Source: an optimization exercise on an open RTL-to-GDS flow (aim: small area and a short achievable clock period). Production flows keep margins and buffers that such runs may drop. RTL that was checked went through simulation tests only; none was proved equivalent to the original. Some runs may be left out. An edit can pass the tests and still lose a function that they never use. The RTL of runs 2 to 4 was laid out without a check of its function.

==> design/flow/design.v <==
`timescale 1 ns/1 ns
module dit_fft_8(clk,reset,mode,x,y);
  input clk, reset, mode;
  input [255:0] x;
  output reg [255:0] y;
  wire [255:0] ywire;
  reg [255:0] ymuxout;
  reg [255:0] xmuxout;
  reg [255:0] xreg;
  wire signed [15:0] x20r,x20i,x21r,x21i,x22r,x22i,x23r,x23i,x24r,x24i,x25r,x25i,x26r,x26i,x27r,x27i;
  wire signed [15:0] x10r,x10i,x11r,x11i,x12r,x12i,x13r,x13i,x14r,x14i,x15r,x15i,x16r,x16i,x17r,x17i;
  wire signed [15:0] wn2x13r, wn2x13i, wn2x17r, wn2x17i, wn2x26r, wn2x26i;
  wire signed [31:0] wn1x25r, wn1x25i, wn3x27r, wn3x27i;
  wire signed [15:0] wn1x25rr, wn1x25ir, wn3x27rr, wn3x27ir;
  integer k;
parameter w1r=16'sh0B50; 
parameter w1i=16'shF4B0; 
parameter w3r=16'shF4B0; 
parameter w3i=16'shF4B0; 
always @ (*)
    begin
        case (mode)
            1'b0 : begin xmuxout = x; ymuxout = ywire; end
            1'b1 :
                begin
                  for (k=0;k<8;k=k+1)
                    begin
                      xmuxout[(2*k)*16 +: 16]   = x[(2*k+1)*16 +: 16];
                      xmuxout[(2*k+1)*16 +: 16] = x[(2*k)*16 +: 16];
                      ymuxout[(2*k)*16 +: 16]   = $signed(ywire[(2*k+1)*16 +: 16])>>>3;
                      ymuxout[(2*k+1)*16 +: 16] = $signed(ywire[(2*k)*16 +: 16])>>>3;
                    end
                end
            default: begin xmuxout = x; ymuxout = ywire; end
        endcase
    end
always @ (posedge clk or posedge reset)
begin
    if (reset)
        begin
            xreg <= 256'h0;
            y <= 256'h0;
        end
    else
        begin
            xreg <= xmuxout;
            y <= ymuxout;
        end
end
  bfly4_4 s11(.xr(xreg[15:0]),.xi(xreg[31:16]), .yr(xreg[143:128]), .yi(xreg[159:144]), .x0r(x10r), .x0i(x10i),.x1r(x11r), .x1i(x11i));
  bfly4_4 s12(.xr(xreg[79:64]),.xi(xreg[95:80]), .yr(xreg[207:192]), .yi(xreg[223:208]), .x0r(x12r), .x0i(x12i),.x1r(x13r), .x1i(x13i));
  bfly4_4 s13(.xr(xreg[47:32]),.xi(xreg[63:48]), .yr(xreg[175:160]), .yi(xreg[191:176]), .x0r(x14r), .x0i(x14i),.x1r(x15r), .x1i(x15i));
  bfly4_4 s14(.xr(xreg[111:96]),.xi(xreg[127:112]), .yr(xreg[239:224]), .yi(xreg[255:240]), .x0r(x16r), .x0i(x16i),.x1r(x17r), .x1i(x17i));
  assign wn2x13r = x13i;
  assign wn2x13i = -(x13r);
  assign wn2x17r = x17i;
  assign wn2x17i = -(x17r);
  bfly4_4 s21(.xr(x10r),.xi(x10i), .yr(x12r), .yi(x12i), .x0r(x20r), .x0i(x20i),.x1r(x22r), .x1i(x22i));
  bfly4_4 s22(.xr(x11r),.xi(x11i), .yr(wn2x13r), .yi(wn2x13i), .x0r(x21r), .x0i(x21i),.x1r(x23r), .x1i(x23i));
  bfly4_4 s23(.xr(x14r),.xi(x14i), .yr(x16r), .yi(x16i), .x0r(x24r), .x0i(x24i),.x1r(x26r), .x1i(x26i));
  bfly4_4 s24(.xr(x15r),.xi(x15i), .yr(wn2x17r), .yi(wn2x17i), .x0r(x25r), .x0i(x25i),.x1r(x27r), .x1i(x27i));
  assign wn1x25r = (w1r * x25r) - (w1i * x25i) + 32'sh00000800;
  assign wn1x25i = (w1r * x25i) + (w1i * x25r) + 32'sh00000800;
  assign wn2x26r = x26i;
  assign wn2x26i = -(x26r);
  assign wn3x27r = (w3r * x27r) - (w3i * x27i) + 32'sh00000800;
  assign wn3x27i = (w3r * x27i) + (w3i * x27r) + 32'sh00000800;
  assign wn1x25rr = wn1x25r[27:12];
  assign wn1x25ir = wn1x25i[27:12];
  assign wn3x27rr = wn3x27r[27:12];
  assign wn3x27ir = wn3x27i[27:12];
  bfly4_4 s31(.xr(x20r),.xi(x20i), .yr(x24r), .yi(x24i), .x0r(ywire[15:0]), .x0i(ywire[31:16]),.x1r(ywire[143:128]), .x1i(ywire[159:144]));
  bfly4_4 s32(.xr(x21r),.xi(x21i), .yr(wn1x25rr), .yi(wn1x25ir), .x0r(ywire[47:32]), .x0i(ywire[63:48]),.x1r(ywire[175:160]), .x1i(ywire[191:176]));
  bfly4_4 s33(.xr(x22r),.xi(x22i), .yr(wn2x26r), .yi(wn2x26i), .x0r(ywire[79:64]), .x0i(ywire[95:80]),.x1r(ywire[207:192]), .x1i(ywire[223:208]));
  bfly4_4 s34(.xr(x23r),.xi(x23i), .yr(wn3x27rr), .yi(wn3x27ir), .x0r(ywire[111:96]), .x0i(ywire[127:112]),.x1r(ywire[239:224]), .x1i(ywire[255:240]));
endmodule
module bfly4_4(xr,xi,yr,yi,x0r,x0i,x1r,x1i);
  input signed [15:0]xr,xi,yr,yi;
  output signed [15:0]x0r,x0i,x1r,x1i;
  assign x0r=xr+yr;
  assign x0i=xi+yi;
  assign x1r=xr-yr;
  assign x1i=xi-yi;
endmodule
==> design/flow/run.sh <==
#!/bin/bash
# synth_recipe.tcl (not shown) runs the flow's synth.tcl, then flattens the netlist and writes it again
# the make line also repeats each setting of config.mk as NAME=value (left out here)
make -C /OpenROAD-flow-scripts/flow DESIGN_CONFIG=/design/flow/config.mk WORK_HOME=/design/flow/orfs CLKGATE_MAP_FILE= SYNTH_SCRIPT=/design/flow/synth_recipe.tcl finish
==> design/flow/config.mk <==
export PLATFORM = sky130hd
export DESIGN_NAME = dit_fft_8
export DESIGN_NICKNAME = dit_fft_8
export VERILOG_FILES = /design/flow/design.v
export SDC_FILE = /design/flow/constraint.sdc
export NUM_CORES = 4
export LEC_CHECK = 0
export CAP_MARGIN = 20
export CORE_MARGIN = 2
export CORE_UTILIZATION = 40
export SLEW_MARGIN = 20
==> design/flow/constraint.sdc <==
create_clock -name core_clock -period 12.0 [get_ports {clk}]
set_input_delay 2.4000 -clock core_clock [delete_from_list [all_inputs] [get_ports {clk}]]
set_output_delay 2.4000 -clock core_clock [all_outputs]
set_load 0.01 [all_outputs]
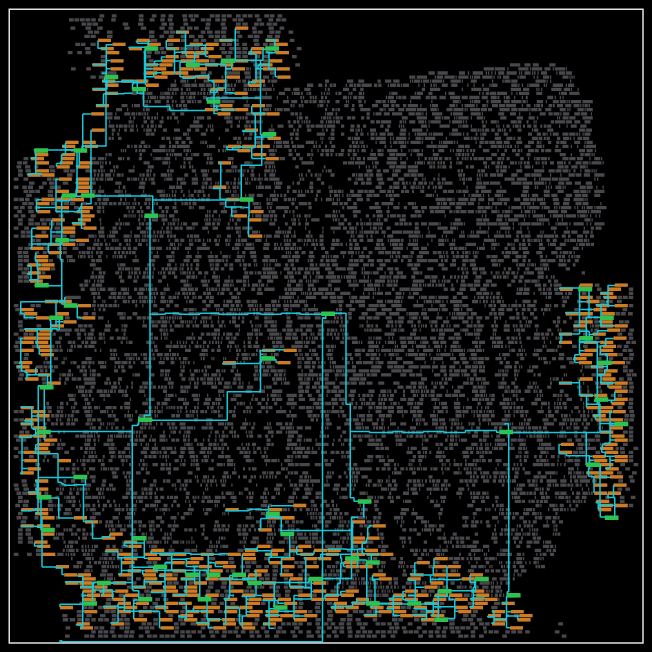
Figure 1: run 1, clock wires, drivers and flops.
Drawn at 1.5 px/µm.
[clock wires] cyan | length: 7470 µm
[flip-flops] orange | count: 512
[clock drivers] green | count: 58
routed clock nets: 59
flops lie: spread over the die
Worst Clk Skew: 0.06321 ns

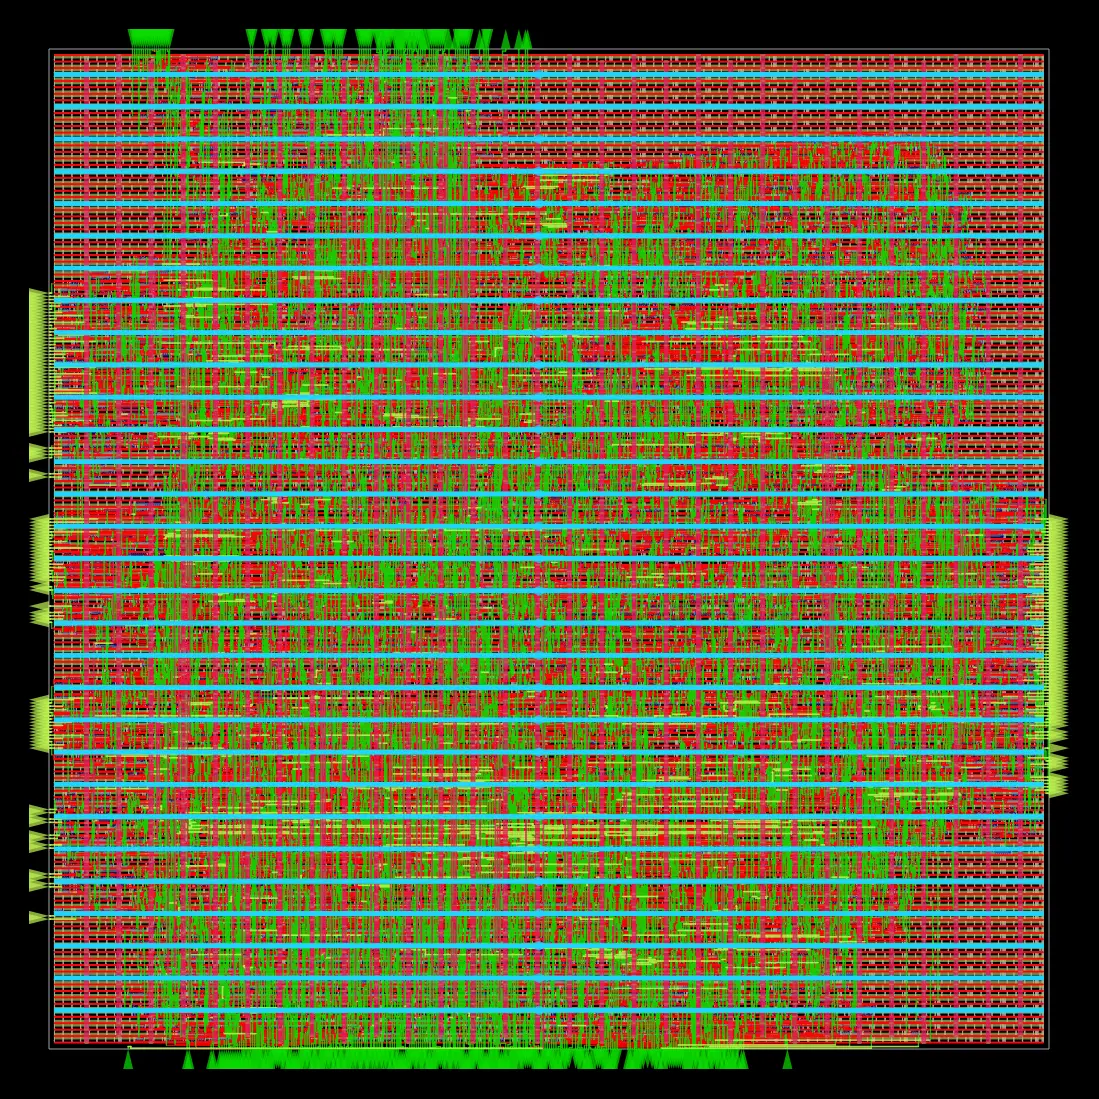
Figure 2: run 1, finished layout with every layer on.
row cnt: 153
die area: 177600 µm²

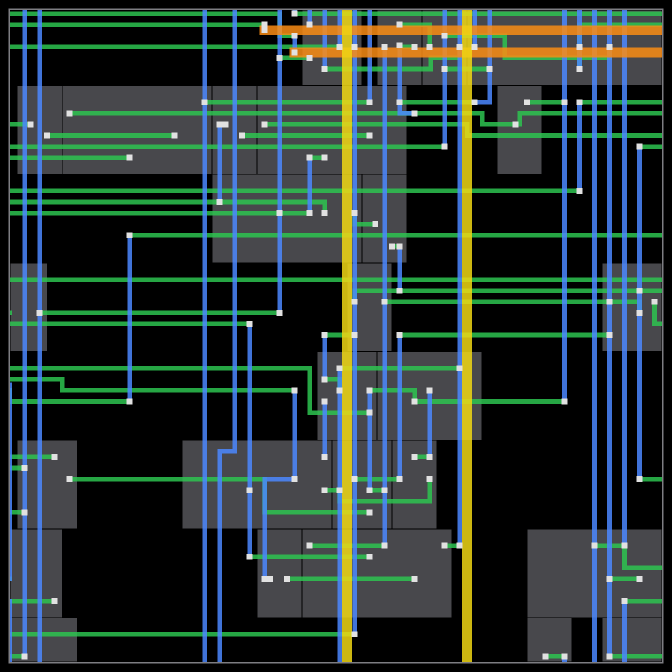
Figure 3: run 1, layout detail.
Window x 95 to 115, y 306 to 326 µm. Cells in grey, sequential cells in the stronger grey; small squares are vias.
[metal 2] blue
[metal 1] green
[metal 4] yellow
[metal 3] orange
most frequent: inv_1 (6), ha_1 (6)
sequential cells in the window: 0
cells with their middle in the window: 24

==> reports/metrics.yaml, run 1 <==
netlist_area_um2: 69710
maxCapViolCount: 0
fin_nets: 10270
fin_ws_ns: 0.6086
cts_buffers: 58
start_util_pct: 40.19
crit_required_ns: 12.58
place_inst: 10620
io-pin-count: 515
r2r_end: "y[254]$_DFF_PP0_"
synth-edff-count: 0
final_cells: 10740
hold_viol: 0
start_kind: "register"
dpl_cell_area_um2: 77880
async_reset_ff_share_pct: 100.0
crit_start: "xreg[32]$_DFF_PP0_"
drt_iter0_drc: 3778
clock_sinks: 512
holdWs_ns: 1.436
post-route-period-util_pct: 94.93
gr-usage-all-layers_pct: 25.18
min_from: "xreg[206]$_DFF_PP0_"
final_common_cell: "ha_1"
ys_seq_elements: 512
dpl.hpwl_um: 202100
syn_to_final_growth_pct: 15.26
setup_violations: 0
synth_cells: 7849
die_y_um: 421.5
worst_path_largest_cell_delay_ns: 0.49
drc: 0
totalWireLength_um: 231300
slew_viol_final: 0
io_buffers: 514
place.gp.congestion: 0.9836
rrSetupSlack_ns: 0.61
grt_first_pass_wirelength_um: 339800
r2r_cells: 46
outcome: "complete, no violations"
holdPathEnd: "y[143]$_DFF_PP0_"
fin_area_um2: 80340
slew_headroom_pct: 24.37
seq_area_frac_synth_pct: 18.38
clk_pin_slew_ns: 0.07
ys.flop_type: "dfrtp_1"
fp.coreArea_um2: 173400
grt.overflow.total: 0
grt_max_degree: 159
htreeDepth: 2
worstHoldPathType: "register to register"
worst_path_most_repeated_cell: "ha_1"
viasPerCell: 5.200
fin_crit_ns: 11.39
worstSkewPairLatency_ns: 0.70
layout-drive-gt1-share_pct: 7.303
fmax_ghz: 0.08779
## run 1: layer usage
| layer | part of all wire, % | global-route usage, % | routed length [µm] |
|---|---|---|---|
| met1 | 45 | 33.78 | 104000 |
| met3 | 3.9 | 2.076 | 8977 |
| met5 | 0 | 0 | 0 |
| met2 | 47 | 42.21 | 108600 |
| met4 | 4.2 | 9.307 | 9648 |
## run 1: registers in the layout (all words and copies together) (netlist names)
name	flops
y	256
xreg	256
## run 1: repair_timing
action,4_1_cts,5_1_grt
buffers inserted,0,7
hold buffers,0,0
endpoints found under the setup margin,0,56
resized for setup,0,86
## run 1: logic make-up (layout without fill, tap and decap cells)
family | after synthesis | in the layout | synth area share [%]
other | 0 | 7 | 0
multiplexers | 411 | 411 | 6.419
adder cells (fa/ha/maj) | 1647 | 1647 | 32.40
XOR/XNOR | 885 | 885 | 11.36
flip-flops | 512 | 512 | 18.38
buffers and inverters | 1487 | 2046 | 8.043
AO/OA/AOI/OAI | 1727 | 1727 | 15.44
AND/OR/NAND/NOR | 1180 | 1180 | 7.957
## run 1: worst max-delay path by stage
stage                             to  slack [ns]  cells after the start
floorplan           y[236]$_DFF_PP0_        1.12                     50
global placement    y[108]$_DFF_PP0_        0.42                     41
detailed placement   y[46]$_DFF_PP0_        0.29                     47
CTS                  y[63]$_DFF_PP0_        0.11                     47
global route        y[191]$_DFF_PP0_     -0.0006                     56
finish              y[254]$_DFF_PP0_        0.61                     46
## run 1: worst max-delay path: cells and delay by family, from the launching register on
family	cells	cell delay, ns
flops	1	0.38
mux	1	0.25
simple gates	4	0.81
fa+ha+maj	12	4.52
xor+xnor	4	0.96
compound gates	18	3.75
buf+inv	7	0.59
## run 1: synth_stat cells, types with 11 or more instances
master | n | area share [%]
ha_1 | 1384 | 25
inv_1 | 1319 | 7.1
xnor2_1 | 689 | 8.7
a21oi_1 | 660 | 4.7
dfrtp_1 | 512 | 18
nor2_1 | 458 | 2.5
o21ai_0 | 296 | 2.1
mux2_2 | 288 | 4.7
o21bai_1 | 264 | 2.8
fa_1 | 263 | 7.6
nand2_1 | 239 | 1.3
xor2_1 | 183 | 2.3
clkbuf_1 | 138 | 0.74
a21o_1 | 135 | 1.5
mux2i_1 | 123 | 1.8
nor3_1 | 87 | 0.62
nand2b_1 | 86 | 0.77
nand3_1 | 63 | 0.45
nor2b_1 | 62 | 0.56
o21a_1 | 51 | 0.55
o31ai_1 | 35 | 0.38
and3_1 | 33 | 0.30
a31oi_1 | 32 | 0.29
a21boi_0 | 31 | 0.33
and2_1 | 29 | 0.26
o211ai_1 | 29 | 0.31
or3_1 | 25 | 0.22
a211oi_1 | 22 | 0.24
a211o_1 | 18 | 0.23
buf_1 | 18 | 0.097
or2_2 | 18 | 0.16
o41ai_1 | 15 | 0.19
or4_1 | 15 | 0.16
nand4_1 | 14 | 0.13
nor4_1 | 14 | 0.13
a31o_2 | 12 | 0.15
a221oi_1 | 11 | 0.14
nor3b_1 | 11 | 0.12
## run 1: area by class of cell
class,instances,area [µm²]
clock inverter,28,351.6
timing repair buffer,618,5947
clock buffer,75,1637
fill,16960,93100
inverter,1325,4985
antenna,7,17.52
sequential,512,12810
tap,2325,2909
multi-input combinational,5850,51680
Figure 4. Cell density map (run 1).
Drawn at 1 px/µm. 21 x 21 tiles, from dark purple (low) to yellow (high), 0 to 100% covered.
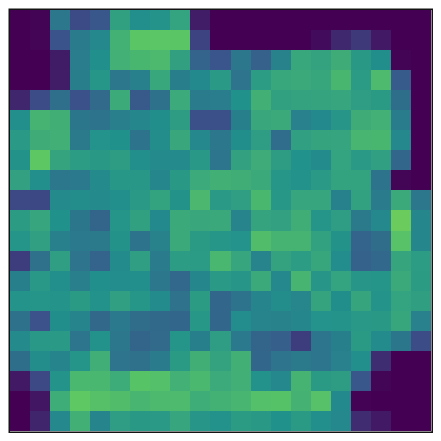

==> run 2: a larger rewrite; changed files in full <==
==> design/flow/design.v <==
`timescale 1 ns/1 ns
module dit_fft_8(clk,reset,mode,x,y);
  input clk, reset, mode;
  input [255:0] x;
  output reg [255:0] y;
  genvar g;
  wire [15:0] Xr [0:7];
  wire [15:0] Xi [0:7];
  generate for (g = 0; g < 8; g = g + 1) begin : gin
    assign Xr[g] = mode ? x[(2*g+1)*16 +: 16] : x[(2*g)*16 +: 16];
    assign Xi[g] = mode ? x[(2*g)*16 +: 16]   : x[(2*g+1)*16 +: 16];
  end endgenerate
  wire [255:0] bnext;
  sum4 #(0) ub0r(Xr[0],  Xr[4],  Xr[2],  Xr[6],  bnext[0*16 +: 16]);
  sum4 #(0) ub0i(Xi[0],  Xi[4],  Xi[2],  Xi[6],  bnext[1*16 +: 16]);
  sum4 #(2) ub1r(Xr[0], ~Xr[4],  Xi[2], ~Xi[6],  bnext[2*16 +: 16]);
  sum4 #(2) ub1i(Xi[0], ~Xi[4], ~Xr[2],  Xr[6],  bnext[3*16 +: 16]);
  sum4 #(2) ub2r(Xr[0],  Xr[4], ~Xr[2], ~Xr[6],  bnext[4*16 +: 16]);
  sum4 #(2) ub2i(Xi[0],  Xi[4], ~Xi[2], ~Xi[6],  bnext[5*16 +: 16]);
  sum4 #(2) ub3r(Xr[0], ~Xr[4], ~Xi[2],  Xi[6],  bnext[6*16 +: 16]);
  sum4 #(2) ub3i(Xi[0], ~Xi[4],  Xr[2], ~Xr[6],  bnext[7*16 +: 16]);
  sum4 #(0) ub4r(Xr[1],  Xr[5],  Xr[3],  Xr[7],  bnext[8*16 +: 16]);
  sum4 #(0) ub4i(Xi[1],  Xi[5],  Xi[3],  Xi[7],  bnext[9*16 +: 16]);
  sum4 #(2) ub5r(Xr[1], ~Xr[5],  Xi[3], ~Xi[7],  bnext[10*16 +: 16]);
  sum4 #(2) ub5i(Xi[1], ~Xi[5], ~Xr[3],  Xr[7],  bnext[11*16 +: 16]);
  sum4 #(2) ub6r(Xr[1],  Xr[5], ~Xr[3], ~Xr[7],  bnext[12*16 +: 16]);
  sum4 #(2) ub6i(Xi[1],  Xi[5], ~Xi[3], ~Xi[7],  bnext[13*16 +: 16]);
  sum4 #(2) ub7r(Xr[1], ~Xr[5], ~Xi[3],  Xi[7],  bnext[14*16 +: 16]);
  sum4 #(2) ub7i(Xi[1], ~Xi[5],  Xr[3], ~Xr[7],  bnext[15*16 +: 16]);
  reg [255:0] b;
  always @(posedge clk or posedge reset)
    if (reset) b <= 256'h0;
    else       b <= bnext;
  wire [15:0] b0r = b[0*16 +: 16], b0i = b[1*16 +: 16];
  wire [15:0] b1r = b[2*16 +: 16], b1i = b[3*16 +: 16];
  wire [15:0] b2r = b[4*16 +: 16], b2i = b[5*16 +: 16];
  wire [15:0] b3r = b[6*16 +: 16], b3i = b[7*16 +: 16];
  wire [15:0] b4r = b[8*16 +: 16], b4i = b[9*16 +: 16];
  wire [15:0] b5r = b[10*16 +: 16], b5i = b[11*16 +: 16];
  wire [15:0] b6r = b[12*16 +: 16], b6i = b[13*16 +: 16];
  wire [15:0] b7r = b[14*16 +: 16], b7i = b[15*16 +: 16];
  wire [255:0] Y;
  add2 #(16) uy0r(b0r,  b4r, 1'b0, Y[0*16 +: 16]);
  add2 #(16) uy0i(b0i,  b4i, 1'b0, Y[1*16 +: 16]);
  add2 #(16) uy4r(b0r, ~b4r, 1'b1, Y[8*16 +: 16]);
  add2 #(16) uy4i(b0i, ~b4i, 1'b1, Y[9*16 +: 16]);
  add2 #(16) uy2r(b2r,  b6i, 1'b0, Y[4*16 +: 16]);
  add2 #(16) uy2i(b2i, ~b6r, 1'b1, Y[5*16 +: 16]);
  add2 #(16) uy6r(b2r, ~b6i, 1'b1, Y[12*16 +: 16]);
  add2 #(16) uy6i(b2i,  b6r, 1'b0, Y[13*16 +: 16]);
  wire [16:0] s1, s2, s3, s4;
  add2 #(17) us1({b5r[15], b5r}, { b5i[15],  b5i}, 1'b0, s1);
  add2 #(17) us2({b5i[15], b5i}, {~b5r[15], ~b5r}, 1'b1, s2);
  add2 #(17) us3({b7i[15], b7i}, {~b7r[15], ~b7r}, 1'b1, s3);
  add2 #(17) us4({b7r[15], b7r}, { b7i[15],  b7i}, 1'b0, s4);
  twid #(0) ut1r(b1r, s1, Y[2*16 +: 16],  Y[10*16 +: 16]);   
  twid #(0) ut1i(b1i, s2, Y[3*16 +: 16],  Y[11*16 +: 16]);   
  twid #(0) ut3r(b3r, s3, Y[6*16 +: 16],  Y[14*16 +: 16]);   
  twid #(1) ut3i(b3i, s4, Y[7*16 +: 16],  Y[15*16 +: 16]);   
  wire [255:0] ynext;
  generate for (g = 0; g < 8; g = g + 1) begin : gout
    assign ynext[(2*g)*16 +: 16]   = mode ? {{3{Y[(2*g+2)*16-1]}}, Y[(2*g+1)*16+3 +: 13]} : Y[(2*g)*16 +: 16];
    assign ynext[(2*g+1)*16 +: 16] = mode ? {{3{Y[(2*g+1)*16-1]}}, Y[(2*g)*16+3 +: 13]}   : Y[(2*g+1)*16 +: 16];
  end endgenerate
  always @(posedge clk or posedge reset)
    if (reset) y <= 256'h0;
    else       y <= ynext;
endmodule
module sum4 #(parameter K = 0) (p, q, r, t, s);
  input [15:0] p, q, r, t;
  output [15:0] s;
  wire [15:0] s1 = p ^ q ^ r;
  wire [15:0] c1 = (p & q) | (p & r) | (q & r);
  wire [15:0] c1s = {c1[14:0], K >= 1};
  wire [15:0] s2 = s1 ^ c1s ^ t;
  wire [15:0] c2 = (s1 & c1s) | (s1 & t) | (c1s & t);
  add2 #(16) ua(s2, {c2[14:0], K >= 2}, 1'b0, s);
endmodule
module twid #(parameter NEG = 0) (b, s, yp, ym);
  input [15:0] b;
  input [16:0] s;
  output [15:0] yp, ym;
  wire [23:0] e = {{7{s[16]}}, s};
  wire [23:0] o1 = e << 7, o2 = e << 5, o3 = e << 4, o4 = e << 2, o5 = e;
  wire [23:0] t1 = o1 ^ o2 ^ o3;
  wire [23:0] u1 = ((o1 & o2) | (o1 & o3) | (o2 & o3)) << 1;
  wire [23:0] t2 = t1 ^ u1 ^ o4;
  wire [23:0] u2 = ((t1 & u1) | (t1 & o4) | (u1 & o4)) << 1;
  wire [23:0] m1 = t2 ^ u2 ^ o5;
  wire [23:0] m2 = ((t2 & u2) | (t2 & o5) | (u2 & o5)) << 1;
  wire [23:0] ap = NEG ? {b, 8'h82} : {b, 8'h80};
  wire [23:0] am = NEG ? {b, 8'h7F} : {b, 8'h81};
  wire [23:0] n1 = NEG ? ~m1 : m1, n2 = NEG ? ~m2 : m2;    
  wire [23:0] v1 = NEG ? m1 : ~m1, v2 = NEG ? m2 : ~m2;    
  wire [23:0] sp1 = ap ^ n1 ^ n2;
  wire [23:0] cp1 = ((ap & n1) | (ap & n2) | (n1 & n2)) << 1;
  wire [23:0] sm1 = am ^ v1 ^ v2;
  wire [23:0] cm1 = ((am & v1) | (am & v2) | (v1 & v2)) << 1;
  wire [23:0] rp, rm;
  add2 #(24) uap(sp1, cp1, 1'b0, rp);
  add2 #(24) uam(sm1, cm1, 1'b0, rm);
  assign yp = rp[23:8];
  assign ym = rm[23:8];
endmodule
module add2 #(parameter W = 16) (a, b, ci, s);
  input [W-1:0] a, b;
  input ci;
  output [W-1:0] s;
  localparam L = $clog2(W);
  wire [W-1:0] p = a ^ b;
  wire [W-1:0] g0 = a & b;
  wire [W-1:0] G [0:L];
  wire [W-1:0] P [0:L];
  assign G[0] = {g0[W-1:1], g0[0] | (p[0] & ci)};
  assign P[0] = p;
  genvar l, i;
  generate for (l = 0; l < L; l = l + 1) begin : lv
    for (i = 0; i < W; i = i + 1) begin : bt
      if ((i >> l) & 1) begin : mg
        assign G[l+1][i] = G[l][i] | (P[l][i] & G[l][((i >> l) << l) - 1]);
        assign P[l+1][i] = P[l][i] & P[l][((i >> l) << l) - 1];
      end else begin : ps
        assign G[l+1][i] = G[l][i];
        assign P[l+1][i] = P[l][i];
      end
    end
  end endgenerate
  assign s = p ^ {G[L][W-2:0], ci};
endmodule
==> design/flow/config.mk <==
export PLATFORM = sky130hd
export DESIGN_NAME = dit_fft_8
export DESIGN_NICKNAME = dit_fft_8
export VERILOG_FILES = /design/flow/design.v
export SDC_FILE = /design/flow/constraint.sdc
export NUM_CORES = 4
export LEC_CHECK = 0
export CAP_MARGIN = 20
export CORE_MARGIN = 2
export CORE_UTILIZATION = 40
export SETUP_SLACK_MARGIN = 5
export SLEW_MARGIN = 20
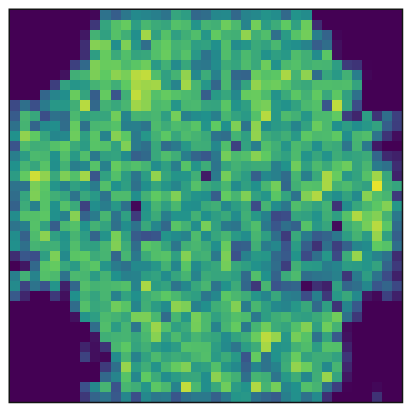
Figure 5: run 2, cell density map.
Drawn at 1 px/µm. 39 x 39 tiles, from dark purple (low) to yellow (high), 0 to 100% covered.
mean over tiles: 46%
tiles over 75% full: 9.5%
nearly empty tiles: 16%
Core Region: 149600 µm²
Core Util, Final: 48.77%

==> reports/metrics.yaml, run 2 <==
slew_viol_final: 0  # unchanged
clock_sinks: 512  # unchanged
cp_num_buf_inv: 7  # unchanged
ys_top_cells_by_count: "inv_1, fa_1, ha_1, dfrtp_1, xnor2_1"  # was ha_1, inv_1, xnor2_1, a21oi_1, dfrtp_1
syn_to_final_growth_pct: 21.34  # was 15.26%
setup_violations: 0  # unchanged
crit_required_ns: 12.56  # was 12.58 ns
cp_top_family: "adder cells"  # unchanged
io_buffers: 514  # unchanged
worst_path_largest_cell_delay_ns: 0.67  # was 0.49 ns
worst_path_most_repeated_cell: "fa_1"  # was ha_1
fmax_ghz: 0.1385  # was 0.08779 GHz
io-pin-count: 515  # unchanged
synth.area.top_cells: "fa_1, dfrtp_1, ha_1"  # was ha_1, dfrtp_1, xnor2_1
gr-usage-all-layers_pct: 25.30  # was 25.18%
skew_ns: 0.03739  # was 0.06321 ns
dpl.hpwl_um: 165400  # was 202100 µm
outcome: "complete, no violations"  # unchanged
seq_area_um2: 12810  # unchanged
place.gp.congestion: 0.9343  # was 0.9836
fin_nets: 8211  # was 10270
drc: 0  # unchanged
fin_crit_ns: 7.219  # was 11.39 ns
final_common_cell: "inv_1"  # was ha_1
layout-drive-gt1-share_pct: 11.33  # was 7.303%
post-route-period-util_pct: 60.16  # was 94.93%
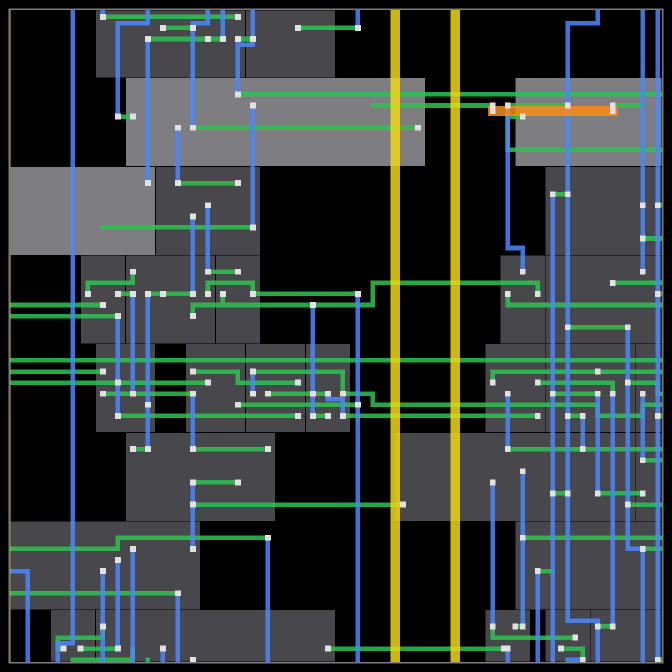
Figure 6: run 2, layout detail.
Window x 88 to 108, y 284 to 304 µm. Cells in grey, sequential cells in the stronger grey; small squares are vias.
[metal 4] yellow
[metal 3] orange
[metal 2] blue
[metal 1] green
sequential cells in the window: 1
netlist names of flops here include: b (1)
most frequent: nor2_1 (4), fa_1 (4), inv_1 (3)
cells with their middle in the window: 24

## run 2: layout make-up
class / instances / share of cell area (%)
timing repair buffer: 679 / 9.058
sequential: 512 / 17.56
antenna: 10 / 0.03430
multi-input combinational: 4039 / 60.80
inverter: 1160 / 6.019
clock inverter: 35 / 0.6140
clock buffer: 82 / 2.456
tap: 2016 / 3.457
## run 2: cell families (layout without fill, tap and decap cells)
group	after synthesis	count (layout)	synth area share, %
compound gates	844	844	9.085
flops	512	512	21.31
fa+ha+maj	1502	1502	41.61
mux	354	354	6.195
other cells	0	10	0
simple gates	801	801	5.977
xor+xnor	538	538	7.943
buf+inv	1258	1956	7.881
## run 2: stage by stage
step                utilization (%)  instances  instance area [µm²]  setup WS [ns]  hold slack (ns)
floorplan                         -       5809                60460          2.648           0.5537
global placement              45.46       8286                68000          3.675           0.6347
detailed placement            45.46       8286                68000          3.626           0.6226
CTS                           47.58       8439                71180          4.776           0.6420
global route                  48.76       8529                72950          4.547           0.6942
finish                        48.77       8533                72960          4.781           0.6471
## run 2: layer usage
| metal | vias to the layer above | part of all wire (%) | routed length (µm) | global-route usage (%) |
|---|---|---|---|---|
| met5 | - | 0.057 | 110 | 0 |
| met1 | 21190 | 44 | 85810 | 35.29 |
| met2 | 1185 | 44 | 85760 | 38.36 |
| li1 | 19650 | - | - | - |
| met4 | 16 | 4.1 | 7998 | 10.03 |
| met3 | 237 | 6.9 | 13310 | 5.356 |
## run 2: timing repair
item                                    in CTS  in global routing
setup buffers                               35                 82
resized for setup                          115                224
pin swaps                                   38                 77
endpoints found under the setup margin     171                121
cloned                                       1                  1
## run 2: worst register-to-register path: cells and delay by family, from the launching register on
family / cells / cell delay, ns
buffers and inverters: 7 / 0.67
adders and majority gates: 8 / 3.48
DFF: 1 / 0.38
xor gates and xnor gates: 1 / 0.17
AOI/OAI and AO/OA: 10 / 1.76
and+or+nand+nor: 3 / 0.36
muxes: 1 / 0.26
## run 2: final timing paths
check / from / to / slack, ns / cells after the start
setup / recovery: b[240]$_DFF_PP0_ / y[234]$_DFF_PP0_ / 4.78 / 30
hold / removal: b[192]$_DFF_PP0_ / y[208]$_DFF_PP0_ / 0.65 / 2
hold reg to reg: b[192]$_DFF_PP0_ / y[208]$_DFF_PP0_ / 0.65 / 2
min in group asynchronous: reset / b[40]$_DFF_PP0_ / 2.20 / 2
setup reg to reg: b[240]$_DFF_PP0_ / y[234]$_DFF_PP0_ / 4.78 / 30
max in group asynchronous: reset / y[192]$_DFF_PP0_ / 7.48 / 5
Figure 7. Clock wires, drivers and flops (run 2).
Drawn at 1.5 px/µm.
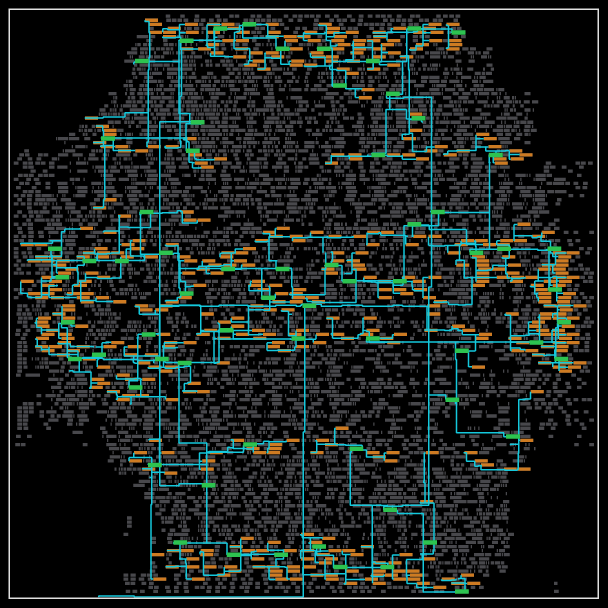

## Run 3: files that changed since run 2, shown whole
==> design/flow/design.v <==
`timescale 1 ns/1 ns
module dit_fft_8(clk,reset,mode,x,y);
  input clk, reset, mode;
  input [255:0] x;
  output reg [255:0] y;
  genvar g;
  wire [15:0] Xr [0:7];
  wire [15:0] Xi [0:7];
  generate for (g = 0; g < 8; g = g + 1) begin : gin
    assign Xr[g] = x[(2*g)*16 +: 16];
    assign Xi[g] = x[(2*g+1)*16 +: 16];
  end endgenerate
  wire [255:0] B;
  sum4 #(0) ub0r(Xr[0],  Xr[4],  Xr[2],  Xr[6],  B[0*16 +: 16]);
  sum4 #(0) ub0i(Xi[0],  Xi[4],  Xi[2],  Xi[6],  B[1*16 +: 16]);
  sum4 #(2) ub1r(Xr[0], ~Xr[4],  Xi[2], ~Xi[6],  B[2*16 +: 16]);
  sum4 #(2) ub1i(Xi[0], ~Xi[4], ~Xr[2],  Xr[6],  B[3*16 +: 16]);
  sum4 #(2) ub2r(Xr[0],  Xr[4], ~Xr[2], ~Xr[6],  B[4*16 +: 16]);
  sum4 #(2) ub2i(Xi[0],  Xi[4], ~Xi[2], ~Xi[6],  B[5*16 +: 16]);
  sum4 #(2) ub3r(Xr[0], ~Xr[4], ~Xi[2],  Xi[6],  B[6*16 +: 16]);
  sum4 #(2) ub3i(Xi[0], ~Xi[4],  Xr[2], ~Xr[6],  B[7*16 +: 16]);
  sum4 #(0) ub4r(Xr[1],  Xr[5],  Xr[3],  Xr[7],  B[8*16 +: 16]);
  sum4 #(0) ub4i(Xi[1],  Xi[5],  Xi[3],  Xi[7],  B[9*16 +: 16]);
  sum4 #(2) ub5r(Xr[1], ~Xr[5],  Xi[3], ~Xi[7],  B[10*16 +: 16]);
  sum4 #(2) ub5i(Xi[1], ~Xi[5], ~Xr[3],  Xr[7],  B[11*16 +: 16]);
  sum4 #(2) ub6r(Xr[1],  Xr[5], ~Xr[3], ~Xr[7],  B[12*16 +: 16]);
  sum4 #(2) ub6i(Xi[1],  Xi[5], ~Xi[3], ~Xi[7],  B[13*16 +: 16]);
  sum4 #(2) ub7r(Xr[1], ~Xr[5], ~Xi[3],  Xi[7],  B[14*16 +: 16]);
  sum4 #(2) ub7i(Xi[1], ~Xi[5],  Xr[3], ~Xr[7],  B[15*16 +: 16]);
  wire [255:0] bnext;
  generate for (g = 0; g < 8; g = g + 1) begin : gsw
    localparam integer PK = (g % 2 == 0) ? g : (g ^ 2);
    assign bnext[(2*g)*16 +: 16]   = mode ? B[(2*PK+1)*16 +: 16] : B[(2*g)*16 +: 16];
    assign bnext[(2*g+1)*16 +: 16] = mode ? B[(2*PK)*16 +: 16]   : B[(2*g+1)*16 +: 16];
  end endgenerate
  reg [255:0] b;
  always @(posedge clk or posedge reset)
    if (reset) b <= 256'h0;
    else       b <= bnext;
  wire [15:0] b0r = b[0*16 +: 16], b0i = b[1*16 +: 16];
  wire [15:0] b1r = b[2*16 +: 16], b1i = b[3*16 +: 16];
  wire [15:0] b2r = b[4*16 +: 16], b2i = b[5*16 +: 16];
  wire [15:0] b3r = b[6*16 +: 16], b3i = b[7*16 +: 16];
  wire [15:0] b4r = b[8*16 +: 16], b4i = b[9*16 +: 16];
  wire [15:0] b5r = b[10*16 +: 16], b5i = b[11*16 +: 16];
  wire [15:0] b6r = b[12*16 +: 16], b6i = b[13*16 +: 16];
  wire [15:0] b7r = b[14*16 +: 16], b7i = b[15*16 +: 16];
  wire [255:0] Y;
  add2 #(16) uy0r(b0r,  b4r, 1'b0, Y[0*16 +: 16]);
  add2 #(16) uy0i(b0i,  b4i, 1'b0, Y[1*16 +: 16]);
  add2 #(16) uy4r(b0r, ~b4r, 1'b1, Y[8*16 +: 16]);
  add2 #(16) uy4i(b0i, ~b4i, 1'b1, Y[9*16 +: 16]);
  add2 #(16) uy2r(b2r,  b6i, 1'b0, Y[4*16 +: 16]);
  add2 #(16) uy2i(b2i, ~b6r, 1'b1, Y[5*16 +: 16]);
  add2 #(16) uy6r(b2r, ~b6i, 1'b1, Y[12*16 +: 16]);
  add2 #(16) uy6i(b2i,  b6r, 1'b0, Y[13*16 +: 16]);
  wire [23:0] m5r1, m5r2, m5i1, m5i2, m7r1, m7r2, m7i1, m7i2;
  mul181 um5r(b5r, m5r1, m5r2);
  mul181 um5i(b5i, m5i1, m5i2);
  mul181 um7r(b7r, m7r1, m7r2);
  mul181 um7i(b7i, m7i1, m7i2);
  wire [23:0] p51, p52, q51, q52, p71, p72, q71, q72;
  add4cs #(0) up5(m5r1, m5r2, m5i1, m5i2, p51, p52);
  add4cs #(2) uq5(~m5r1, ~m5r2, m5i1, m5i2, q51, q52);
  add4cs #(0) up7(m7r1, m7r2, m7i1, m7i2, p71, p72);
  add4cs #(2) uq7(~m7r1, ~m7r2, m7i1, m7i2, q71, q72);
  sum3 uy1r({b1r, 8'h80}, p51, p52, Y[2*16 +: 16]);
  sum3 uy5r({b1r, 8'h81}, ~p51, ~p52, Y[10*16 +: 16]);
  sum3 uy1i({b1i, 8'h80}, q51, q52, Y[3*16 +: 16]);
  sum3 uy5i({b1i, 8'h81}, ~q51, ~q52, Y[11*16 +: 16]);
  sum3 uy3r({b3r, 8'h80}, q71, q72, Y[6*16 +: 16]);
  sum3 uy7r({b3r, 8'h81}, ~q71, ~q72, Y[14*16 +: 16]);
  sum3 uy3i({b3i, 8'h82}, ~p71, ~p72, Y[7*16 +: 16]);
  sum3 uy7i({b3i, 8'h7F}, p71, p72, Y[15*16 +: 16]);
  wire [255:0] ynext;
  generate for (g = 0; g < 8; g = g + 1) begin : gout
    assign ynext[(2*g)*16 +: 16]   = mode ? {{3{Y[(2*g+2)*16-1]}}, Y[(2*g+1)*16+3 +: 13]} : Y[(2*g)*16 +: 16];
    assign ynext[(2*g+1)*16 +: 16] = mode ? {{3{Y[(2*g+1)*16-1]}}, Y[(2*g)*16+3 +: 13]}   : Y[(2*g+1)*16 +: 16];
  end endgenerate
  always @(posedge clk or posedge reset)
    if (reset) y <= 256'h0;
    else       y <= ynext;
endmodule
module sum4 #(parameter K = 0) (p, q, r, t, s);
  input [15:0] p, q, r, t;
  output [15:0] s;
  wire [15:0] s1 = p ^ q ^ r;
  wire [15:0] c1 = (p & q) | (p & r) | (q & r);
  wire [15:0] c1s = {c1[14:0], K >= 1};
  wire [15:0] s2 = s1 ^ c1s ^ t;
  wire [15:0] c2 = (s1 & c1s) | (s1 & t) | (c1s & t);
  add2 #(16) ua(s2, {c2[14:0], K >= 2}, 1'b0, s);
endmodule
module mul181 (u, m1, m2);
  input [15:0] u;
  output [23:0] m1, m2;
  wire [23:0] e = {{8{u[15]}}, u};
  wire [23:0] o1 = e << 7, o2 = e << 5, o3 = e << 4, o4 = e << 2, o5 = e;
  wire [23:0] t1 = o1 ^ o2 ^ o3;
  wire [23:0] u1 = ((o1 & o2) | (o1 & o3) | (o2 & o3)) << 1;
  wire [23:0] t2 = t1 ^ u1 ^ o4;
  wire [23:0] u2 = ((t1 & u1) | (t1 & o4) | (u1 & o4)) << 1;
  assign m1 = t2 ^ u2 ^ o5;
  assign m2 = ((t2 & u2) | (t2 & o5) | (u2 & o5)) << 1;
endmodule
module add4cs #(parameter K = 0) (a, b, c, d, s1, s2);
  input [23:0] a, b, c, d;
  output [23:0] s1, s2;
  wire [23:0] t1 = a ^ b ^ c;
  wire [23:0] u1 = {((a[22:0] & b[22:0]) | (a[22:0] & c[22:0]) | (b[22:0] & c[22:0])), K >= 1};
  assign s1 = t1 ^ u1 ^ d;
  assign s2 = {((t1[22:0] & u1[22:0]) | (t1[22:0] & d[22:0]) | (u1[22:0] & d[22:0])), K >= 2};
endmodule
module sum3 (a, b, c, y);
  input [23:0] a, b, c;
  output [15:0] y;
  wire [23:0] t1 = a ^ b ^ c;
  wire [23:0] u1 = ((a & b) | (a & c) | (b & c)) << 1;
  wire [23:0] r;
  add2 #(24) ua(t1, u1, 1'b0, r);
  assign y = r[23:8];
endmodule
module add2 #(parameter W = 16) (a, b, ci, s);
  input [W-1:0] a, b;
  input ci;
  output [W-1:0] s;
  localparam L = $clog2(W);
  wire [W-1:0] p = a ^ b;
  wire [W-1:0] g0 = a & b;
  wire [W-1:0] G [0:L];
  wire [W-1:0] P [0:L];
  assign G[0] = {g0[W-1:1], g0[0] | (p[0] & ci)};
  assign P[0] = p;
  genvar l, i;
  generate for (l = 0; l < L; l = l + 1) begin : lv
    for (i = 0; i < W; i = i + 1) begin : bt
      if ((i >> l) & 1) begin : mg
        assign G[l+1][i] = G[l][i] | (P[l][i] & G[l][((i >> l) << l) - 1]);
        assign P[l+1][i] = P[l][i] & P[l][((i >> l) << l) - 1];
      end else begin : ps
        assign G[l+1][i] = G[l][i];
        assign P[l+1][i] = P[l][i];
      end
    end
  end endgenerate
  assign s = p ^ {G[L][W-2:0], ci};
endmodule
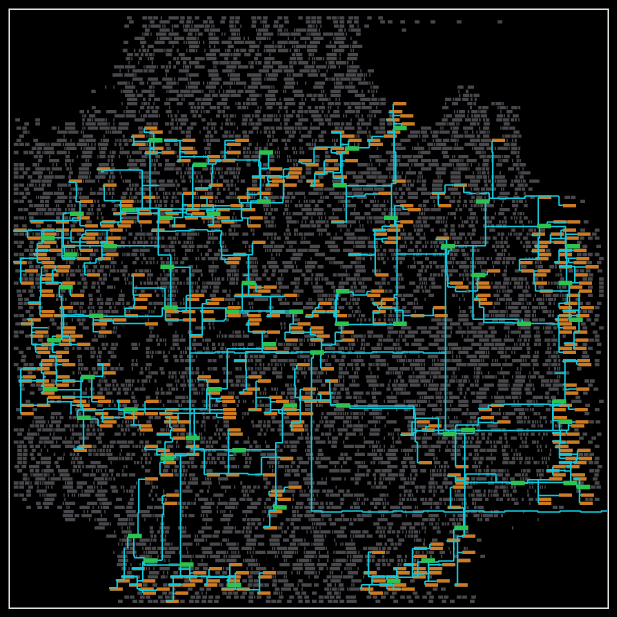
Figure 8: run 3, clock wires, drivers and flops.
Drawn at 1.5 px/µm.
[clock drivers] green | count: 61
[flip-flops] orange | count: 512
[clock wires] cyan | length: 8650 µm
routed clock nets: 62
flops lie: spread over the die
Worst Clk Skew: 0.07477 ns
worst-skew pair later-pin latency: 0.71 ns

==> reports/metrics.yaml, run 3 <==
outcome: "complete, no violations"  # unchanged
post-route-period-util_pct: 56.95  # was 60.16%
hold_viol: 0  # unchanged
ys_top_cells_by_count: "inv_1, fa_1, ha_1, dfrtp_1, xnor2_1"  # unchanged
reg_top3: "b x256, y x256"  # unchanged
ys.flop_type: "dfrtp_1"  # unchanged
crit_start: "b[185]$_DFF_PP0_"  # was b[240]$_DFF_PP0_
io-pin-count: 515  # unchanged
synthAdderAreaFrac_pct: 43.83  # was 41.61%
cts_buffers: 61  # was 66
synthMuxAreaShare_pct: 3.988  # was 6.195%
start_kind: "register"  # unchanged
setup_violations: 0  # unchanged
yosysMostFrequentCell: "inv_1"  # unchanged
holdPathEnd: "y[64]$_DFF_PP0_"  # was y[208]$_DFF_PP0_
netlist_area_um2: 62180  # was 60130 µm²
slew_viol_final: 0  # unchanged
drc: 0  # unchanged
grt_first_pass_wirelength_um: 296000  # was 281000 µm
r2r_cells: 21  # was 30
drt_iter0_drc: 2878  # was 2931
holdWs_ns: 0.7164  # was 0.6471 ns
place.gp.congestion: 0.9515  # was 0.9343
io_buffers: 514  # unchanged
synth_cells: 6044  # was 5809
clock_sinks: 512  # unchanged
fin_crit_ns: 6.834  # was 7.219 ns
ctsHoldBuffers: 0  # unchanged
hold_path_depth: 2  # unchanged
final_cells: 8635  # was 8533
dpl_cell_area_um2: 69650  # was 68000 µm²
fmax_ghz: 0.1463  # was 0.1385 GHz
dieArea_um2: 158600  # was 153400 µm²
seq_area_frac_synth_pct: 20.60  # was 21.31%
synth-edff-count: 0  # unchanged
synth-simple-area-share_pct: 6.636  # was 5.976%
min_from: "b[208]$_DFF_PP0_"  # was b[192]$_DFF_PP0_
rr_startpoint: "b[185]$_DFF_PP0_"  # was b[240]$_DFF_PP0_
totalWireLength_um: 201000  # was 193000 µm
fin_area_um2: 71890  # was 72960 µm²
synth_area_leader_cell: "fa_1"  # unchanged
syn_to_final_growth_pct: 15.61  # was 21.34%
die_y_um: 398.3  # was 391.7 µm
num_rows: 144  # was 142
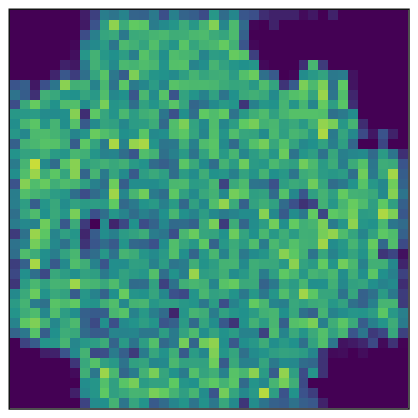
Figure 9: run 3, cell density map.
Drawn at 1 px/µm. 40 x 40 tiles, from dark purple (low) to yellow (high), 0 to 100% covered.
nearly empty tiles: 15%
fullest tile: 92%
mean over tiles: 44%
emptiest ninth of the die: top right
Initial Util: 40.32%
Core Region: 154200 µm²
Core Util, Final: 46.62%

## run 3: cell count changes after synthesis, sizes merged, moves of 35 or more
| cell | change |
|---|---|
| a211oi | -35 |
| xnor2 | -43 |
| a21oi | +60 |
| inv | +79 |
| mux2 | -35 |
| mux2i | -85 |
| fa | +120 |
## run 3: layer usage
layer | up-vias | global-route usage [%] | share of wire, %
met3 | 227 | 3.821 | 5.7
met2 | 1124 | 42.75 | 48
met4 | 0 | 8.470 | 3.9
met5 | - | 0 | 0
met1 | 22620 | 33.59 | 42
li1 | 20140 | - | -
## run 3: area by class of cell
type                            count  area, µm²
Antenna cell                        7      17.52
Clock buffer                       77       1637
Clock inverter                     36      501.7
Fill cell                       14590      82330
Inverter                         1239       4662
Multi-Input combinational cell   4189      44360
Sequential cell                   512      12820
Tap cell                         2044       2557
Timing Repair Buffer              531       5335
## run 3: worst max path at each step
stage | cells after the start | endpoint
after detailed placement | 16 | b[223]$_DFF_PP0_
after floorplan | 1 | b[0]$_DFF_PP0_
after global routing | 21 | y[62]$_DFF_PP0_
after global placement | 16 | b[223]$_DFF_PP0_
after CTS | 21 | y[62]$_DFF_PP0_
final | 21 | y[62]$_DFF_PP0_
## run 3: timing repair
item	CTS	global route
setup endpoints to repair	1	17
pin swaps	1	0
gates resized for setup	0	14
setup buffers	1	0
## run 3: logic make-up after synthesis
| logic type | after synthesis |
|---|---|
| muxes | 234 |
| and+or+nand+nor | 890 |
| AOI/OAI and AO/OA | 986 |
| adders and majority gates | 1609 |
| buffers and inverters | 1343 |
| xor gates and xnor gates | 470 |
| DFF | 512 |
## run 3: worst max-delay path, cell delays in order (launching register included)
cell and delay (ns):
dfrtp_1 0.57, fa_1 0.59, inv_1 0.05, fa_1 0.38, fa_1 0.51, inv_1 0.08
fa_1 0.53, inv_1 0.06, fa_1 0.56, inv_1 0.10, fa_1 0.49, inv_1 0.04
ha_1 0.34, nand3_1 0.14, nor3_1 0.34, o2111ai_1 0.22, nand3b_1 0.31, o221ai_1 0.20
o21ai_0 0.35, xnor2_2 0.27, nand2b_1 0.21, o21ai_0 0.21
## run 3: per-stage QoR
step | setup slack (ns)
after CTS | 5.055
after global routing | 4.914
after global placement | 4.574
after detailed placement | 4.457
final | 5.166
after floorplan | 2.648
Figure 10. Layout detail (run 3).
Window x 90 to 110, y 289 to 309 µm. Cells in grey, sequential cells in the stronger grey; small squares are vias.
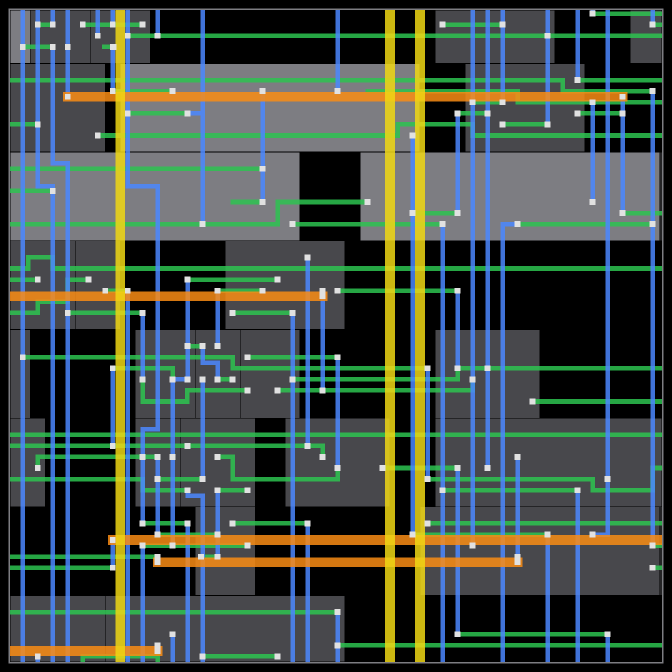

==> run 4: too many edits to list; what changed since run 3 <==
design/flow/design.v: 147 -> 2449 lines; modules unchanged: 0
  dit_fft_8: edited, 82 -> 2418 lines
  cpa: new, 24 lines
  fa: new, 6 lines
  removed: sum4, mul181, add4cs, sum3, add2
==> module cpa as of run 4 <==
module cpa #(parameter W = 16, parameter LO = 0) (a, b, s);
  input [W-1:0] a, b;
  output [W-1-LO:0] s;
  localparam L = $clog2(W);
  wire [W-1:0] p = a ^ b;
  wire [W-1:0] G [0:L];
  wire [W-1:0] P [0:L];
  assign G[0] = a & b;
  assign P[0] = p;
  genvar l, i;
  generate for (l = 0; l < L; l = l + 1) begin : lv
    for (i = 0; i < W; i = i + 1) begin : bt
      if ((i >> l) & 1) begin : mg
        assign G[l+1][i] = G[l][i] | (P[l][i] & G[l][((i >> l) << l) - 1]);
        assign P[l+1][i] = P[l][i] & P[l][((i >> l) << l) - 1];
      end else begin : ps
        assign G[l+1][i] = G[l][i];
        assign P[l+1][i] = P[l][i];
      end
    end
  end endgenerate
  wire [W-1:0] t = p ^ {G[L][W-2:0], 1'b0};
  assign s = t[W-1:LO];
endmodule
==> module fa as of run 4 <==
module fa(a, b, c, s, co);
  input a, b, c;
  output s, co;
  assign s = a ^ b ^ c;
  assign co = (a & b) | (a & c) | (b & c);
endmodule
--- a/design/flow/config.mk
+++ b/design/flow/config.mk
@@ -11,2 +11,4 @@
 export SETUP_SLACK_MARGIN = 5
 export SLEW_MARGIN = 20
+export SYNTH_HIERARCHICAL = 1
+export SYNTH_MINIMUM_KEEP_SIZE = 0
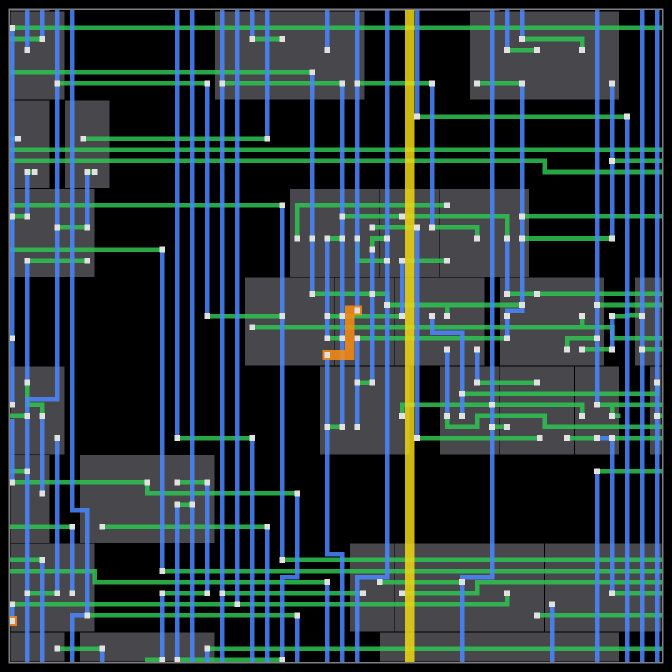
Figure 11: run 4, layout detail.
Window x 94 to 114, y 301 to 321 µm. Cells in grey, sequential cells in the stronger grey; small squares are vias.
[metal 2] blue
[metal 3] orange
[metal 4] yellow
[metal 1] green
cells with their middle in the window: 21
most frequent: ha_1 (4), inv_1 (3)
sequential cells in the window: 0

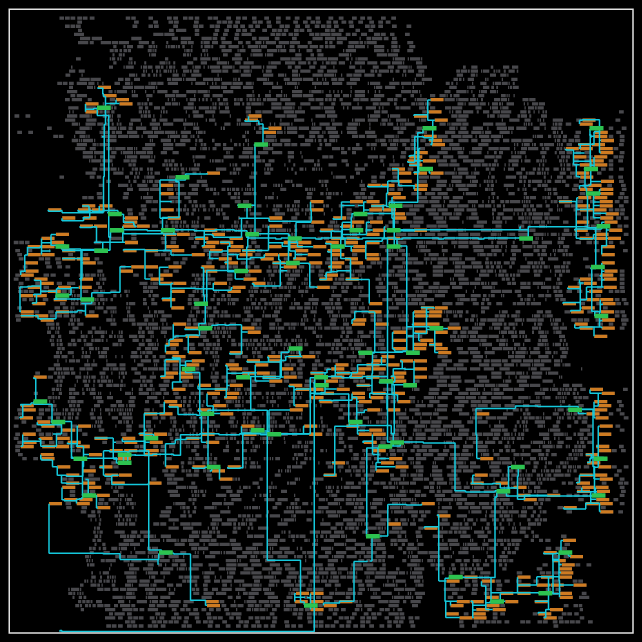
Figure 12: run 4, clock wires, drivers and flops.
Drawn at 1.5 px/µm.
[clock wires] cyan | length: 8800 µm
[flip-flops] orange | count: 512
[clock drivers] green | count: 68
routed clock nets: 69
Worst Clk Skew: 0.03609 ns

==> reports/metrics.yaml, run 4 <==
viasPerCell: 5.243  # was 5.108
synth-edff-count: 0  # unchanged
io-pin-count: 515  # unchanged
grt_first_pass_wirelength_um: 326700  # was 296000 µm
fill_cells: 15670  # was 14590
start_util_pct: 40.31  # was 40.32%
dpl.hpwl_um: 197100  # was 175200 µm
outcome: "complete, no violations"  # unchanged
post-route-period-util_pct: 52.32  # was 56.95%
fin_crit_ns: 6.279  # was 6.834 ns
dieArea_um2: 172000  # was 158600 µm²
top_usage_layer: "met2"  # unchanged
num_rows: 150  # was 144
layout-drive-gt1-share_pct: 12.52  # was 4.496%
io_buffers: 514  # unchanged
synth_cells: 5993  # was 6044
maxCapViolCount: 0  # unchanged
rrSetupSlack_ns: 5.72  # was 5.17 ns
fmax_ghz: 0.1593  # was 0.1463 GHz
drc: 0  # unchanged
cts-resized-gates: 0  # unchanged
yosysMostFrequentCell: "inv_1"  # unchanged
synth_top_area_share_pct: 30.67  # was 30.65%
ys_top_cells_by_count: "inv_1, fa_1, ha_1, dfrtp_1, mux2_2"  # was inv_1, fa_1, ha_1, dfrtp_1, xnor2_1
gr-usage-all-layers_pct: 25.92  # was 25.44%
die_y_um: 414.8  # was 398.3 µm
met3_usage_pct: 3.532  # was 3.821%
start_kind: "register"  # unchanged
clk_pin_slew_ns: 0.06  # about the same
synth_area_leader_cell: "fa_1"  # unchanged
worstHoldPathType: "register to register"  # unchanged
grt_max_degree: 173  # was 171
setup_violations: 0  # unchanged
crit_required_ns: 12.60  # was 12.44 ns
final_common_cell: "inv_1"  # unchanged
fp.coreArea_um2: 167400  # was 154200 µm²
slew_headroom_pct: 31.76  # was 29.26%
drt_iter0_drc: 2754  # was 2878
worstSkewPairLatency_ns: 0.68  # was 0.71 ns
post_cts_buffers: 0  # was 1
netlist_area_um2: 67490  # was 62180 µm²
cts_buffers: 68  # was 61
ctsHoldBuffers: 0  # unchanged
syn_to_final_growth_pct: 14.12  # was 15.61%
use_met2_pct: 45.96  # was 42.75%
reg_top3: "b x256, y x256"  # unchanged
met1_usage_pct: 30.57  # was 33.59%
synth.area.top_cells: "fa_1, dfrtp_1, ha_1"  # unchanged
totalWireLength_um: 222100  # was 201000 µm
async_reset_ff_share_pct: 100.0  # unchanged
==> run 4: stage by stage <==
| stage | worst slack (ns) | utilization (%) | instances | hold WS, ns | area [µm²] |
|---|---|---|---|---|---|
| after floorplan | 2.648 | - | 5993 | 0.6587 | 67490 |
| after global placement | 5.259 | 44.62 | 8639 | 0.6525 | 74690 |
| after detailed placement | 5.288 | 44.62 | 8639 | 0.6649 | 74690 |
| after CTS | 5.766 | 46.00 | 8762 | 0.6717 | 77010 |
| after global routing | 5.444 | 46.00 | 8766 | 0.6934 | 77020 |
| final | 5.721 | 46.01 | 8767 | 0.6726 | 77020 |
==> run 4: per-module statistics from Yosys, one instance, submodules excluded, a selection <==
module     flip-flops and latches  copies in the design
dit_fft_8                     512                     1
fa                              0                   922
==> run 4: metal layers <==
metal,up-vias,wire [µm],share of wire (%)
li1,21030,-,-
met1,23440,86840,39
met2,1142,112800,51
met3,343,8718,3.9
met4,10,13660,6.1
met5,-,51,0.023
==> run 4: kinds of logic after synthesis <==
kind of cell / after synthesis / synth area share, %
compound gates: 768 / 8.958
xor+xnor: 277 / 3.595
fa+ha+maj: 1837 / 45.56
buf+inv: 1204 / 7.466
flops: 512 / 18.98
mux: 536 / 8.899
simple gates: 859 / 6.539
==> run 4: final timing paths <==
check / endpoint / depth (start not counted) / start
max: y[38]$_DFF_PP0_ / 16 / b[160]$_DFF_PP0_
min: y[208]$_DFF_PP0_ / 2 / b[192]$_DFF_PP0_
max reg2reg: y[38]$_DFF_PP0_ / 16 / b[160]$_DFF_PP0_
min reg2reg: y[208]$_DFF_PP0_ / 2 / b[192]$_DFF_PP0_
max in group asynchronous: b[155]$_DFF_PP0_ / 5 / reset
min in group asynchronous: b[50]$_DFF_PP0_ / 3 / reset
==> run 4: worst max-delay path: stages (launching register included) <==
cell,delay (ns)
dfrtp_1,0.62
ha_1,0.40
fa_1,0.49
fa_1,0.45
inv_1,0.09
ha_1,0.24
fa_1,0.48
fa_1,0.58
fa_1,0.44
ha_1,0.38
a21oi_1,0.20
nor3_1,0.08
o31ai_2,0.35
nand3_1,0.25
fa_1,0.44
xor2_1,0.46
mux2_2,0.27
==> run 4: layout make-up <==
class | count | area, µm² | area share (%)
antenna | 5 | 12.51 | 0.01625
clock buffer | 91 | 1951 | 2.533
tap | 2204 | 2758 | 3.580
timing repair buffer | 523 | 5268 | 6.839
sequential | 512 | 12810 | 16.64
inverter | 1123 | 4219 | 5.478
clock inverter | 32 | 361.6 | 0.4695
multi-input combinational | 4277 | 49640 | 64.45
Figure 13. Cell density map (run 4).
Drawn at 1 px/µm. 21 x 21 tiles, from dark purple (low) to yellow (high), 0 to 100% covered.
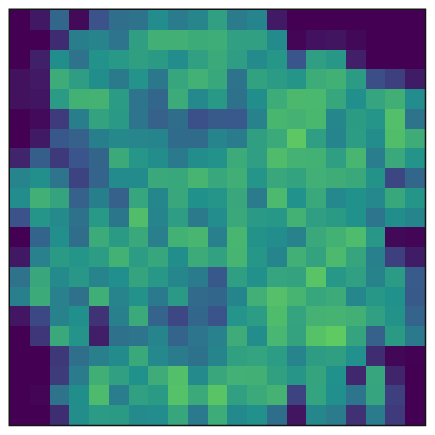

==> run 5: too many edits to list; what changed since run 4 <==
design/flow/design.v: 2449 -> 3781 lines; modules unchanged: 1
  dit_fft_8: edited, 2418 -> 3602 lines
  pfx_16_0_bk: new, 71 lines
  pfx_24_8_bk: new, 101 lines
  removed: cpa
==> module pfx_16_0_bk as of run 5 <==
module pfx_16_0_bk(g, p, s);
  input [15:0] g, p;
  output [15:0] s;
  wire G1 = g[1] | (p[1] & g[0]);
  wire G2 = g[3] | (p[3] & g[2]);
  wire P2 = p[3] & p[2];
  wire G3 = g[5] | (p[5] & g[4]);
  wire P3 = p[5] & p[4];
  wire G4 = g[7] | (p[7] & g[6]);
  wire P4 = p[7] & p[6];
  wire G5 = g[9] | (p[9] & g[8]);
  wire P5 = p[9] & p[8];
  wire G6 = g[11] | (p[11] & g[10]);
  wire P6 = p[11] & p[10];
  wire G7 = g[13] | (p[13] & g[12]);
  wire P7 = p[13] & p[12];
  wire G8 = g[15] | (p[15] & g[14]);
  wire P8 = p[15] & p[14];
  wire G9 = G2 | (P2 & G1);
  wire P9 = P2 & p[1];
  wire G10 = G4 | (P4 & G3);
  wire P10 = P4 & P3;
  wire G11 = G6 | (P6 & G5);
  wire P11 = P6 & P5;
  wire G12 = G8 | (P8 & G7);
  wire P12 = P8 & P7;
  wire G13 = G10 | (P10 & G9);
  wire P13 = P10 & P9;
  wire G14 = G12 | (P12 & G11);
  wire P14 = P12 & P11;
  wire G15 = G14 | (P14 & G13);
  wire P15 = P14 & P13;
  wire G16 = G11 | (P11 & G13);
  wire P16 = P11 & P13;
  wire G17 = G3 | (P3 & G9);
  wire P17 = P3 & P9;
  wire G18 = G5 | (P5 & G13);
  wire P18 = P5 & P13;
  wire G19 = G7 | (P7 & G16);
  wire P19 = P7 & P16;
  wire G20 = g[2] | (p[2] & G1);
  wire P20 = p[2] & p[1];
  wire G21 = g[4] | (p[4] & G9);
  wire P21 = p[4] & P9;
  wire G22 = g[6] | (p[6] & G17);
  wire P22 = p[6] & P17;
  wire G23 = g[8] | (p[8] & G13);
  wire P23 = p[8] & P13;
  wire G24 = g[10] | (p[10] & G18);
  wire P24 = p[10] & P18;
  wire G25 = g[12] | (p[12] & G16);
  wire P25 = p[12] & P16;
  wire G26 = g[14] | (p[14] & G19);
  wire P26 = p[14] & P19;
  assign s[0] = p[0];
  assign s[1] = p[1] ^ g[0];
  assign s[2] = p[2] ^ G1;
  assign s[3] = p[3] ^ G20;
  assign s[4] = p[4] ^ G9;
  assign s[5] = p[5] ^ G21;
  assign s[6] = p[6] ^ G17;
  assign s[7] = p[7] ^ G22;
  assign s[8] = p[8] ^ G13;
  assign s[9] = p[9] ^ G23;
  assign s[10] = p[10] ^ G18;
  assign s[11] = p[11] ^ G24;
  assign s[12] = p[12] ^ G16;
  assign s[13] = p[13] ^ G25;
  assign s[14] = p[14] ^ G19;
  assign s[15] = p[15] ^ G26;
endmodule
==> module pfx_24_8_bk as of run 5 <==
module pfx_24_8_bk(g, p, s);
  input [23:0] g, p;
  output [15:0] s;
  wire G1 = g[1] | (p[1] & g[0]);
  wire G2 = g[3] | (p[3] & g[2]);
  wire P2 = p[3] & p[2];
  wire G3 = g[5] | (p[5] & g[4]);
  wire P3 = p[5] & p[4];
  wire G4 = g[7] | (p[7] & g[6]);
  wire P4 = p[7] & p[6];
  wire G5 = g[9] | (p[9] & g[8]);
  wire P5 = p[9] & p[8];
  wire G6 = g[11] | (p[11] & g[10]);
  wire P6 = p[11] & p[10];
  wire G7 = g[13] | (p[13] & g[12]);
  wire P7 = p[13] & p[12];
  wire G8 = g[15] | (p[15] & g[14]);
  wire P8 = p[15] & p[14];
  wire G9 = g[17] | (p[17] & g[16]);
  wire P9 = p[17] & p[16];
  wire G10 = g[19] | (p[19] & g[18]);
  wire P10 = p[19] & p[18];
  wire G11 = g[21] | (p[21] & g[20]);
  wire P11 = p[21] & p[20];
  wire G12 = g[23] | (p[23] & g[22]);
  wire P12 = p[23] & p[22];
  wire G13 = G2 | (P2 & G1);
  wire P13 = P2 & p[1];
  wire G14 = G4 | (P4 & G3);
  wire P14 = P4 & P3;
  wire G15 = G6 | (P6 & G5);
  wire P15 = P6 & P5;
  wire G16 = G8 | (P8 & G7);
  wire P16 = P8 & P7;
  wire G17 = G10 | (P10 & G9);
  wire P17 = P10 & P9;
  wire G18 = G12 | (P12 & G11);
  wire P18 = P12 & P11;
  wire G19 = G14 | (P14 & G13);
  wire P19 = P14 & P13;
  wire G20 = G16 | (P16 & G15);
  wire P20 = P16 & P15;
  wire G21 = G18 | (P18 & G17);
  wire P21 = P18 & P17;
  wire G22 = G20 | (P20 & G19);
  wire P22 = P20 & P19;
  wire G23 = G21 | (P21 & G22);
  wire P23 = P21 & P22;
  wire G24 = G15 | (P15 & G19);
  wire P24 = P15 & P19;
  wire G25 = G17 | (P17 & G22);
  wire P25 = P17 & P22;
  wire G26 = G3 | (P3 & G13);
  wire P26 = P3 & P13;
  wire G27 = G5 | (P5 & G19);
  wire P27 = P5 & P19;
  wire G28 = G7 | (P7 & G24);
  wire P28 = P7 & P24;
  wire G29 = G9 | (P9 & G22);
  wire P29 = P9 & P22;
  wire G30 = G11 | (P11 & G25);
  wire P30 = P11 & P25;
  wire G31 = g[2] | (p[2] & G1);
  wire P31 = p[2] & p[1];
  wire G32 = g[4] | (p[4] & G13);
  wire P32 = p[4] & P13;
  wire G33 = g[6] | (p[6] & G26);
  wire P33 = p[6] & P26;
  wire G34 = g[8] | (p[8] & G19);
  wire P34 = p[8] & P19;
  wire G35 = g[10] | (p[10] & G27);
  wire P35 = p[10] & P27;
  wire G36 = g[12] | (p[12] & G24);
  wire P36 = p[12] & P24;
  wire G37 = g[14] | (p[14] & G28);
  wire P37 = p[14] & P28;
  wire G38 = g[16] | (p[16] & G22);
  wire P38 = p[16] & P22;
  wire G39 = g[18] | (p[18] & G29);
  wire P39 = p[18] & P29;
  wire G40 = g[20] | (p[20] & G25);
  wire P40 = p[20] & P25;
  wire G41 = g[22] | (p[22] & G30);
  wire P41 = p[22] & P30;
  assign s[0] = p[8] ^ G19;
  assign s[1] = p[9] ^ G34;
  assign s[2] = p[10] ^ G27;
  assign s[3] = p[11] ^ G35;
  assign s[4] = p[12] ^ G24;
  assign s[5] = p[13] ^ G36;
  assign s[6] = p[14] ^ G28;
  assign s[7] = p[15] ^ G37;
  assign s[8] = p[16] ^ G22;
  assign s[9] = p[17] ^ G38;
  assign s[10] = p[18] ^ G29;
  assign s[11] = p[19] ^ G39;
  assign s[12] = p[20] ^ G25;
  assign s[13] = p[21] ^ G40;
  assign s[14] = p[22] ^ G30;
  assign s[15] = p[23] ^ G41;
endmodule
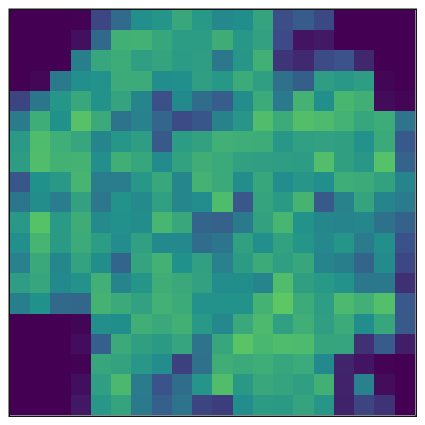
Figure 14: run 5, cell density map.
Drawn at 1 px/µm. 20 x 20 tiles, from dark purple (low) to yellow (high), 0 to 100% covered.
nearly empty tiles: 12%
fullest tile: 74%
mean over tiles: 43%
Core Util, Final: 46.20%
Initial Util: 40.23%
Core Region: 160200 µm²

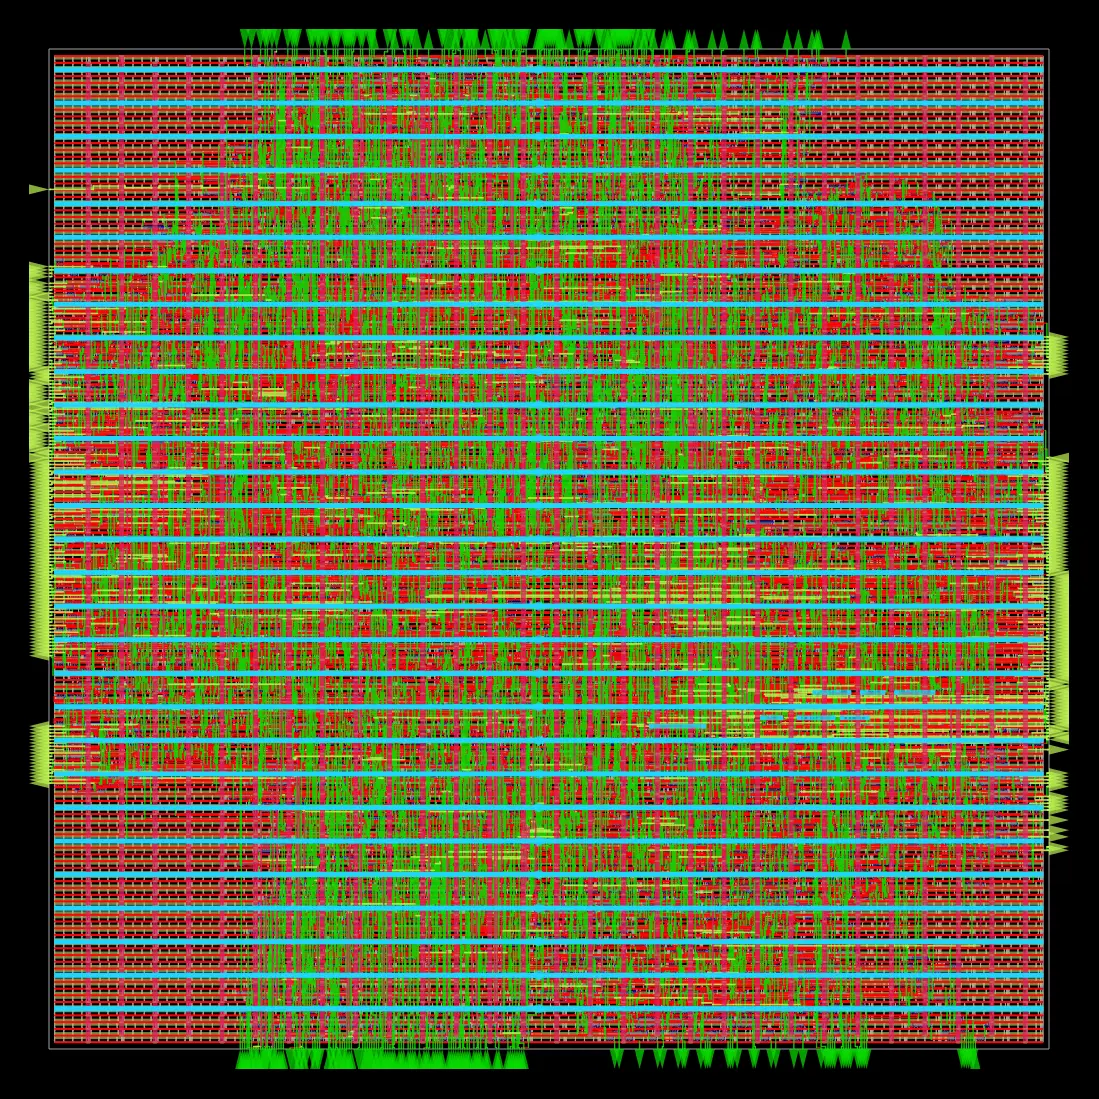
Figure 15: run 5, finished layout with every layer on.
Horiz. Die Dim: 405.4 µm
final std cells w/o fill: 8333
row cnt: 147
die height: 405.4 µm

==> reports/metrics.yaml, run 5 <==
outcome: "complete, no violations"  # unchanged
r2r_end: "y[126]$_DFF_PP0_"  # was y[38]$_DFF_PP0_
dpl.hpwl_um: 177600  # was 197100 µm
clk_pin_slew_ns: 0.06  # about the same
place_inst: 8202  # was 8639
io_buffers: 514  # unchanged
clock_sinks: 512  # unchanged
min_from: "b[208]$_DFF_PP0_"  # was b[192]$_DFF_PP0_
worstSkewPairLatency_ns: 0.67  # was 0.68 ns
place.gp.congestion: 0.9412  # was 0.9847
drc: 0  # unchanged
dieArea_um2: 164400  # was 172000 µm²
r2r_cells: 21  # was 16
fmax_ghz: 0.1584  # was 0.1593 GHz
crit_start: "b[251]$_DFF_PP0_"  # was b[160]$_DFF_PP0_
hold_viol: 0  # unchanged
cts-resized-gates: 0  # unchanged
fin_area_um2: 74020  # was 77020 µm²
synth_cells: 5602  # was 5993
ctsHoldBuffers: 0  # unchanged
seq_area_um2: 12810  # unchanged
multi_input_area_um2: 47100  # was 49640 µm²
post_cts_buffers: 0  # unchanged
slew_headroom_pct: 26.45  # was 31.76%
gr-usage-all-layers_pct: 24.96  # was 25.92%
grt.overflow.total: 0  # unchanged
skew_ns: 0.03633  # was 0.03609 ns
io-pin-count: 515  # unchanged
slew_viol_final: 0  # unchanged
crit_required_ns: 12.56  # was 12.60 ns
post-route-period-util_pct: 52.62  # was 52.32%
drt_iter0_drc: 2569  # was 2754
worstHoldPathType: "register to register"  # unchanged
start_kind: "register"  # unchanged
layout-drive-gt1-share_pct: 11.39  # was 12.52%
==> run 5: worst max-delay path by stage <==
stage | to | slack [ns] | cells past startpoint
detailed placement | b[15]$_DFF_PP0_ | 5.31 | 13
CTS | y[44]$_DFF_PP0_ | 5.67 | 17
global route | y[126]$_DFF_PP0_ | 5.35 | 21
global placement | b[11]$_DFF_PP0_ | 5.34 | 13
floorplan | b[0]$_DFF_PP0_ | 2.65 | 1
finish | y[126]$_DFF_PP0_ | 5.69 | 21
==> run 5: routing by layer <==
metal  track usage, %  up-vias  wire length (µm)
met4            7.924       14              6915
li1                 -    19050                 -
met2            41.08      911             95690
met1            33.81    21160             88760
met3            3.765      211             10360
met5                0        -                89
==> run 5: layout make-up <==
| class | instances | area share [%] |
|---|---|---|
| Inverter | 1002 | 5.086 |
| Antenna cell | 7 | 0.02367 |
| Sequential cell | 512 | 17.31 |
| Clock inverter | 33 | 0.6119 |
| Tap cell | 2160 | 3.651 |
| Multi-Input combinational cell | 4005 | 63.63 |
| Timing Repair Buffer | 523 | 7.117 |
| Clock buffer | 91 | 2.566 |
==> run 5: stage by stage <==
| stage | setup WS (ns) | hold slack (ns) | util [%] |
|---|---|---|---|
| final | 5.686 | 0.8303 | 46.20 |
| after global routing | 5.345 | 0.8770 | 46.19 |
| after CTS | 5.674 | 0.8497 | 46.19 |
| after detailed placement | 5.315 | 0.8252 | 44.72 |
| after global placement | 5.344 | 0.8304 | 44.72 |
| after floorplan | 2.648 | 0.6702 | - |
==> run 5: critical path, cell delays in order (launching register included) <==
cell and delay, ns:
dfrtp_1 0.77, inv_1 0.18, ha_1 0.32, inv_1 0.10, fa_1 0.44, fa_1 0.57, ha_1 0.26, fa_1 0.39
fa_1 0.56, fa_1 0.43, ha_1 0.35, a21o_1 0.21, a21o_1 0.18, a21oi_1 0.19, nor2_1 0.07, a211oi_1 0.21
o31ai_2 0.11, ha_1 0.20, nor2_1 0.13, xnor2_1 0.17, nand2_1 0.15, o21ai_0 0.20

==> gallery <==
Finished layout with every layer on.
image #1
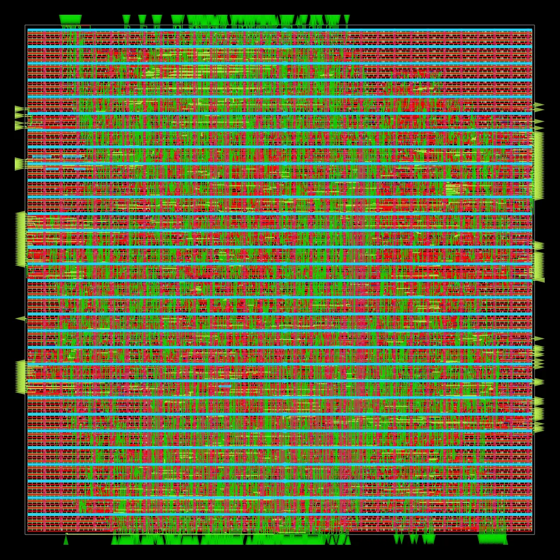
image #2
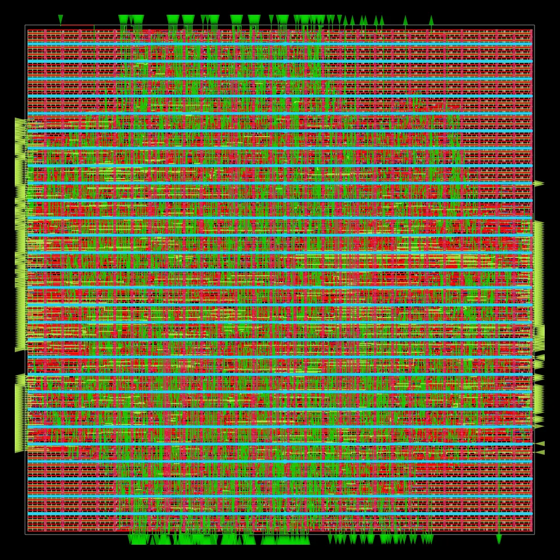
image #3
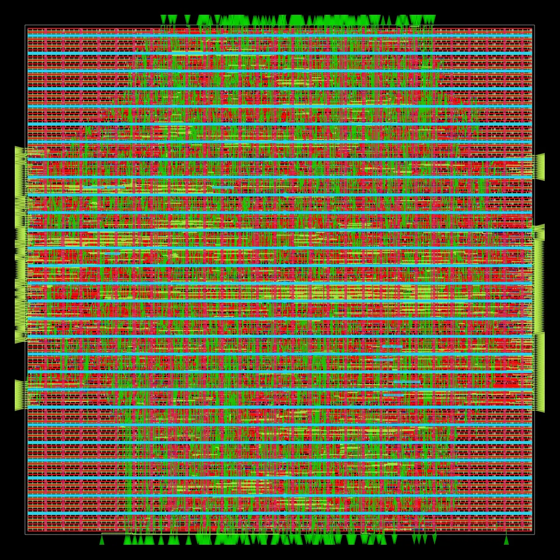
- image #1 = run 4
- image #2 = run 3
- image #3 = run 2

-- re-timing with driven ports --
In the flow no input, the clock included, has a driving cell. The finished layouts below were timed again as built, in two steps.
Step 1: set_driving_cell puts a clkbuf_16 on clk and a buf_2 on each other input, an assumption about the parent block.
Step 2 adds t to the input delays and takes it off the output delays; t is the mean of the earliest and latest rising clock arrival at the registers after step 1. Input paths then give back, and output paths get back, about the clock's delay inside the block.
Slacks: ideal / step 1 / step 2; pairs: ideal / step 1.
run | shift t [ns] | slack for setup (ns) | worst setup path after step 2 | cell pins on the clock port's net
run 1 | 0.762 | 0.609 / 0.609 / 0.609 | register to register | 1
run 2 | 0.743 | 4.781 / 4.781 / 4.402 | input to register | 1
run 3 | 0.750 | 5.166 / 5.166 / 4.510 | input to register | 1
run 4 | 0.729 | 5.721 / 5.721 / 5.264 | input to register | 1
run 5 | 0.741 | 5.686 / 5.686 / 5.249 | input to register | 1
After both steps every run listed still meets setup and hold. For run 3, which loses most, drivers alone change the setup slack by 0.000 ns; drivers and shift together by -0.656 ns.
